Source: an optimization exercise on an open RTL-to-GDS flow (aim: small area and a short achievable clock period). Production flows keep margins and buffers that such runs may drop.
RTL that was checked went through simulation tests only; none was proved equivalent to the original.
Not every run is shown, and edits may drop behaviour that the tests do not exercise.
Only the layout flow was run in run 2; the RTL was not checked for function there.
Power figures rest on the tool's default switching activity, not on a simulated workload.

### flow/run.sh
#!/bin/bash
# synth_recipe.tcl (not shown) runs the flow's synth.tcl, then flattens the netlist and writes it again
# the make line also repeats each setting of config.mk as NAME=value (left out here)
make -C /OpenROAD-flow-scripts/flow DESIGN_CONFIG=/design/flow/config.mk WORK_HOME=/design/flow/orfs CLKGATE_MAP_FILE= SYNTH_SCRIPT=/design/flow/synth_recipe.tcl finish
### flow/config.mk
export PLATFORM = sky130hd
export DESIGN_NAME = write_back
export DESIGN_NICKNAME = write_back
export VERILOG_FILES = /design/flow/design.v
export SDC_FILE = /design/flow/constraint.sdc
export NUM_CORES = 4
export LEC_CHECK = 0
export CAP_MARGIN = 20
export CORE_MARGIN = 2
export CORE_UTILIZATION = 40
export SLEW_MARGIN = 20
### flow/constraint.sdc
create_clock -name core_clock -period 10.0 [get_ports {clk}]
set_input_delay 2.0000 -clock core_clock [delete_from_list [all_inputs] [get_ports {clk}]]
set_output_delay 2.0000 -clock core_clock [all_outputs]
set_load 0.01 [all_outputs]
### flow/design.v
`timescale 1ns / 1ps
module if_decode(instr, op_code, dest, op_reg1, imm_or_reg, op_reg2, sft_reg, imm, sft_imm);
parameter word_size = 32;
input [word_size-1:0]instr;
output imm_or_reg;
output [3:0]op_code,op_reg1,op_reg2,dest;
output [7:0]sft_reg;
output [3:0]sft_imm;
output [7:0]imm;
assign imm_or_reg = instr[25];
assign op_code = instr[24:21];
assign op_reg1 = instr[19:16];
assign dest = instr[15:12];
assign sft_reg = instr[11:4];
assign op_reg2 = instr[3:0];
assign sft_imm = instr[11:8];
assign imm = instr[7:0];
endmodule
`timescale 1ns / 1ps
module execute(nzcv_old,op_code,opr1,opr2,depi,dep,result,is_write,nzcv);
input depi;
input [3:0]nzcv_old;
input [3:0]op_code;
input [31:0]opr1,opr2,dep;
output reg [31:0]result;
output reg [3:0]nzcv;
reg [31:0]operand2;
reg cin, cout;
output reg is_write;
always @(*)
begin
    result = 32'b0;
    nzcv = nzcv_old;
    cin = 1'b0;
    cout = 1'b0;
    is_write = 1'b0;
    if(depi==1)
        operand2 = dep;
    else
        operand2 = opr2;
    case(op_code)
    4'b0000: 
    begin
        result = opr1 & operand2;
        if(result==0)
            nzcv[3] = 1'b1;
        else
            nzcv[3] = 1'b0;
        nzcv[2:0] = nzcv_old[2:0];
        is_write = 1;
    end 
    4'b0001:
    begin
        result = opr1 ^ operand2;
        if(result==0)
            nzcv[3] = 1'b1;
        else
            nzcv[3] = 1'b0;
        nzcv[2:0] = nzcv_old[2:0];
        is_write = 1;
    end 
    4'b0010:
    begin
        result = opr1 - operand2;
        if(result==0)
            nzcv[3] = 1'b1;
        else
            nzcv[3] = 1'b0;
        nzcv[2:0] = nzcv_old[2:0];
        is_write = 1;
    end
    4'b0011:
    begin
        result = operand2 - opr1;
        if(result==0)
            nzcv[3] = 1'b1;
        else
            nzcv[3] = 1'b0;
        nzcv[2:0] = nzcv_old[2:0];
        is_write = 1;
    end
    4'b0100:
    begin 
        {cin, result[30:0]} = opr1[30:0]+operand2[30:0];
        {cout, result[31]} = opr1[31]+operand2[31]+cin;
        nzcv[1] = cout;  
        nzcv[0] = cout^cin;
        nzcv[3:2] = nzcv_old[3:2];
        is_write = 1;
    end
    4'b0101:
    begin
        {cin, result[30:0]} = opr1[30:0]+operand2[30:0] + nzcv_old[1];
        {cout, result[31]} = opr1[31]+operand2[31]+cin;
        nzcv[1] = cout;  
        nzcv[0] = cout^cin;
        nzcv[3:2] = nzcv_old[3:2];
        is_write = 1;
    end 
    4'b0110:
    begin
        {cin, result[30:0]} = opr1[30:0]+ ~operand2[30:0]+ nzcv_old[1] -1; 
        {cout, result[31]} = cin + opr1[31]+ ~operand2[31];
	    nzcv[1]  = cout;	 
	    nzcv[0] = cin^cout;
	    nzcv[3:2] = nzcv_old[3:2];
	    is_write = 1;
    end
    4'b0111:
    begin
        {cin, result[30:0]} = operand2[30:0]+ ~opr1[30:0]+ nzcv_old[1] -1; 
	    {cout, result[31]} = cin + operand2[31] + ~opr1[31];
		nzcv[1] = cout;	 
		nzcv[0] = cin^cout;
        nzcv[3:2] = nzcv_old[3:2];
        is_write = 1;
    end
    4'b1000:
    begin
        result = opr1 & operand2;
        if(result==0)
            nzcv[3] = 1'b1;
        else
            nzcv[3] = 1'b0;
        nzcv[2:0] = nzcv_old[2:0];
        is_write = 0;
    end
    4'b1001:
    begin
        result = opr1 ^ operand2;
        if(result==0)
            nzcv[3] = 1'b1;
        else
            nzcv[3] = 1'b0;
        nzcv[2:0] = nzcv_old[2:0];
        is_write = 0;
    end
    4'b1010:
    begin 
        {cin, result[30:0]} = opr1[30:0]+operand2[30:0];
        {cout, result[31]} = opr1[31]+operand2[31]+cin;
        nzcv[1] = cout;  
        nzcv[0] = cout^cin;
        nzcv[3:2] = nzcv_old[3:2];
        is_write = 0;
    end
    4'b1011:
    begin
        {cin, result[30:0]} = opr1[30:0]+operand2[30:0];
        {cout, result[31]} = opr1[31]+operand2[31]+cin;
        nzcv[1] = cout;  
        nzcv[0] = cout^cin;
        nzcv[3:2] = nzcv_old[3:2];
        is_write = 0;
    end
    4'b1100:
    begin
        result = opr1 | operand2;
        if(result==0)
            nzcv[3] = 1'b1;
        else
            nzcv[3] = 1'b0;
        nzcv[2:0] = nzcv_old[2:0];
        is_write = 0;
    end
    4'b1101:
    begin
        result = operand2;
        if(result==0)
            nzcv[3] = 1'b1;
        else
            nzcv[3] = 1'b0;
        nzcv[2:0] = nzcv_old[2:0];
        is_write = 0;
    end
    4'b1110:
    begin
        result = opr1 & (~operand2);
        if(result==0)
            nzcv[3] = 1'b1;
        else
            nzcv[3] = 1'b0;
        nzcv[2:0] = nzcv_old[2:0];
        is_write = 0;
    end
    4'b1111:
    begin
        result = ~operand2;
        if(result==0)
            nzcv[3] = 1'b1;
        else
            nzcv[3] = 1'b0;
        nzcv[2:0] = nzcv_old[2:0];
        is_write = 0;
    end
    default:
        nzcv = nzcv_old;
    endcase    
end
endmodule
`timescale 1ns / 1ps
module write_back(clk,rst,instr,pos_show,pc,show);
input clk, rst;
input [31:0]instr;
input [3:0]pos_show;
output [3:0]pc;
output reg [15:0]show;
parameter reg_size = 32;
parameter r_file_size = 16;
reg [reg_size-1:0]register[r_file_size-1:0];
reg [3:0]PC;
integer k;
reg d;
reg [3:0]nzcv_old;
wire [3:0]nzcv;
wire [3:0]op_code,dest,op_reg1,op_reg2;
wire i_or_reg,is_write;
wire [7:0]imm,sft_reg;
wire [3:0]sft_imm;
reg [3:0]op_code_ex;
reg [reg_size-1:0]opr1,opr2;
reg [3:0]dest_old;
reg [31:0]result_old;
wire [31:0]result;
assign pc = PC;
if_decode first_stage(.instr(instr),
                      .op_code(op_code),
                      .dest(dest),
                      .op_reg1(op_reg1),
                      .imm_or_reg(i_or_reg), 
                      .op_reg2(op_reg2),
                      .sft_reg(sft_reg),
                      .imm(imm),
                      .sft_imm(sft_imm));
execute second_stage(.nzcv_old(nzcv_old),
                     .op_code(op_code_ex),
                     .opr1(opr1),
                     .opr2(opr2),
                     .depi(d),
                     .dep(result_old),
                     .result(result),
                     .is_write(is_write),
                     .nzcv(nzcv));
always @(posedge clk)
begin 
    show <= register[pos_show][15:0];
    op_code_ex <= op_code;
    if(rst==1'b1)
    begin
        PC <= 4'b0000;
	for(k = 0; k < r_file_size-1; k = k+1)
	begin
    		register[k] = k*16;
	end
	register[r_file_size-1] = 4'b0000;
	dest_old <= 4'b0000;
	result_old <= 32'b0000_0000_0000_0000_0000_0000_0000_0000;
	nzcv_old <= 4'b0000;
	opr1 <= 32'b0;
	opr2 <= 32'b0;
	d <= 1'b0;
    end
    else
    begin
        if(PC==4'b1111)
            PC <= 4'b0000;
        else
            PC <= PC+4'b0001;
        if(is_write==1)
            register[dest_old] = result;
        register[0] = 0;
        if(dest_old==op_reg2)
            d <= 1;
        else
            d <= 0;
        dest_old <= dest;
        result_old <= result;
        nzcv_old <= nzcv;
        opr1 <= register[op_reg1];
        if(i_or_reg==1)
            opr2 <= imm>>(2*sft_imm);
        else
            if(sft_reg[0]==0)
                case(sft_reg[2:1])
                2'b00:  opr2 <= register[op_reg2]>>sft_reg[7:3];  
                2'b01:  opr2 <= register[op_reg2]<<sft_reg[7:3];
                2'b10:  opr2 <= register[op_reg2]>>>sft_reg[7:3]; 
                2'b11:  opr2 <= register[op_reg2]<<<sft_reg[7:3]; 
                endcase
           else
                case(sft_reg[2:1])
                2'b00:  opr2 <= register[op_reg2]>>register[sft_reg[7:4]][4:0];  
                2'b01:  opr2 <= register[op_reg2]<<register[sft_reg[7:4]][4:0];
                2'b10:  opr2 <= register[op_reg2]>>>register[sft_reg[7:4]][4:0];
                2'b11:  opr2 <= register[op_reg2]<<<register[sft_reg[7:4]][4:0];
                endcase 
    end
end  
endmodule
==> run_1/final_ir_drop.png <==
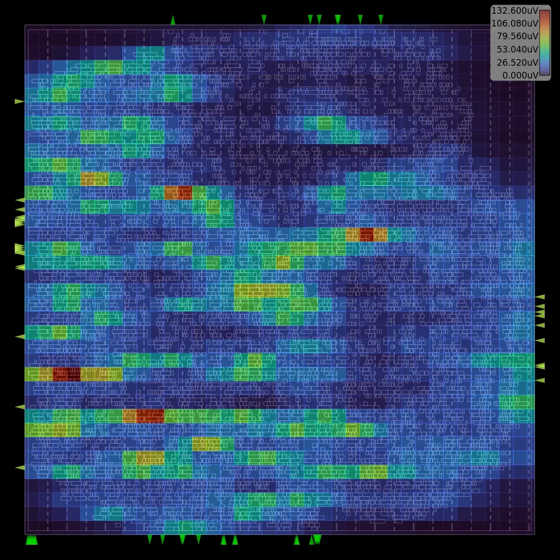
pwr dens: 140 mW/mm^2
Cell Int Power: 4.94 mW
total power: 8.17 mW

==> run_1/cell_classes.png <==
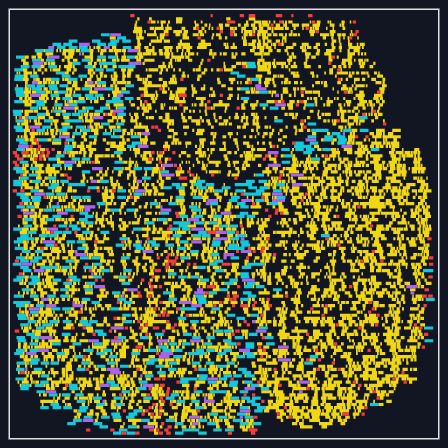
red -> other buffers and delay cells  # cells 359, share of their area 5.2%
yellow -> all other logic  # cells 5,860, share of their area 68%
cyan -> flops  # cells 606, share of their area 22%
purple -> clock drivers and dummy loads  # cells 131, share of their area 4.7%

==> results.py, run 1 <==
metrics = {
    "outcome": {
        "status": "no timing/DRC/antenna violations",
    },
    "hold_path": {
        "min_path_cells": 2,
        "hp-class": "flop to flop",
        "hp-start": "PC[3]",
    },
    "route": {
        "via_per_inst": 7.32,
        "highest_layer": "met5",
        "dr.pass1.iters": 13,
        "drt_first_iter_violations": 12700,
        "drcViolationCount": 0,
        "wl_met3_um": 50200,
        "wl_met2_um": 126000,
    },
    "finish": {
        "seq_area_share_pct": 20.8,
        "multi_input_area_mm2": 0.0375,
        "final_nets": 7198,
        "largest_cell_class": "multi-input combinational cells",
        "final_common_cell": "nor2_1",
        "fillers": 13300,
        "fin_cells": 8718,
        "multi_input_area_share_pct": 64.4,
        "clock_cell_area_share_pct": 4.51,
        "layout_common_cells": "nor2_1 (974), dfxtp_1 (602), a21oi_1 (535)",
        "seq_area_mm2": 0.0121,
        "num-nonclk-buffers": 359,
        "final_util_pct": 45.0,
        "seq_cells": 606,
        "layout.nonclk_buf_share_pct": 4.98,
    },
    "placed_design": {
        "gp_congestion": 1.11,
        "io_buffers": 50,
        "dp_slack_ns": 1.27,
        "dp.cells": 8564,
        "hpwl_um": 228000,
        "dpl-instance-area_mm2": 0.0555,
    },
    "clock_tree": {
        "cts_tree": "yes",
        "cts_setup_buffers": 0,
        "clk_latency_ns": 0.73,
        "h-tree-depth": 3,
        "clk_pin_slew_ns": 0.06,
        "clock_path_buffers": 3,
        "cts_resized": 0,
        "cts_buffers": 74,
    },
    "pwr": {
        "p_seq_mw": 2.53,
        "p_seq_share_pct": 31.0,
        "ir_drop_mv": 0.133,
        "p_comb_mw": 2.66,
        "combPwrFrac_pct": 32.5,
        "p_switching_mw": 3.23,
    },
    "sta": {
        "finalSetupTns_ns": 0,
        "setup_viol": 0,
        "fin_crit_ns": 9.19,
        "holdWs_ns": 0.507,
        "finalWorstSetupSlack_ns": 0.814,
        "fmax_mhz": 109,
        "rsz0062_at_grt": "no",
        "hold_viol": 0,
    },
    "floorplanning": {
        "floorplan.initialDensity_pct": 40.3,
        "dieHeight_um": 365,
        "tapCellCount": 1742,
        "fp-row-count": 132,
        "die_area_mm2": 0.133,
        "core_mm2": 0.129,
        "top_level_ports": 58,
    },
    "synthesis": {
        "synth-seq-area-share_pct": 23.2,
        "yosysTopAreaCell": "dfxtp_1",
        "synth_xor_area_share_pct": 2.06,
        "yosysMostFrequentCell": "nor2_1",
        "synth_top_area_share_pct": 23.2,
        "synth.area.top_cells": "dfxtp_1 (23%), nor2_1 (7.3%), mux2i_1 (6.3%)",
        "synth_common_cells": "nor2_1 (1,008), dfxtp_1 (606), a21oi_1 (536)",
        "async_reset_ff_share_pct": 0,
        "ys_types": 103,
        "yosysWarnings": 3,
        "netlist_area_mm2": 0.0522,
        "synth_ff_type": "dfxtp_1",
    },
    "critical_path": {
        "crit_family": "compound AO/OA/AOI/OAI gates",
        "r2r_end": "opr2[3]",
        "r2r_start": "d",
        "cp_num_buf_inv": 4,
        "path_depth": 28,
        "critPathMostFrequentCell": "buf_4",
        "ff2ff_path_depth": 28,
        "crit_path_start": "d",
        "endpoint": "opr2[3]",
        "critPathMaxFanout": 17,
    },
    "global_routing": {
        "grt_pass1_vias": 58500,
        "grt_pass1_wl_um": 444000,
        "busiest_layer": "met2",
        "use_met3_pct": 18.0,
        "grtUsageMet2_pct": 65.0,
        "grt_max_degree": 194,
    },
}
==> run_1/met2.png <==
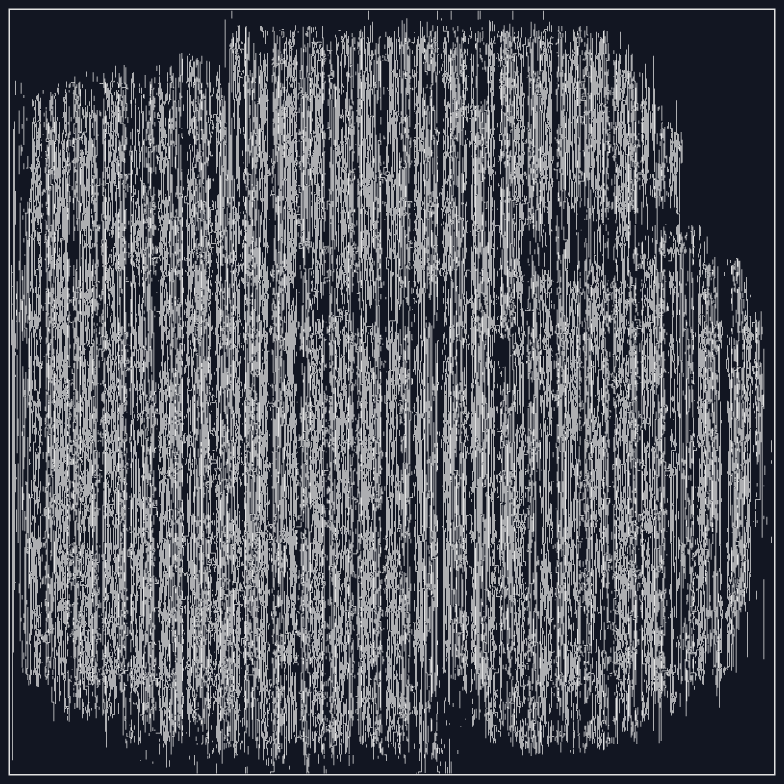
nets with wire on the layer = 5,951
share of all routed wire = 39%

--- run 2 (diff from run 1) ---
==> flow/design.v (replaced) <==
module if_decode(val, amt, left, imm_form, imm, rot, opr2);
input  [31:0] val;
input  [4:0]  amt;
input         left, imm_form;
input  [7:0]  imm;
input  [3:0]  rot;
output [31:0] opr2;
wire [31:0] sh = left ? (val << amt) : (val >> amt);
wire [7:0]  ish = imm >> {rot, 1'b0};
assign opr2 = imm_form ? {24'b0, ish} : sh;
endmodule
module execute(op, a, b, c_in, result, c_out);
input  [3:0]  op;
input  [31:0] a, b;
input         c_in;
output reg [31:0] result;
output reg        c_out;
wire inv_a = (op == 4'b0011) | (op == 4'b0111);
wire inv_b = (op == 4'b0010) | (op == 4'b0110);
wire m     = (op == 4'b0110) | (op == 4'b0111);    
wire [31:0] x = a ^ {32{inv_a}};
wire [31:0] y = b ^ {32{inv_b}};
wire [31:0] s = ~(x ^ y);
wire [31:0] k = x | y;
wire [31:0] xa = m ? s : x;
wire [31:0] ya = m ? {k[30:0], 1'b0} : y;
wire cin0 = (op == 4'b0010) | (op == 4'b0011) |
            (((op == 4'b0101) | m) & c_in);
wire [32:0] sum = {1'b0, xa} + {1'b0, ya} + {32'b0, cin0};
wire c31 = sum[31] ^ xa[31] ^ ya[31];
always @(*) begin
    result = sum[31:0];
    c_out  = c_in;
    case (op)
    4'b0000, 4'b1000: result = a & b;
    4'b0001, 4'b1001: result = a ^ b;
    4'b1100: result = a | b;
    4'b1101: result = b;
    4'b1110: result = a & ~b;
    4'b1111: result = ~b;
    4'b0100, 4'b0101, 4'b1010, 4'b1011: c_out = sum[32];
    4'b0110, 4'b0111: begin
        result = {~sum[31], sum[30:0]};
        c_out  = ~(((c31 ^ k[30]) & x[31]) | ((c31 ^ k[30]) & y[31]) | (x[31] & y[31]));
    end
    default: ;
    endcase
end
endmodule
module write_back(clk,rst,instr,pos_show,pc,show);
input clk, rst;
input [31:0]instr;
input [3:0]pos_show;
output [3:0]pc;
output reg [15:0]show;
reg [31:0] r [1:15];
reg [3:0]  PC;
reg [3:0]  op_ex, dest_ex;
reg        c_flag;
reg [31:0] opr1, opr2;
assign pc = PC;
wire [3:0] op   = instr[24:21];
wire [3:0] rn   = instr[19:16];
wire [3:0] rd   = instr[15:12];
wire [3:0] rm   = instr[3:0];
wire [3:0] rs   = instr[11:8];
function [31:0] rd_port(input [3:0] i, input [32*15-1:0] rr);
    integer j;
    begin
        rd_port = 32'd0;
        for (j = 1; j < 16; j = j + 1)
            rd_port = rd_port | ({32{i == j}} & rr[32*(j-1) +: 32]);
    end
endfunction
wire [32*15-1:0] rflat;
genvar g;
generate for (g = 1; g < 16; g = g + 1) begin : fl
    assign rflat[32*(g-1) +: 32] = r[g];
end endgenerate
wire [31:0] result;
wire        c_new;
execute alu(.op(op_ex), .a(opr1), .b(opr2), .c_in(c_flag), .result(result), .c_out(c_new));
wire we = ~op_ex[3] & (dest_ex != 4'd0);
wire [31:0] rn_val = rd_port(rn, rflat);
wire [31:0] rs_val = rd_port(rs, rflat);
wire [31:0] rm_val = rd_port(rm, rflat);
wire [31:0] ps_val = rd_port(pos_show, rflat);
wire [4:0] amt_reg = (we && dest_ex == rs) ? result[4:0] : rs_val[4:0];
wire [4:0] amt = instr[4] ? amt_reg : instr[11:7];
wire [31:0] opr2_sh;
if_decode sh(.val(rm_val), .amt(amt), .left(instr[5]), .imm_form(instr[25]),
             .imm(instr[7:0]), .rot(instr[11:8]), .opr2(opr2_sh));
wire [31:0] wd_lo = result & {32{~rst}};
wire [31:0] wd_hi = result | {32{rst}};
integer k;
always @(posedge clk) begin
    show  <= ps_val[15:0];
    op_ex <= op;
    for (k = 1; k < 16; k = k + 1)
        if (rst | (we & dest_ex == k))
            r[k] <= {wd_lo[31:8],
                     ((k & 8) && k != 15) ? wd_hi[7] : wd_lo[7],
                     ((k & 4) && k != 15) ? wd_hi[6] : wd_lo[6],
                     ((k & 2) && k != 15) ? wd_hi[5] : wd_lo[5],
                     ((k & 1) && k != 15) ? wd_hi[4] : wd_lo[4],
                     wd_lo[3:0]};
    if (rst) begin
        PC      <= 4'd0;
        dest_ex <= 4'd0;
        c_flag  <= 1'b0;
        opr1    <= 32'd0;
        opr2    <= 32'd0;
    end else begin
        PC <= PC + 4'd1;
        dest_ex <= rd;
        c_flag  <= c_new;
        opr1    <= (we && dest_ex == rn) ? result : rn_val;
        opr2    <= (dest_ex == rm) ? result : opr2_sh;
    end
end
endmodule
==> run_2/cell_classes.png <==
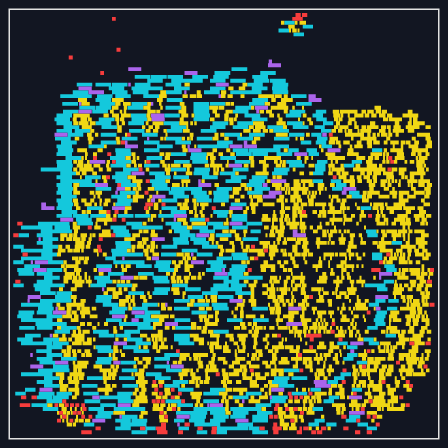
purple -> clock drivers and dummy loads  # cells 115, share of their area 5.4%
cyan -> flops  # cells 573, share of their area 43%
yellow -> all other logic  # cells 2,497, share of their area 48%
red -> other buffers and delay cells  # cells 166, share of their area 3.6%

==> run_2/final_ir_drop.png <==
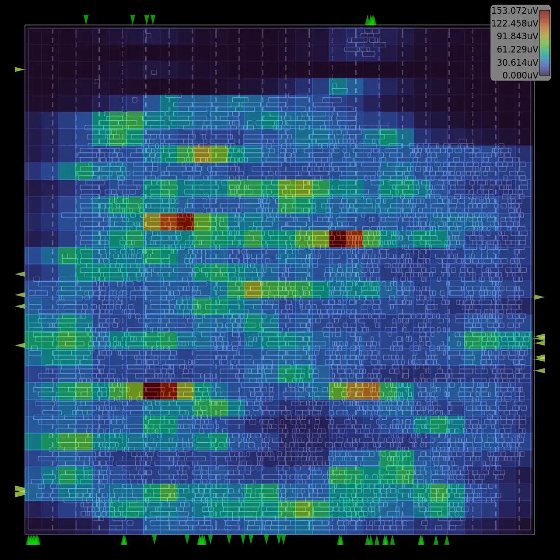
net switching power: 2.79 mW
Cell Int Power: 5.07 mW
pwr dens: 200 mW/mm^2
total power: 7.86 mW

==> run 2 against run 1 <==
  * Still clean on timing, DRC and antenna
  * Largest cell class unchanged
  * Final cell count fell by 48%
  * Power fell by 3.8%
  * Clock power fell by 22%
==> results.py, run 2 <==
metrics = {
    "pwr": {
        "p_comb_mw": 2.20,
        "combPwrFrac_pct": 28.0,
        "p_seq_mw": 3.33,
        "p_seq_share_pct": 42.4,
        "ir_drop_mv": 0.170,
        "powerClk_mw": 2.33,
    },
    "hold_path": {
        "hp-class": "flop to flop",
        "min_path_cells": 1,
        "hp-start": "PC[0]",
    },
    "placed_design": {
        "dp.cells": 4401,
        "dpl-instance-area_mm2": 0.0373,
        "dp_slack_ns": 2.64,
        "hpwl_um": 98300,
        "gp_congestion": 1.01,
    },
    "critical_path": {
        "crit_path_start": "op_ex[0]",
        "endpoint": "r[3][29]",
        "path_depth": 20,
        "endpoint_kind": "flop",
        "r2r_end": "r[3][29]",
        "critPathMaxFanout": 34,
        "r2r_start": "op_ex[0]",
        "cp_num_buf_inv": 5,
        "crit_family": "compound AO/OA/AOI/OAI gates",
        "ff2ff_path_depth": 20,
        "critPathKind": "flop to flop",
        "critPathMostFrequentCell": "buf_4",
    },
    "route": {
        "wl_per_cell_um": 35.1,
        "wl_met2_um": 66000,
        "drt_first_iter_violations": 7002,
        "via_per_inst": 7.24,
        "drcViolationCount": 0,
        "highest_layer": "met5",
        "wl_met3_um": 24200,
        "dr.pass1.iters": 11,
    },
    "finish": {
        "fillers": 8265,
        "final_nets": 3435,
        "layout_common_cells": "edfxtp_1 (480), a22oi_1 (305), mux2i_1 (194)",
        "largest_registers": "r: 480 flops, opr1: 32 flops, opr2: 32 flops",
        "fin_cells": 4518,
        "largest_cell_class": "multi-input combinational cells",
        "final_util_pct": 44.8,
        "seq_cells": 573,
        "num-nonclk-buffers": 166,
        "layout.nonclk_buf_share_pct": 3.47,
        "clock_cell_area_share_pct": 5.20,
        "multi_input_area_mm2": 0.0179,
        "final_common_cell": "edfxtp_1",
        "seq_area_share_pct": 41.3,
        "seq_area_mm2": 0.0163,
    },
    "clock_tree": {
        "clk_latency_ns": 0.70,
        "h-tree-depth": 2,
        "cts_tree": "yes",
        "clock_path_buffers": 3,
        "cts_resized": 0,
        "cts_buffers": 61,
        "clk_pin_slew_ns": 0.07,
        "cts_setup_buffers": 0,
    },
    "floorplanning": {
        "core_mm2": 0.0880,
        "fp-row-count": 109,
        "die_area_mm2": 0.0908,
        "tapCellCount": 1165,
        "top_level_ports": 58,
        "floorplan.initialDensity_pct": 40.2,
    },
    "global_routing": {
        "met1_usage_pct": 43.5,
        "use_met3_pct": 12.3,
        "busiest_layer": "met2",
        "grt_pass1_vias": 30700,
        "grtUsageMet2_pct": 49.6,
        "grt_pass1_wl_um": 223000,
        "grt_max_degree": 59,
    },
    "sta": {
        "setup_viol": 0,
        "finalSetupTns_ns": 0,
        "finalWorstSetupSlack_ns": 2.85,
        "fin_crit_ns": 7.15,
        "holdWs_ns": 0.471,
        "rsz0062_at_grt": "no",
        "fmax_mhz": 140,
        "hold_viol": 0,
    },
    "outcome": {
        "status": "no timing/DRC/antenna violations",
    },
    "synthesis": {
        "async_reset_ff_share_pct": 0,
        "synth_top_family_by_area": "compound AO/OA/AOI/OAI gates",
        "synth-seq-area-share_pct": 46.0,
        "synth_common_cells": "edfxtp_1 (480), a22oi_1 (306), nor2_1 (201)",
        "yosysWarnings": 3,
        "netlist_area_mm2": 0.0354,
        "synth_xor_area_share_pct": 2.50,
        "synth.area.top_cells": "edfxtp_1 (41%), a22oi_1 (6.5%), mux2i_1 (5.5%)",
        "yosysTopAreaCell": "edfxtp_1",
        "synth_top_area_share_pct": 40.7,
        "yosysMostFrequentCell": "edfxtp_1",
        "synth_edf_count": 480,
        "synth_ff_type": "edfxtp_1",
        "ys_types": 97,
    },
}
==> run_2/layout.png <==
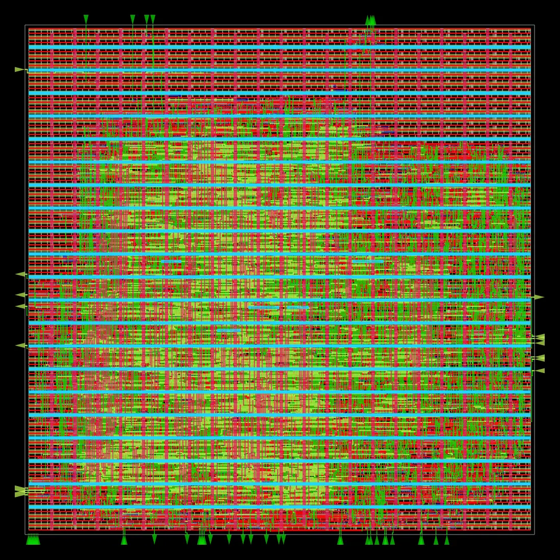
Die H: 301 um
Die X: 301 um

==> run 3: a larger rewrite; changed files in full <==
==> flow/design.v <==
module if_decode(val, amt, left, opr2);
input  [31:0] val;
input  [4:0]  amt;
input         left;
output [31:0] opr2;
wire [31:0] s = val >> amt;
genvar i;
generate for (i = 0; i < 32; i = i + 1) begin : rv
    assign opr2[i] = left ? s[31 - i] : s[i];
end endgenerate
endmodule
module execute(op, a, b, c_in, result, c_out);
input  [3:0]  op;
input  [31:0] a, b;
input         c_in;
output [31:0] result;
output        c_out;
wire arith = (op[3:2] == 2'b01) | (op[3:1] == 3'b001) | (op[3:1] == 3'b101);
wire inv_a = (op == 4'b0011) | (op == 4'b0111);
wire inv_b = (op == 4'b0010) | (op == 4'b0110);
wire m     = (op == 4'b0110) | (op == 4'b0111);    
wire inc   = (op == 4'b0010) | (op == 4'b0011) | ((op == 4'b0101) & c_in);
wire dec   = m & ~c_in;
wire [31:0] x = a ^ {32{inv_a}};
wire [31:0] w = x ^ {32{dec}};
wire [32:0] z [0:5];                  
assign z[0] = {w, 1'b1};
genvar l, i;
generate for (l = 0; l < 5; l = l + 1) begin : zl
    for (i = 0; i < 33; i = i + 1) begin : zb
        if (i >= (1 << l)) begin : n
            assign z[l+1][i] = z[l][i] & z[l][i - (1 << l)];
        end else begin : w_
            assign z[l+1][i] = z[l][i];
        end
    end
end endgenerate
wire [32:0] mask = z[5] & {33{inc | dec}};
wire [31:0] xs = x ^ mask[31:0];
wire [31:0] y  = b ^ {32{inv_b}};
wire [31:0] gg [0:5];
wire [31:0] tt [0:5];
assign gg[0] = xs & y;
assign tt[0] = xs | y;
generate for (l = 0; l < 5; l = l + 1) begin : lv
    for (i = 0; i < 32; i = i + 1) begin : bt
        if (i >= (1 << l)) begin : n
            assign gg[l+1][i] = gg[l][i] | (tt[l][i] & gg[l][i - (1 << l)]);
            assign tt[l+1][i] = tt[l][i] & tt[l][i - (1 << l)];
        end else begin : w_
            assign gg[l+1][i] = gg[l][i];
            assign tt[l+1][i] = tt[l][i];
        end
    end
end endgenerate
wire [32:0] c = {gg[5], 1'b0};
wire [31:0] sum = (x ^ (y ^ mask[31:0])) ^ c[31:0];
reg [31:0] l1, l0;
always @(*) begin
    case (op)
    4'b0000, 4'b1000: begin l1 = a;        l0 = 32'd0; end
    4'b0001, 4'b1001: begin l1 = ~a;       l0 = a;     end
    4'b1100:          begin l1 = ~32'd0;   l0 = a;     end
    4'b1101:          begin l1 = ~32'd0;   l0 = 32'd0; end
    4'b1110:          begin l1 = 32'd0;    l0 = a;     end
    default:          begin l1 = 32'd0;    l0 = ~32'd0; end
    endcase
end
wire [31:0] lg;
generate for (i = 0; i < 32; i = i + 1) begin : lb
    assign lg[i] = b[i] ? l1[i] : l0[i];
end endgenerate
assign result = arith ? {sum[31] ^ m, sum[30:0]} : lg;
wire y31 = y[31];
wire cin_ref = c[31] ^ ~mask[31];
assign c_out = m ? ~((cin_ref & x[31]) | (cin_ref & y31) | (x[31] & y31)) :
               ((op[3:1] == 3'b010) | (op[3:1] == 3'b101)) ? (c[32] | mask[32]) : c_in;
endmodule
module write_back(clk,rst,instr,pos_show,pc,show);
input clk, rst;
input [31:0]instr;
input [3:0]pos_show;
output [3:0]pc;
output reg [15:0]show;
reg [31:0] r [1:15];
reg [3:0]  PC;
reg [3:0]  op_ex, dest_ex;
reg        c_flag;
reg [31:0] opr1;
reg [31:0] opr2_raw;
reg [4:0]  amt_ex;
reg        left_ex;
assign pc = PC;
wire [3:0] op   = instr[24:21];
wire [3:0] rn   = instr[19:16];
wire [3:0] rd   = instr[15:12];
wire [3:0] rm   = instr[3:0];
wire [3:0] rs   = instr[11:8];
wire       imm_form = instr[25];
wire       left = instr[5];
wire [32*15-1:0] rflat;
genvar g;
generate for (g = 1; g < 16; g = g + 1) begin : fl
    assign rflat[32*(g-1) +: 32] = r[g];
end endgenerate
function [31:0] rd_oh(input [15:1] s, input [32*15-1:0] rr);
    integer j;
    begin
        rd_oh = 32'd0;
        for (j = 1; j < 16; j = j + 1)
            rd_oh = rd_oh | ({32{s[j]}} & rr[32*(j-1) +: 32]);
    end
endfunction
function [15:1] onehot(input [3:0] i);
    integer j;
    for (j = 1; j < 16; j = j + 1)
        onehot[j] = (i == j);
endfunction
function [31:0] rev(input [31:0] v);
    integer j;
    for (j = 0; j < 32; j = j + 1)
        rev[j] = v[31 - j];
endfunction
wire [31:0] b;
if_decode shifter(.val(opr2_raw), .amt(amt_ex), .left(left_ex), .opr2(b));
wire [31:0] result;
wire        c_new;
execute alu(.op(op_ex), .a(opr1), .b(b), .c_in(c_flag), .result(result), .c_out(c_new));
wire we = ~op_ex[3] & (dest_ex != 4'd0);
wire [31:0] rn_val = rd_oh(onehot(rn), rflat);
wire [31:0] rs_val = rd_oh(onehot(rs), rflat);
wire [31:0] rm_val = rd_oh(onehot(rm), rflat);
wire [31:0] ps_val = rd_oh(onehot(pos_show), rflat);
wire        fwd = (dest_ex == rm);
wire [4:0]  amt_reg = (we && dest_ex == rs) ? result[4:0] : rs_val[4:0];
wire [4:0]  amt = imm_form ? {instr[11:8], 1'b0} : instr[4] ? amt_reg : instr[11:7];
wire [31:0] opr2_val = imm_form ? {24'd0, instr[7:0]} : left ? rev(rm_val) : rm_val;
wire [31:0] wd_lo = result & {32{~rst}};
wire [31:0] wd_hi = result | {32{rst}};
integer k;
always @(posedge clk) begin
    show  <= ps_val[15:0];
    op_ex <= op;
    for (k = 1; k < 16; k = k + 1)
        if (rst | (we & dest_ex == k))
            r[k] <= {wd_lo[31:8],
                     ((k & 8) && k != 15) ? wd_hi[7] : wd_lo[7],
                     ((k & 4) && k != 15) ? wd_hi[6] : wd_lo[6],
                     ((k & 2) && k != 15) ? wd_hi[5] : wd_lo[5],
                     ((k & 1) && k != 15) ? wd_hi[4] : wd_lo[4],
                     wd_lo[3:0]};
    if (rst) begin
        PC       <= 4'd0;
        dest_ex  <= 4'd0;
        c_flag   <= 1'b0;
        opr1     <= 32'd0;
        opr2_raw <= 32'd0;
        amt_ex   <= 5'd0;
        left_ex  <= 1'b0;
    end else begin
        PC       <= PC + 4'd1;
        dest_ex  <= rd;
        c_flag   <= c_new;
        opr1     <= (we && dest_ex == rn) ? result : rn_val;
        opr2_raw <= fwd ? result : opr2_val;
        amt_ex   <= fwd ? 5'd0 : amt;
        left_ex  <= ~fwd & ~imm_form & left;
    end
end
endmodule
==> flow/config.mk <==
export PLATFORM = sky130hd
export DESIGN_NAME = write_back
export DESIGN_NICKNAME = write_back
export VERILOG_FILES = /design/flow/design.v
export SDC_FILE = /design/flow/constraint.sdc
export NUM_CORES = 4
export LEC_CHECK = 0
export CAP_MARGIN = 20
export CORE_MARGIN = 2
export CORE_UTILIZATION = 40
export SETUP_SLACK_MARGIN = 5
export SLEW_MARGIN = 20
export TNS_END_PERCENT = 100
==> run_3/clock_map.png <==
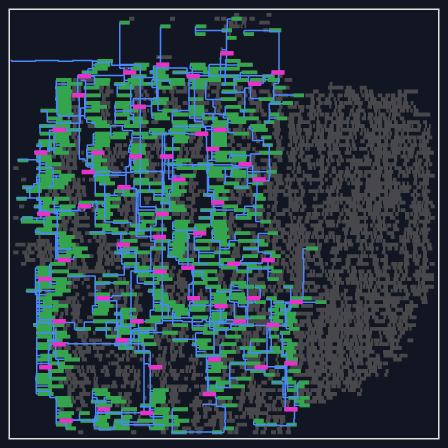
blue -> clock wires  # length 6,900 um
magenta -> cells driving clock nets  # count 56
green -> flip-flops  # count 579
routed clock nets = 57

==> run_3/pdn.png <==
Pins as bars on the die edge. Tap cells in grey.
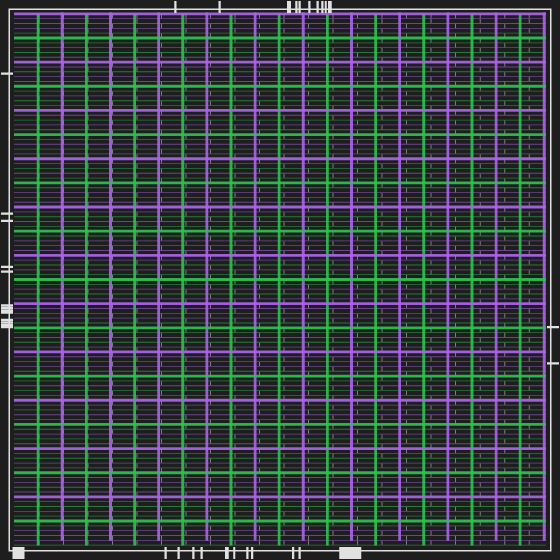
green -> VSS
purple -> VDD
rows = 110
tap cells = 1,176
met4 straps = 22
met5 straps = 22

==> run 3 against run 2 <==
  * Count of clock-buffer cells in the layout down 12
  * Design area grew 11%
  * Sequential power up 2%
  * First-iteration DRC count grew 9.1%
  * Power up 2.8%
  * Synthesized cell count grew 6.4%
  * Sequential share of layout area down 3.8 points
  * Setup slack better by 2.0 ns
  * Final cell count up 8.1%
  * Critical path type is now input port to flop
  * Largest power group unchanged
==> results.py, run 3 <==
metrics = {
    "sta": {
        "rsz0062_at_grt": "yes",
        "finalWorstSetupSlack_ns": 4.84,
        "finalSetupTns_ns": 0,
        "hold_viol": 0,
        "setup_viol": 0,
        "fin_crit_ns": 5.16,
        "holdWs_ns": 0.461,
    },
    "finish": {
        "multi_input_area_share_pct": 46.7,
        "largest_registers": "r: 480 flops, opr1: 32 flops, opr2_raw: 32 flops",
        "final_util_pct": 48.9,
        "layout.nonclk_buf_share_pct": 7.66,
        "layout_common_cells": "edfxtp_1 (480), a22oi_1 (392), buf_4 (242)",
        "fillers": 7974,
        "multi_input_area_mm2": 0.0205,
        "clock_cell_area_share_pct": 4.38,
        "largest_cell_class": "multi-input combinational cells",
        "final_common_cell": "edfxtp_1",
        "seq_area_share_pct": 37.5,
        "seq_area_mm2": 0.0164,
        "num-nonclk-buffers": 349,
        "seq_cells": 579,
        "final_nets": 3700,
    },
    "clock_tree": {
        "cts_buffers": 56,
        "cts_resized": 254,
        "cts_setup_buffers": 107,
        "clk_latency_ns": 0.64,
        "h-tree-depth": 2,
        "clk_pin_slew_ns": 0.07,
        "cts_tree": "yes",
    },
    "critical_path": {
        "crit_path_start": "instr[18]",
        "cp_num_buf_inv": 2,
        "crit_family": "buffers and inverters",
        "r2r_start": "amt_ex[1]",
        "r2r_slack_ns": 4.86,
        "critPathMaxFanout": 27,
        "ff2ff_path_depth": 19,
        "r2r_end": "r[2][18]",
        "path_depth": 9,
        "critPathKind": "input port to flop",
        "endpoint": "opr1[12]",
    },
    "placed_design": {
        "io_buffers": 50,
        "dp.cells": 4590,
        "dpl-instance-area_mm2": 0.0379,
        "dp_slack_ns": 2.89,
    },
    "pwr": {
        "p_seq_share_pct": 41.9,
        "powerClk_mw": 2.23,
        "ir_drop_mv": 0.107,
        "p_comb_mw": 2.46,
        "combPwrFrac_pct": 30.5,
        "p_seq_mw": 3.39,
    },
    "floorplanning": {
        "dieHeight_um": 304,
        "top_level_ports": 58,
        "tapCellCount": 1176,
        "floorplan.initialDensity_pct": 40.2,
        "core_mm2": 0.0896,
        "die_area_mm2": 0.0925,
    },
    "global_routing": {
        "grt_pass1_wl_um": 236000,
        "grt_pass1_vias": 32900,
        "grtUsageMet2_pct": 50.9,
        "grt_max_degree": 58,
        "met1_usage_pct": 43.9,
        "use_met3_pct": 11.6,
        "busiest_layer": "met2",
    },
    "synthesis": {
        "yosysMostFrequentCell": "edfxtp_1",
        "synth_xor_area_share_pct": 4.22,
        "synth_compound_area_share_pct": 27.5,
        "synth.area.top_cells": "edfxtp_1 (40%), a22oi_1 (8.4%), dfxtp_1 (5.5%)",
        "synth_edf_count": 480,
        "synth_top_family_by_area": "compound AO/OA/AOI/OAI gates",
        "synth_common_cells": "edfxtp_1 (480), a22oi_1 (401), nor2_1 (235)",
        "yosysWarnings": 3,
        "synth-seq-area-share_pct": 45.5,
        "synth_top_area_share_pct": 40.0,
        "netlist_area_mm2": 0.0360,
        "ys_types": 111,
    },
    "route": {
        "met1Wirelength_um": 59400,
        "via_per_inst": 7.35,
        "wl_met2_um": 70600,
        "vias": 35900,
        "highest_layer": "met5",
        "dr.pass1.iters": 13,
    },
    "hold_path": {
        "hp-start": "PC[0]",
        "min_path_cells": 1,
        "hp-class": "flop to flop",
    },
    "outcome": {
        "status": "no timing/DRC/antenna violations",
    },
}
==> run_3/final_ir_drop.png <==
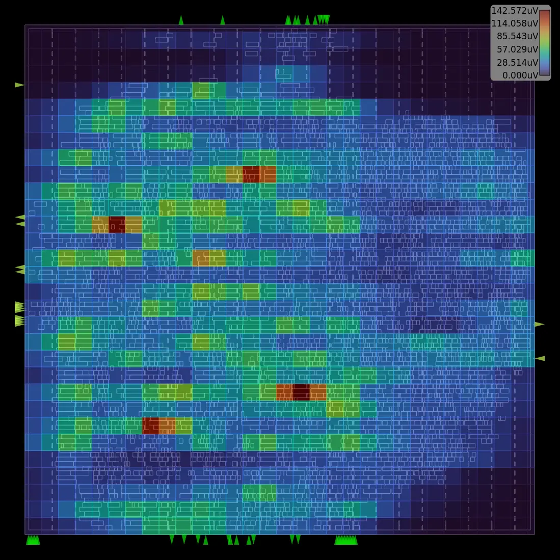
total power: 8.08 mW
pwr dens: 184 mW/mm^2
Cell Int Power: 5.25 mW
net switching power: 2.83 mW

--- run 4 (diff from run 3) ---
--- a/flow/design.v
+++ b/flow/design.v
@@ -21,38 +21,10 @@
 wire m     = (op == 4'b0110) | (op == 4'b0111);    
-wire inc   = (op == 4'b0010) | (op == 4'b0011) | ((op == 4'b0101) & c_in);
 wire dec   = m & ~c_in;
-wire [31:0] x = a ^ {32{inv_a}};
-wire [31:0] w = x ^ {32{dec}};
-wire [32:0] z [0:5];                  
-assign z[0] = {w, 1'b1};
-genvar l, i;
-generate for (l = 0; l < 5; l = l + 1) begin : zl
-    for (i = 0; i < 33; i = i + 1) begin : zb
-        if (i >= (1 << l)) begin : n
-            assign z[l+1][i] = z[l][i] & z[l][i - (1 << l)];
-        end else begin : w_
-            assign z[l+1][i] = z[l][i];
-        end
-    end
-end endgenerate
-wire [32:0] mask = z[5] & {33{inc | dec}};
-wire [31:0] xs = x ^ mask[31:0];
+wire c0    = (op == 4'b0010) | (op == 4'b0011) | ((op == 4'b0101) & c_in);
+wire [31:0] x  = a ^ {32{inv_a}};
+wire [31:0] xs = dec ? x - 32'd1 : x;
 wire [31:0] y  = b ^ {32{inv_b}};
-wire [31:0] gg [0:5];
-wire [31:0] tt [0:5];
-assign gg[0] = xs & y;
-assign tt[0] = xs | y;
-generate for (l = 0; l < 5; l = l + 1) begin : lv
-    for (i = 0; i < 32; i = i + 1) begin : bt
-        if (i >= (1 << l)) begin : n
-            assign gg[l+1][i] = gg[l][i] | (tt[l][i] & gg[l][i - (1 << l)]);
-            assign tt[l+1][i] = tt[l][i] & tt[l][i - (1 << l)];
-        end else begin : w_
-            assign gg[l+1][i] = gg[l][i];
-            assign tt[l+1][i] = tt[l][i];
-        end
-    end
-end endgenerate
-wire [32:0] c = {gg[5], 1'b0};
-wire [31:0] sum = (x ^ (y ^ mask[31:0])) ^ c[31:0];
+wire [32:0] s33 = {1'b0, xs} + {1'b0, y} + {32'd0, c0};
+wire        c31 = s33[31] ^ xs[31] ^ y[31];
+wire        borrow = dec & (x[30:0] == 31'd0);
 reg [31:0] l1, l0;
@@ -69,2 +41,3 @@
 wire [31:0] lg;
+genvar i;
 generate for (i = 0; i < 32; i = i + 1) begin : lb
@@ -72,7 +45,6 @@
 end endgenerate
-assign result = arith ? {sum[31] ^ m, sum[30:0]} : lg;
-wire y31 = y[31];
-wire cin_ref = c[31] ^ ~mask[31];
-assign c_out = m ? ~((cin_ref & x[31]) | (cin_ref & y31) | (x[31] & y31)) :
-               ((op[3:1] == 3'b010) | (op[3:1] == 3'b101)) ? (c[32] | mask[32]) : c_in;
+assign result = arith ? {s33[31] ^ m, s33[30:0]} : lg;
+wire cin_ref = c31 ^ ~borrow;
+assign c_out = m ? ~((cin_ref & x[31]) | (cin_ref & y[31]) | (x[31] & y[31])) :
+               ((op[3:1] == 3'b010) | (op[3:1] == 3'b101)) ? s33[32] : c_in;
 endmodule
--- a/flow/config.mk
+++ b/flow/config.mk
@@ -7,2 +7,3 @@
 export LEC_CHECK = 0
+export ABC_AREA = 1
 export CAP_MARGIN = 20
==> run_4/cell_classes.png <==
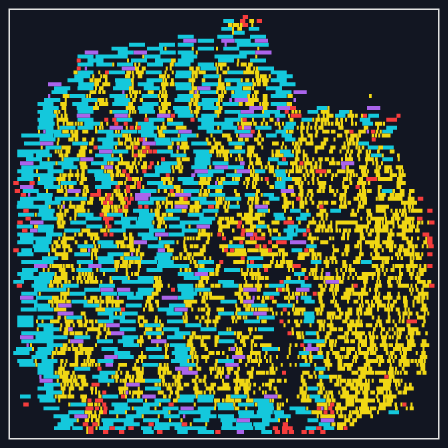
purple -> clock drivers and dummy loads  # cells 119, share of their area 5.9%
red -> other buffers and delay cells  # cells 188, share of their area 4.5%
cyan -> flops  # cells 579, share of their area 44%
yellow -> all other logic  # cells 3,322, share of their area 46%

==> run_4/final_ir_drop.png <==
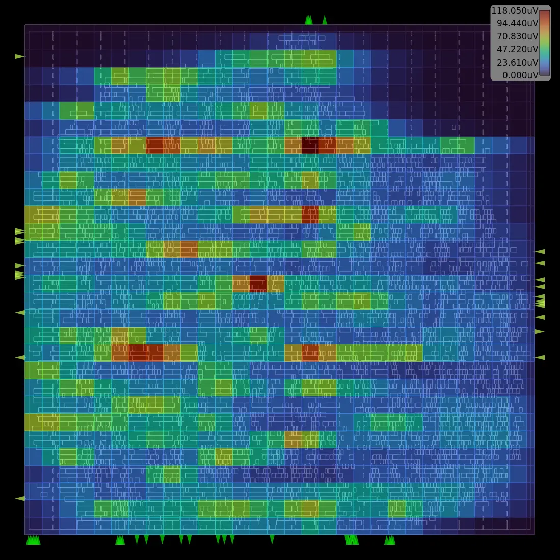
net switching power: 2.79 mW
Cell Int Power: 5.14 mW
total power: 7.94 mW
pwr dens: 204 mW/mm^2

==> run 4 against run 3 <==
  * Still clean on timing, DRC and antenna
  * Power down 1.8%
  * Non-clock buffer count down 161
  * Fmax down 0.44%
  * Via count down 3.8%
  * Global-route usage up 3.3 points
  * Combinational power down 15%
  * Utilization down 2.4 points
  * Die area down 6.2%
  * Routed wire length about the same
  * Final cell count up 8.4%
  * Largest power group unchanged
  * Highest routed layer unchanged
==> results.py, run 4 <==
metrics = {
    "hold_path": {
        "min_path_cells": 1,
        "hp-start": "PC[0]",
        "hp-class": "flop to flop",
    },
    "finish": {
        "fillers": 8205,
        "layout_common_cells": "nand2_1 (965), inv_1 (520), edfxtp_1 (480)",
        "clock_cell_area_share_pct": 5.72,
        "final_util_pct": 46.5,
        "multi_input_area_mm2": 0.0152,
        "fin_cells": 5293,
        "final_common_cell": "nand2_1",
        "final_nets": 4230,
        "seq_area_mm2": 0.0164,
        "num-nonclk-buffers": 188,
        "layout.nonclk_buf_share_pct": 4.30,
    },
    "critical_path": {
        "path_depth": 13,
        "r2r_end": "r[13][26]",
        "cp_num_buf_inv": 5,
        "crit_family": "buffers and inverters",
        "ff2ff_path_depth": 20,
        "endpoint_kind": "flop",
        "crit_path_start": "instr[3]",
    },
    "floorplanning": {
        "fp-row-count": 106,
        "tapCellCount": 1080,
        "dieHeight_um": 295,
        "core_mm2": 0.0836,
    },
    "clock_tree": {
        "clock_path_buffers": 3,
        "cts_tree": "yes",
        "h-tree-depth": 3,
        "cts_setup_buffers": 9,
    },
    "synthesis": {
        "synth_xor_area_share_pct": 2.84,
        "yosysWarnings": 3,
        "synth_common_cells": "nand2_1 (977), inv_1 (525), edfxtp_1 (480)",
        "yosysTopAreaCell": "edfxtp_1",
        "synth_compound_area_share_pct": 16.9,
        "synth.area.top_cells": "edfxtp_1 (43%), nand2_1 (11%), dfxtp_1 (5.9%)",
    },
    "placed_design": {
        "hpwl_um": 111000,
        "gp_congestion": 1.02,
    },
    "global_routing": {
        "use_met3_pct": 14.4,
        "grtUsageMet2_pct": 54.7,
        "met1_usage_pct": 46.9,
        "grt_pass1_vias": 31300,
    },
    "outcome": {
        "status": "no timing/DRC/antenna violations",
    },
    "sta": {
        "setup_viol": 0,
        "fmax_mhz": 193,
        "hold_viol": 0,
    },
    "route": {
        "vias": 34500,
        "met1Wirelength_um": 59200,
        "wl_met2_um": 68100,
        "dr.pass1.iters": 9,
    },
    "pwr": {
        "p_comb_mw": 2.09,
        "ir_drop_mv": 0.156,
    },
}
==> run_4/clock_map.png <==
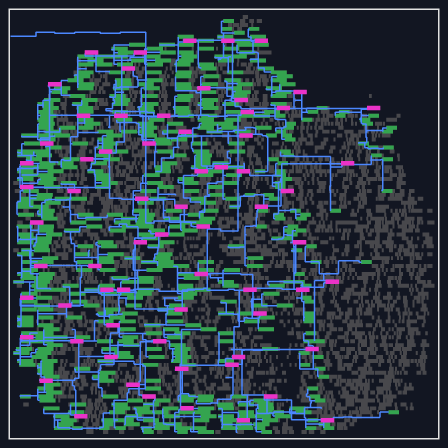
green -> flip-flops  # count 579
magenta -> cells driving clock nets  # count 67
blue -> clock wires  # length 7,760 um
routed clock nets = 68

--- run 5 (changed files replaced; the others as in run 4) ---
removed: flow/run.sh
==> flow/design.v <==
module if_decode(val, amt, left, fill, opr2);
input  [31:0] val;
input  [4:0]  amt;
input         left, fill;
output [31:0] opr2;
wire [63:0] s = {{32{fill}}, val} >> amt;
genvar i;
generate for (i = 0; i < 32; i = i + 1) begin : rv
    assign opr2[i] = left ? s[31 - i] : s[i];
end endgenerate
endmodule
module execute(x, y, arith, sub, adc, m, cupd, tt_l, rst, c_in, wd_lo, wd_hi, c_out);
input  [31:0] x;       
input  [31:0] y;       
input         arith;   
input         sub;     
input         adc;     
input         m;       
input         cupd;    
input  [3:0]  tt_l;    
input         rst;
input         c_in;
output [31:0] wd_lo;   
output [31:0] wd_hi;   
output        c_out;
wire        dec = m & ~c_in;
wire        c0  = sub | (adc & c_in);
wire [31:0] xs  = dec ? x - 32'd1 : x;
wire [32:0] s33 = {1'b0, xs} + {1'b0, y} + {32'd0, c0};
wire        c31 = s33[31] ^ xs[31] ^ y[31];
wire        borrow = dec & (x[30:0] == 31'd0);
wire [31:0] lg;
genvar i;
generate for (i = 0; i < 32; i = i + 1) begin : lb
    assign lg[i] = y[i] ? (x[i] ? tt_l[3] : tt_l[2]) : (x[i] ? tt_l[1] : tt_l[0]);
end endgenerate
wire [31:0] res = arith ? {s33[31] ^ m, s33[30:0]} : lg;
assign wd_lo = res & {32{~rst}};
assign wd_hi = res | {32{rst}};
wire cin_ref = c31 ^ ~borrow;
assign c_out = m ? ~((cin_ref & x[31]) | (cin_ref & y[31]) | (x[31] & y[31])) :
               cupd ? s33[32] : c_in;
endmodule
module write_back(clk,rst,instr,pos_show,pc,show);
input clk, rst;
input [31:0]instr;
input [3:0]pos_show;
output [3:0]pc;
output reg [15:0]show;
reg [31:0] r_n [1:15];             
reg [3:0]  PC;
reg [3:0]  dest_ex;
reg        we_ex;
reg        c_flag;
reg [31:0] opr1, opr2_raw;
reg [4:0]  amt_ex;
reg        left_ex, fill_ex;
reg        arith_ex, sub_ex, adc_ex, m_ex, cupd_ex;
reg [3:0]  tt_ex;
assign pc = PC;
wire [3:0] op   = instr[24:21];
wire [3:0] rn   = instr[19:16];
wire [3:0] rd   = instr[15:12];
wire [3:0] rm   = instr[3:0];
wire [3:0] rs   = instr[11:8];
wire       imm_form = instr[25];
wire       left = instr[5];
wire inv_a = (op == 4'b0011) | (op == 4'b0111);
wire inv_b = (op == 4'b0010) | (op == 4'b0110);
wire arith = (op[3:2] == 2'b01) | (op[3:1] == 3'b001) | (op[3:1] == 3'b101);
wire sub   = (op == 4'b0010) | (op == 4'b0011);
wire adc   = (op == 4'b0101);
wire m     = (op == 4'b0110) | (op == 4'b0111);
wire cupd  = (op[3:1] == 3'b010) | (op[3:1] == 3'b101);
reg [3:0] tt;                        
always @(*) begin
    case (op)
    4'b0000, 4'b1000: tt = 4'b1000;
    4'b0001, 4'b1001: tt = 4'b0110;
    4'b1100:          tt = 4'b1110;
    4'b1101:          tt = 4'b1100;
    4'b1110:          tt = 4'b0010;
    4'b1111:          tt = 4'b0011;
    default:          tt = 4'b0000;
    endcase
end
wire [32*15-1:0] rflat;
genvar g;
generate for (g = 1; g < 16; g = g + 1) begin : fl
    assign rflat[32*(g-1) +: 32] = ~r_n[g];
end endgenerate
function [31:0] rd_oh(input [15:1] s, input [32*15-1:0] rr);
    integer j;
    begin
        rd_oh = 32'd0;
        for (j = 1; j < 16; j = j + 1)
            rd_oh = rd_oh | ({32{s[j]}} & rr[32*(j-1) +: 32]);
    end
endfunction
function [15:1] onehot(input [3:0] i);
    integer j;
    for (j = 1; j < 16; j = j + 1)
        onehot[j] = (i == j);
endfunction
function [31:0] rev(input [31:0] v);
    integer j;
    for (j = 0; j < 32; j = j + 1)
        rev[j] = v[31 - j];
endfunction
wire [31:0] y;
if_decode shifter(.val(opr2_raw), .amt(amt_ex), .left(left_ex), .fill(fill_ex), .opr2(y));
wire [31:0] wd_lo, wd_hi;            
wire        c_new;
execute alu(.x(opr1), .y(y), .arith(arith_ex), .sub(sub_ex), .adc(adc_ex), .m(m_ex),
            .cupd(cupd_ex), .tt_l(tt_ex), .rst(rst), .c_in(c_flag),
            .wd_lo(wd_lo), .wd_hi(wd_hi), .c_out(c_new));
wire [31:0] rn_val = rd_oh(onehot(rn), rflat);
wire [31:0] rs_val = rd_oh(onehot(rs), rflat);
wire [31:0] rm_val = rd_oh(onehot(rm), rflat);
wire [31:0] ps_val = rd_oh(onehot(pos_show), rflat);
wire        fwd = (dest_ex == rm);
wire [4:0]  amt_reg = (we_ex && dest_ex == rs) ? wd_lo[4:0] : rs_val[4:0];
wire [4:0]  amt = imm_form ? {instr[11:8], 1'b0} : instr[4] ? amt_reg : instr[11:7];
wire [31:0] opr2_val = imm_form ? {24'd0, instr[7:0]} : left ? rev(rm_val) : rm_val;
wire [31:0] opr1_val = (we_ex && dest_ex == rn) ? wd_lo : rn_val;
integer k;
always @(posedge clk) begin
    show     <= ps_val[15:0];
    arith_ex <= arith;
    sub_ex   <= sub;
    adc_ex   <= adc;
    m_ex     <= m;
    cupd_ex  <= cupd;
    tt_ex    <= tt;
    fill_ex  <= inv_b;
    for (k = 1; k < 16; k = k + 1)
        if (rst | (we_ex & dest_ex == k))
            r_n[k] <= ~{wd_lo[31:8],
                     ((k & 8) && k != 15) ? wd_hi[7] : wd_lo[7],
                     ((k & 4) && k != 15) ? wd_hi[6] : wd_lo[6],
                     ((k & 2) && k != 15) ? wd_hi[5] : wd_lo[5],
                     ((k & 1) && k != 15) ? wd_hi[4] : wd_lo[4],
                     wd_lo[3:0]};
    if (rst) begin
        PC       <= 4'd0;
        dest_ex  <= 4'd0;
        we_ex    <= 1'b0;
        c_flag   <= 1'b0;
        opr1     <= {32{inv_a}};
        opr2_raw <= {32{inv_b}};
        amt_ex   <= 5'd0;
        left_ex  <= 1'b0;
    end else begin
        PC       <= PC + 4'd1;
        dest_ex  <= rd;
        we_ex    <= ~op[3] & (rd != 4'd0);
        c_flag   <= c_new;
        opr1     <= opr1_val ^ {32{inv_a}};
        opr2_raw <= (fwd ? wd_lo : opr2_val) ^ {32{inv_b}};
        amt_ex   <= fwd ? 5'd0 : amt;
        left_ex  <= ~fwd & ~imm_form & left;
    end
end
endmodule
==> flow/flow/run.sh <==
#!/bin/bash
set -euo pipefail
export SETUP_SLACK_MARGIN=6.1
bash standard.sh > standard_flow.log 2>&1
==> flow/standard.sh <==
#!/bin/bash
# synth_recipe.tcl (not shown) runs the flow's synth.tcl, then flattens the netlist and writes it again
# the make line also repeats each setting of config.mk as NAME=value (left out here)
make -C /OpenROAD-flow-scripts/flow DESIGN_CONFIG=/design/flow/config.mk WORK_HOME=/design/flow/orfs CLKGATE_MAP_FILE= SYNTH_SCRIPT=/design/flow/synth_recipe.tcl "${@:-finish}"
==> flow/config.mk <==
export PLATFORM = sky130hd
export DESIGN_NAME = write_back
export DESIGN_NICKNAME = write_back
export VERILOG_FILES = /design/flow/design.v
export SDC_FILE = /design/flow/constraint.sdc
export NUM_CORES = 4
export LEC_CHECK = 0
export ABC_AREA = 1
export CAP_MARGIN = 20
export CORE_MARGIN = 2
export CORE_UTILIZATION = 70
export CTS_CLUSTER_DIAMETER = 100
export CTS_CLUSTER_SIZE = 22
export SLEW_MARGIN = 20
export TNS_END_PERCENT = 100
==> run 5 against run 4 <==
  * The run now fails in global routing
  * Synthesized cell count increased by 1.2%
  * Synthesized area increased by 0.40%
==> results.py, run 5 <==
metrics = {
    "global_routing": {
        "busiest_layer": "met2",
        "track_usage_pct": 83.7,
        "grt_max_degree": 52,
        "grtUsageMet2_pct": 91.5,
        "overflow": 11,
        "use_met3_pct": 76.4,
        "met1_usage_pct": 86.8,
        "antenna_found_initial": 30,
    },
    "sta": {
        "worst_endpoint_kind": "register input",
        "postGrtWorstEndpoint": "r_n[11][31]$_DFFE_PP_/D",
    },
    "clock_tree": {
        "hold_buffers": 0,
        "cts_buffers": 31,
        "root_buffer": "clkbuf_16",
        "cts_resized": 317,
        "h-tree-depth": 1,
        "cts_num_sinks": 586,
        "clock_path_buffers": 3,
        "cts_setup_buffers": 47,
    },
    "floorplanning": {
        "top_level_ports": 58,
        "floorplan.initialDensity_pct": 71.0,
        "dieHeight_um": 224,
        "fp-row-count": 80,
        "die_w_um": 224,
    },
    "synthesis": {
        "synth_fa_ha_area_share_pct": 1.34,
        "yosysMostFrequentCell": "nand2_1",
        "synth_xor_area_share_pct": 1.14,
        "ys_seq_elements": 586,
        "synth.area.top_cells": "edfxtp_1 (43%), nand2_1 (10%), o22ai_1 (6.8%)",
        "synth-seq-area-share_pct": 48.8,
        "muxShareOfSynthArea_pct": 0,
        "async_reset_ff_share_pct": 0,
        "synth_common_cells": "nand2_1 (932), edfxtp_1 (480), nand3_1 (452)",
        "ys_types": 66,
        "synth_compound_area_share_pct": 15.5,
        "yosysTopAreaCell": "edfxtp_1",
        "synth_top_area_share_pct": 42.5,
        "synth_ff_type": "edfxtp_1",
        "synthCells": 4118,
        "synthSimpleGateAreaFrac_pct": 26.3,
        "yosysWarnings": 2,
        "syn_avg_cell_area_um2": 8.23,
        "synthesis.nets": 4191,
        "synth_top_family_by_area": "simple AND/OR/NAND/NOR gates",
        "synth_edf_count": 480,
        "netlist_area_mm2": 0.0339,
    },
    "placed_design": {
        "gp_congestion": 1.15,
        "hpwl_um": 98800,
        "io_buffers": 50,
        "dp_slack_ns": 4.29,
        "dpl-instance-area_mm2": 0.0350,
        "dp.cells": 4661,
    },
    "outcome": {
        "lastStage": "global routing",
        "status": "stopped before the end",
        "error_line": "[ERROR GRT-0232] Routing congestion too high. Check the congestion heatmap in the GUI.",
    },
}
--- run 6 (diff from run 5) ---
--- a/flow/config.mk
+++ b/flow/config.mk
@@ -10,3 +10,3 @@
 export CORE_MARGIN = 2
-export CORE_UTILIZATION = 70
+export CORE_UTILIZATION = 55
 export CTS_CLUSTER_DIAMETER = 100
==> run_6/pdn.png <==
Pins as bars on the die edge. Tap cells in grey.
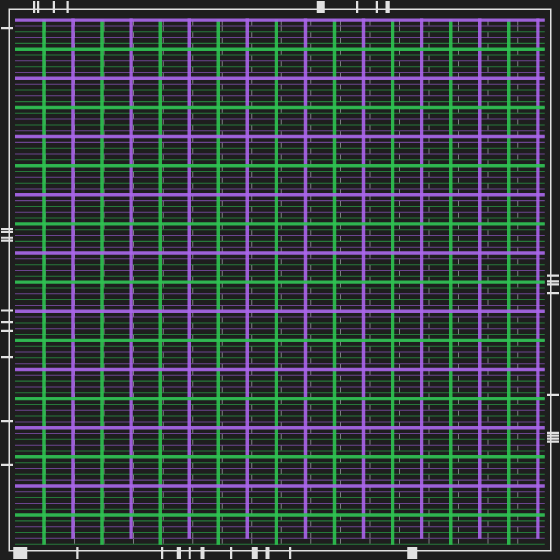
purple -> VDD
green -> VSS
signal pins = 58
met4 straps = 18
tap cells = 782

==> run_6/cell_classes.png <==
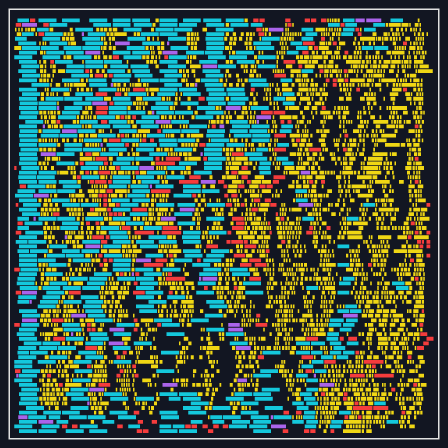
red -> other buffers and delay cells  # cells 273, share of their area 7.8%
yellow -> all other logic  # cells 3,345, share of their area 49%
purple -> clock drivers and dummy loads  # cells 62, share of their area 2.6%
cyan -> flops  # cells 586, share of their area 41%

==> run 6 against run 5 <==
  * The run now finishes clean
  * Synthesized cell count is the same
  * Synthesized area is the same
==> results.py, run 6 <==
metrics = {
    "clock_tree": {
        "cts_buffers": 34,
        "cts_setup_buffers": 66,
        "clock_path_buffers": 3,
        "cts_num_sinks": 586,
        "cts_resized": 391,
        "h-tree-depth": 2,
        "root_buffer": "clkbuf_16",
        "clk_latency_ns": 0.63,
        "hold_buffers": 0,
    },
    "finish": {
        "largest_cell_class": "multi-input combinational cells",
        "multi_input_area_share_pct": 43.4,
        "final_util_pct": 68.1,
        "seq_cells": 586,
        "num-nonclk-buffers": 273,
        "layout_common_cells": "nand2_1 (816), edfxtp_1 (480), o22ai_1 (370)",
        "largest_registers": "r_n: 480 flops, opr1: 32 flops, opr2_raw: 32 flops",
        "final_nets": 4313,
        "clock_cell_area_share_pct": 2.54,
        "fillers": 4779,
    },
    "pwr": {
        "p_seq_share_pct": 47.2,
        "powerDensity_mw_per_mm2": 165,
        "powerClk_mw": 1.55,
        "p_comb_mw": 2.05,
        "combPwrFrac_pct": 30.1,
        "ir_drop_mv": 0.196,
        "p_seq_mw": 3.22,
        "total_power_mw": 6.82,
    },
    "synthesis": {
        "synth_top_family_by_area": "simple AND/OR/NAND/NOR gates",
        "ys_seq_elements": 586,
        "synth-seq-area-share_pct": 48.8,
        "synthCells": 4118,
        "yosysWarnings": 2,
        "syn_avg_cell_area_um2": 8.23,
        "muxShareOfSynthArea_pct": 0,
        "synth_edf_count": 480,
        "synth_common_cells": "nand2_1 (932), edfxtp_1 (480), nand3_1 (452)",
        "synth_fa_ha_area_share_pct": 1.34,
        "yosysTopAreaCell": "edfxtp_1",
        "synthesis.nets": 4191,
        "synth_xor_area_share_pct": 1.14,
        "synth_compound_area_share_pct": 15.5,
        "netlist_area_mm2": 0.0339,
        "synth.area.top_cells": "edfxtp_1 (43%), nand2_1 (10%), o22ai_1 (6.8%)",
        "synthSimpleGateAreaFrac_pct": 26.3,
    },
    "route": {
        "dr.pass1.iters": 17,
        "wl_met2_um": 67300,
        "via_per_inst": 7.30,
        "highest_layer": "met5",
        "vias": 37000,
        "wl_met3_um": 29600,
        "wl_per_cell_um": 33.5,
        "drt_first_iter_violations": 7305,
        "met1Wirelength_um": 52800,
        "drcViolationCount": 0,
    },
    "global_routing": {
        "met1_usage_pct": 59.4,
        "use_met3_pct": 22.9,
        "grt_max_degree": 42,
        "overflow": 0,
        "grt_pass1_vias": 33600,
        "busiest_layer": "met2",
        "grtUsageMet2_pct": 71.6,
        "antenna_found_initial": 10,
    },
    "sta": {
        "hold_viol": 0,
        "setup_viol": 0,
        "finalSetupTns_ns": 0,
        "holdWs_ns": 0.467,
        "fmax_mhz": 246,
    },
    "hold_path": {
        "min_path_cells": 1,
        "hp-start": "PC[0]",
        "hp-class": "flop to flop",
    },
    "floorplanning": {
        "die_area_mm2": 0.0636,
        "die_w_um": 252,
        "dieHeight_um": 252,
        "fp-row-count": 90,
        "tapCellCount": 782,
    },
    "critical_path": {
        "crit_family": "buffers and inverters",
        "endpoint": "opr1[12]",
        "endpoint_kind": "flop",
        "critPathKind": "input port to flop",
        "r2r_slack_ns": 6.12,
        "r2r_end": "opr2_raw[23]",
        "critPathMostFrequentCell": "inv_1",
        "crit_path_start": "instr[16]",
        "r2r_start": "amt_ex[0]",
        "ff2ff_path_depth": 28,
        "critPathMaxFanout": 14,
    },
    "placed_design": {
        "gp_congestion": 1.09,
        "hpwl_um": 104000,
        "dp_slack_ns": 3.80,
        "io_buffers": 50,
    },
    "outcome": {
        "status": "no timing/DRC/antenna violations",
    },
}
==> run_6/clock_map.png <==
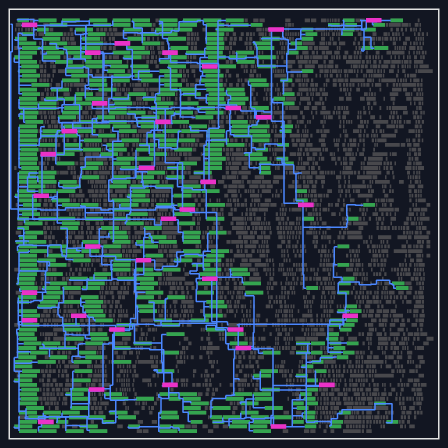
blue -> clock wires  # length 6,570 um
magenta -> cells driving clock nets  # count 34
green -> flip-flops  # count 586
flops lie = all over the die

--- run 7 (diff from run 6) ---
--- a/flow/config.mk
+++ b/flow/config.mk
@@ -10,3 +10,3 @@
 export CORE_MARGIN = 2
-export CORE_UTILIZATION = 55
+export CORE_UTILIZATION = 48
 export CTS_CLUSTER_DIAMETER = 100
==> run_7/final_ir_drop.png <==
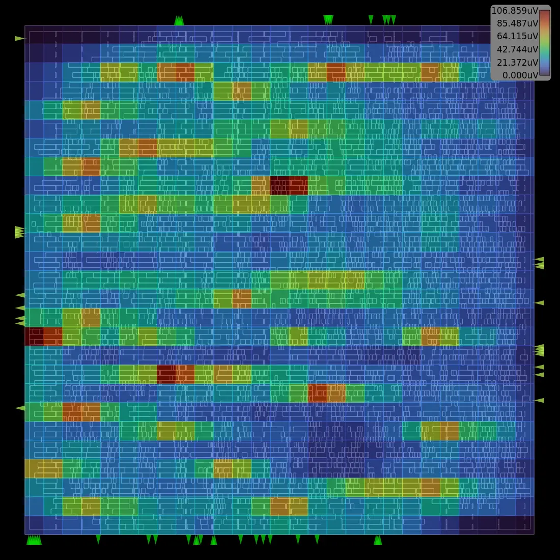
Cell Int Power: 4.32 mW
net switching power: 2.48 mW
pwr dens: 165 mW/mm^2
total power: 6.79 mW

==> run_7/cell_classes.png <==
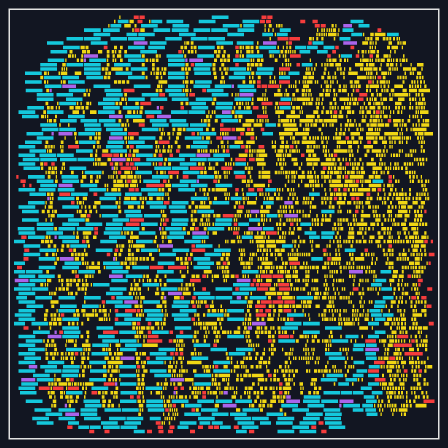
cyan -> flops  # cells 586, share of their area 41%
purple -> clock drivers and dummy loads  # cells 63, share of their area 2.7%
red -> other buffers and delay cells  # cells 291, share of their area 8.1%
yellow -> all other logic  # cells 3,343, share of their area 48%

==> run 7 against run 6 <==
  * Still clean
  * Sequential share of layout area is 0.17 points higher
  * Critical path depth shrank 4
  * Design area decreased by 0.43%
  * Global-route usage decreased by 8.7 points
  * Setup slack gained 0.054 ns
  * Die area grew 14%
  * Clock power is 3% higher
  * Utilization down 9.4 points
  * Sequential cell count unchanged
  * Clock skew is 0.011 ns lower
  * Critical path type unchanged
==> results.py, run 7 <==
metrics = {
    "clock_tree": {
        "hold_buffers": 0,
        "cts_setup_buffers": 54,
        "clk_latency_ns": 0.62,
        "h-tree-depth": 2,
        "cts_num_sinks": 586,
        "cts_buffers": 35,
        "clock_path_buffers": 3,
    },
    "synthesis": {
        "yosysMostFrequentCell": "nand2_1",
        "synth-seq-area-share_pct": 48.8,
        "synth_top_area_share_pct": 42.5,
        "synthSimpleGateAreaFrac_pct": 26.3,
        "synth_top_family_by_area": "simple AND/OR/NAND/NOR gates",
        "muxShareOfSynthArea_pct": 0,
        "async_reset_ff_share_pct": 0,
        "yosysWarnings": 2,
        "synth_xor_area_share_pct": 1.14,
        "synth_edf_count": 480,
        "synth_compound_area_share_pct": 15.5,
        "synth.area.top_cells": "edfxtp_1 (43%), nand2_1 (10%), o22ai_1 (6.8%)",
        "ys_types": 66,
        "yosysTopAreaCell": "edfxtp_1",
        "netlist_area_mm2": 0.0339,
        "ys_seq_elements": 586,
        "synthCells": 4118,
        "synthesis.nets": 4191,
    },
    "finish": {
        "layout_common_cells": "nand2_1 (842), edfxtp_1 (480), o22ai_1 (370)",
        "seq_area_share_pct": 40.3,
        "layout.nonclk_buf_share_pct": 7.87,
        "num-nonclk-buffers": 291,
        "seq_area_mm2": 0.0166,
        "final_common_cell": "nand2_1",
        "multi_input_area_share_pct": 42.5,
        "largest_cell_class": "multi-input combinational cells",
        "multi_input_area_mm2": 0.0175,
        "final_util_pct": 58.7,
        "fin_cells": 5226,
        "clock_cell_area_share_pct": 2.64,
    },
    "global_routing": {
        "antenna_found_initial": 6,
        "grt_pass1_vias": 31400,
        "track_usage_pct": 42.4,
        "grtUsageMet2_pct": 62.0,
        "grt_pass1_wl_um": 222000,
        "grt_max_degree": 50,
        "use_met3_pct": 12.7,
    },
    "route": {
        "drcViolationCount": 0,
        "highest_layer": "met5",
        "wl_met2_um": 67100,
        "met1Wirelength_um": 56700,
    },
    "critical_path": {
        "r2r_end": "r_n[6][5]",
        "endpoint": "r_n[11][8]",
        "critPathMaxFanout": 49,
        "crit_path_start": "rst",
        "path_depth": 6,
        "endpoint_kind": "flop",
        "cp_num_buf_inv": 5,
        "r2r_slack_ns": 6.12,
        "ff2ff_path_depth": 16,
    },
    "sta": {
        "finalWorstSetupSlack_ns": 6.00,
    },
    "placed_design": {
        "dp.cells": 5002,
        "hpwl_um": 104000,
        "dp_slack_ns": 4.08,
        "dpl-instance-area_mm2": 0.0355,
        "io_buffers": 50,
    },
    "outcome": {
        "status": "no timing/DRC/antenna violations",
    },
    "pwr": {
        "powerClk_mw": 1.59,
        "combPwrFrac_pct": 29.3,
        "p_seq_mw": 3.21,
        "p_seq_share_pct": 47.3,
    },
    "hold_path": {
        "hp-start": "PC[0]",
        "min_path_cells": 1,
    },
    "floorplanning": {
        "core_mm2": 0.0700,
        "floorplan.initialDensity_pct": 48.4,
        "tapCellCount": 940,
    },
}
==> run_7/met2.png <==
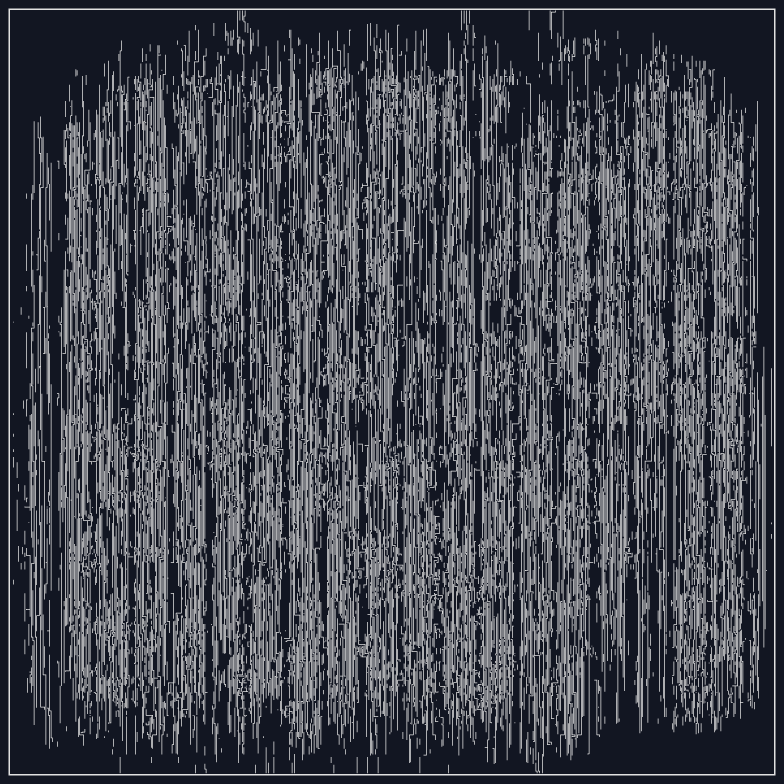
nets with wire on the layer = 3,478
main direction = vertical

--- run 8 (diff from run 7) ---
--- a/flow/config.mk
+++ b/flow/config.mk
@@ -14,2 +14,2 @@
 export SLEW_MARGIN = 20
-export TNS_END_PERCENT = 100
+export TNS_END_PERCENT = 0
==> run_8/clock_map.png <==
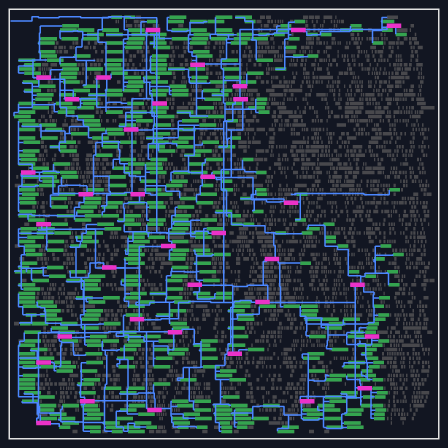
magenta -> cells driving clock nets  # count 35
green -> flip-flops  # count 586
blue -> clock wires  # length 7,010 um
flops lie = all over the die

==> run_8/cell_classes.png <==
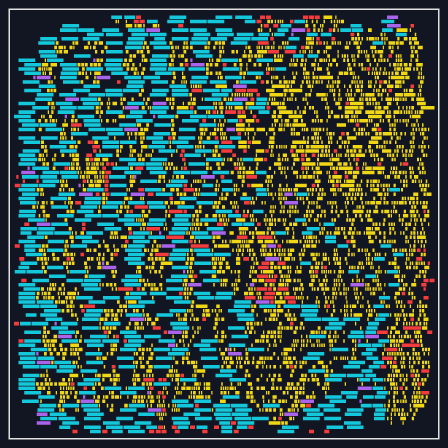
fin area: 0.0397 mm^2
row count: 97
Seq/total area: 41.7%

==> run 8 against run 7 <==
  * Critical path type unchanged
  * Largest cell class unchanged
  * Fmax is 2.9% lower
  * Hold slack worse by 0.011 ns
  * Still clean
  * Highest routed layer unchanged
  * Sequential cell count stayed put
==> results.py, run 8 <==
metrics = {
    "outcome": {
        "status": "no timing/DRC/antenna violations",
    },
    "pwr": {
        "p_seq_share_pct": 47.9,
        "combPwrFrac_pct": 28.1,
        "ir_drop_mv": 0.163,
        "powerClk_mw": 1.61,
        "p_comb_mw": 1.88,
        "total_power_mw": 6.71,
        "p_seq_mw": 3.21,
    },
    "sta": {
        "finalSetupTns_ns": 0,
        "holdWs_ns": 0.447,
        "hold_viol": 0,
        "rsz0062_at_grt": "yes",
        "setup_viol": 0,
        "fmax_mhz": 243,
        "fin_crit_ns": 4.12,
    },
    "route": {
        "wl_met2_um": 68500,
        "drt_first_iter_violations": 6124,
        "vias": 34800,
        "highest_layer": "met5",
        "via_per_inst": 6.72,
    },
    "floorplanning": {
        "floorplan.initialDensity_pct": 48.4,
        "tapCellCount": 940,
        "core_mm2": 0.0700,
        "top_level_ports": 58,
    },
    "clock_tree": {
        "cts_setup_buffers": 39,
        "cts_num_sinks": 586,
        "cts_buffers": 35,
        "h-tree-depth": 2,
        "root_buffer": "clkbuf_16",
        "clk_pin_slew_ns": 0.08,
    },
    "finish": {
        "multi_input_area_mm2": 0.0168,
        "fillers": 6453,
        "clock_cell_area_share_pct": 2.79,
        "seq_cells": 586,
        "layout_common_cells": "nand2_1 (864), edfxtp_1 (480), nand3_1 (390)",
        "largest_cell_class": "multi-input combinational cells",
        "final_nets": 4274,
        "layout.nonclk_buf_share_pct": 6.33,
    },
    "global_routing": {
        "met1_usage_pct": 54.8,
        "track_usage_pct": 43.4,
        "grt_max_degree": 57,
        "overflow": 0,
        "grt_pass1_vias": 31100,
        "grt_pass1_wl_um": 226000,
    },
    "critical_path": {
        "critPathMostFrequentCell": "buf_4",
        "path_depth": 6,
        "critPathKind": "input port to flop",
        "crit_path_start": "rst",
        "endpoint_kind": "flop",
        "ff2ff_path_depth": 18,
        "r2r_start": "amt_ex[0]",
        "crit_family": "buffers and inverters",
    },
    "synthesis": {
        "synthesis.nets": 4191,
        "synthSimpleGateAreaFrac_pct": 26.3,
        "syn_avg_cell_area_um2": 8.23,
        "synth_fa_ha_area_share_pct": 1.34,
        "ys_seq_elements": 586,
        "synth_common_cells": "nand2_1 (932), edfxtp_1 (480), nand3_1 (452)",
        "async_reset_ff_share_pct": 0,
        "ys_types": 66,
        "synth-seq-area-share_pct": 48.8,
        "synth_edf_count": 480,
        "synth_compound_area_share_pct": 15.5,
        "muxShareOfSynthArea_pct": 0,
    },
    "hold_path": {
        "hp-class": "flop to flop",
        "hp-start": "PC[0]",
    },
    "placed_design": {
        "dp_slack_ns": 4.12,
        "dp.cells": 5004,
    },
}
==> run_8/final_ir_drop.png <==
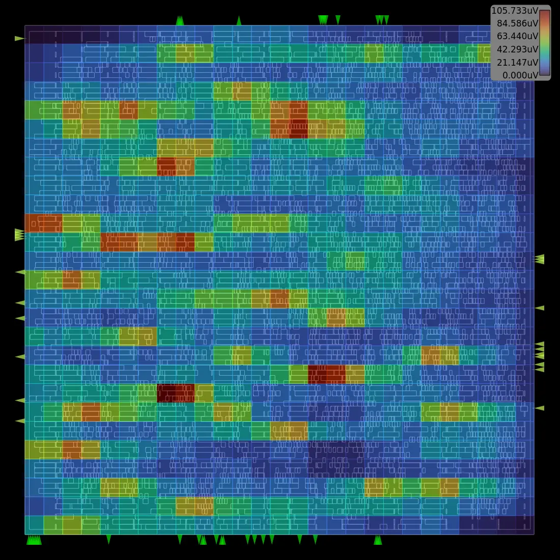
net switching power: 2.43 mW
Cell Int Power: 4.28 mW
pwr dens: 169 mW/mm^2

--- run 9 (diff from run 8) ---
--- a/flow/config.mk
+++ b/flow/config.mk
@@ -10,3 +10,3 @@
 export CORE_MARGIN = 2
-export CORE_UTILIZATION = 48
+export CORE_UTILIZATION = 42
 export CTS_CLUSTER_DIAMETER = 100
==> run_9/layout.png <==
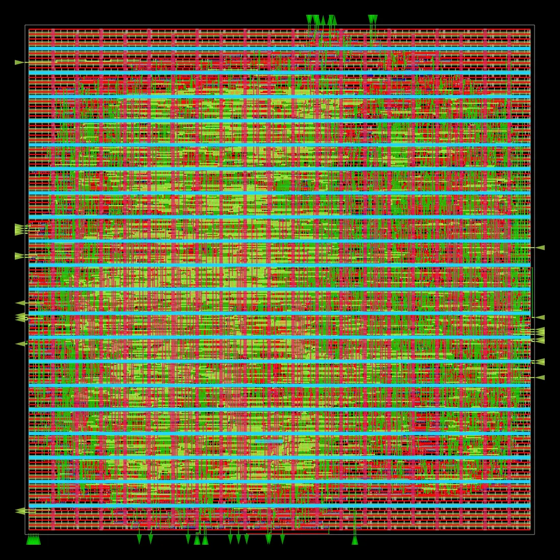
final core occ: 48.0%
Non-Filler Instances: 5,229

==> run_9/met2.png <==
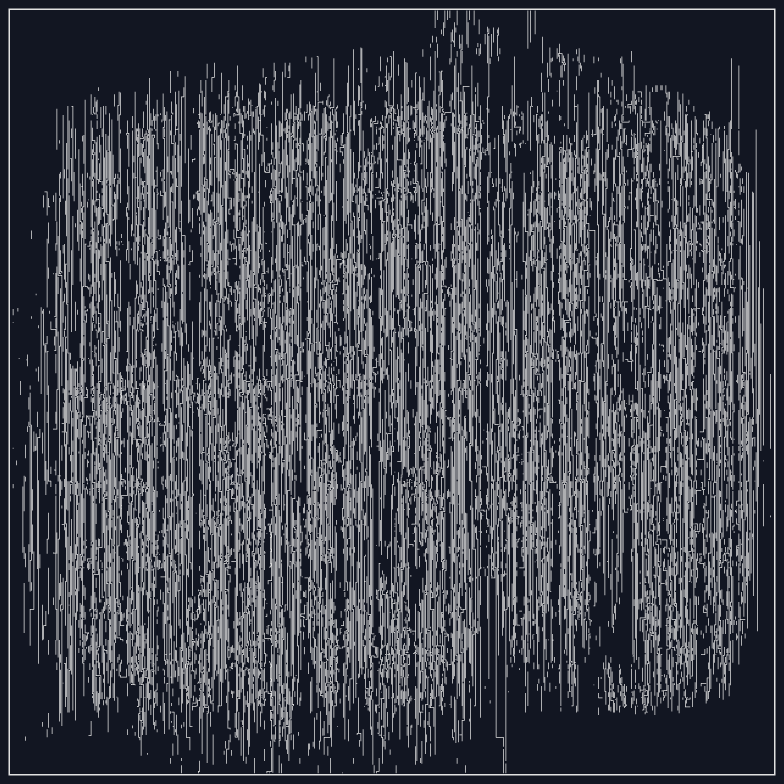
longest straight run = 111 um
main direction = vertical
share of all routed wire = 42%
nets with wire on the layer = 3,309
wire length on this layer = 67.9 mm

==> run 9 against run 8 <==
  * Still clean
  * Clock skew down 0.0037 ns
  * Die area grew 14%
  * Clock power fell by 12%
  * Sequential share of layout area increased by 1.3 points
  * Utilization is 8.7 points lower
  * Critical path type unchanged
  * Critical endpoint is now show[5]
  * Largest power group unchanged
==> results.py, run 9 <==
metrics = {
    "critical_path": {
        "critPathKind": "input port to flop",
        "crit_family": "buffers and inverters",
        "critPathMaxFanout": 14,
        "endpoint_kind": "flop",
        "r2r_end": "opr2_raw[26]",
        "critPathMostFrequentCell": "inv_1",
        "r2r_start": "m_ex",
    },
    "floorplanning": {
        "tapCellCount": 1060,
        "top_level_ports": 58,
        "dieHeight_um": 288,
    },
    "hold_path": {
        "min_path_cells": 1,
    },
    "clock_tree": {
        "clk_pin_slew_ns": 0.09,
        "h-tree-depth": 1,
        "hold_buffers": 0,
        "cts_num_sinks": 586,
    },
    "finish": {
        "largest_registers": "r_n: 480 flops, opr1: 32 flops, opr2_raw: 32 flops",
        "fillers": 7765,
        "clock_cell_area_share_pct": 2.35,
        "layout_common_cells": "nand2_1 (897), edfxtp_1 (480), nand3_1 (406)",
        "seq_cells": 586,
        "largest_cell_class": "flip-flops and latches",
        "final_nets": 4214,
    },
    "sta": {
        "finalWorstSetupSlack_ns": 5.71,
        "setup_viol": 0,
        "finalSetupTns_ns": 0,
    },
    "synthesis": {
        "synth_top_area_share_pct": 42.5,
        "synthesis.nets": 4191,
        "synth_ff_type": "edfxtp_1",
        "async_reset_ff_share_pct": 0,
        "synthCells": 4118,
        "yosysWarnings": 2,
        "ys_types": 66,
        "muxShareOfSynthArea_pct": 0,
        "synth_compound_area_share_pct": 15.5,
    },
    "route": {
        "wl_met2_um": 67900,
        "highest_layer": "met5",
    },
    "pwr": {
        "internal-power_mw": 4.09,
        "powerClk_mw": 1.42,
        "p_seq_share_pct": 50.3,
        "ir_drop_mv": 0.155,
        "combPwrFrac_pct": 27.5,
    },
    "outcome": {
        "status": "no timing/DRC/antenna violations",
    },
    "global_routing": {
        "met1_usage_pct": 47.8,
        "overflow": 0,
        "grt_max_degree": 58,
    },
    "placed_design": {
        "dpl-instance-area_mm2": 0.0356,
    },
}
==> run_9/clock_map.png <==
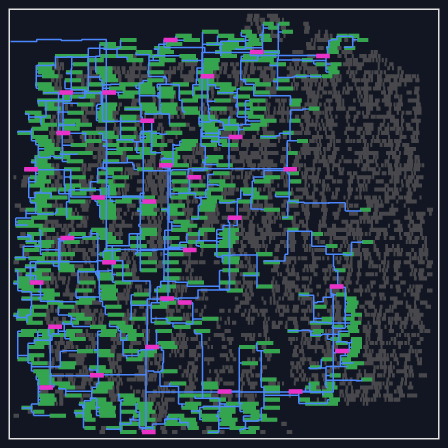
blue -> clock wires  # length 6,800 um
green -> flip-flops  # count 586
magenta -> cells driving clock nets  # count 31
flops lie = all over the die

re-timing with driven ports:
The results above use ideal ports. As a check the final layouts listed here were re-extracted and re-timed, cells and wires unchanged.
Step 1 assumes that a clkbuf_16 drives the clock port and a buf_2 every other input.
Step 2, shift: input delay + t, output delay - t, t = (earliest + latest rising clock arrival at the registers) / 2. This alone moves slack from input paths to output paths.
Slacks: ideal ports / drivers / drivers and shift; pairs: ideal ports / drivers.
run | t, ns | setup WS [ns] | worst data-port slew with drivers (ns)
run 1 | 0.772 | 0.814 / 0.814 / 0.814 | 0.18
run 2 | 0.742 | 2.855 / 2.855 / 2.382 | 0.12
run 3 | 0.685 | 4.837 / 4.864 / 4.182 | 0.09
run 4 | 0.689 | 4.815 / 4.858 / 4.169 | 0.04
run 6 | 0.669 | 5.943 / 5.942 / 5.273 | 0.14
run 7 | 0.663 | 5.997 / 6.042 / 5.378 | 0.04
run 8 | 0.664 | 5.877 / 5.918 / 5.254 | 0.05
run 9 | 0.709 | 5.712 / 5.755 / 5.046 | 0.13
After both steps setup and hold are still met in every run listed. The setup slack of run 6, which loses most, moves by -0.001 ns with the drivers and by -0.670 ns with both steps.
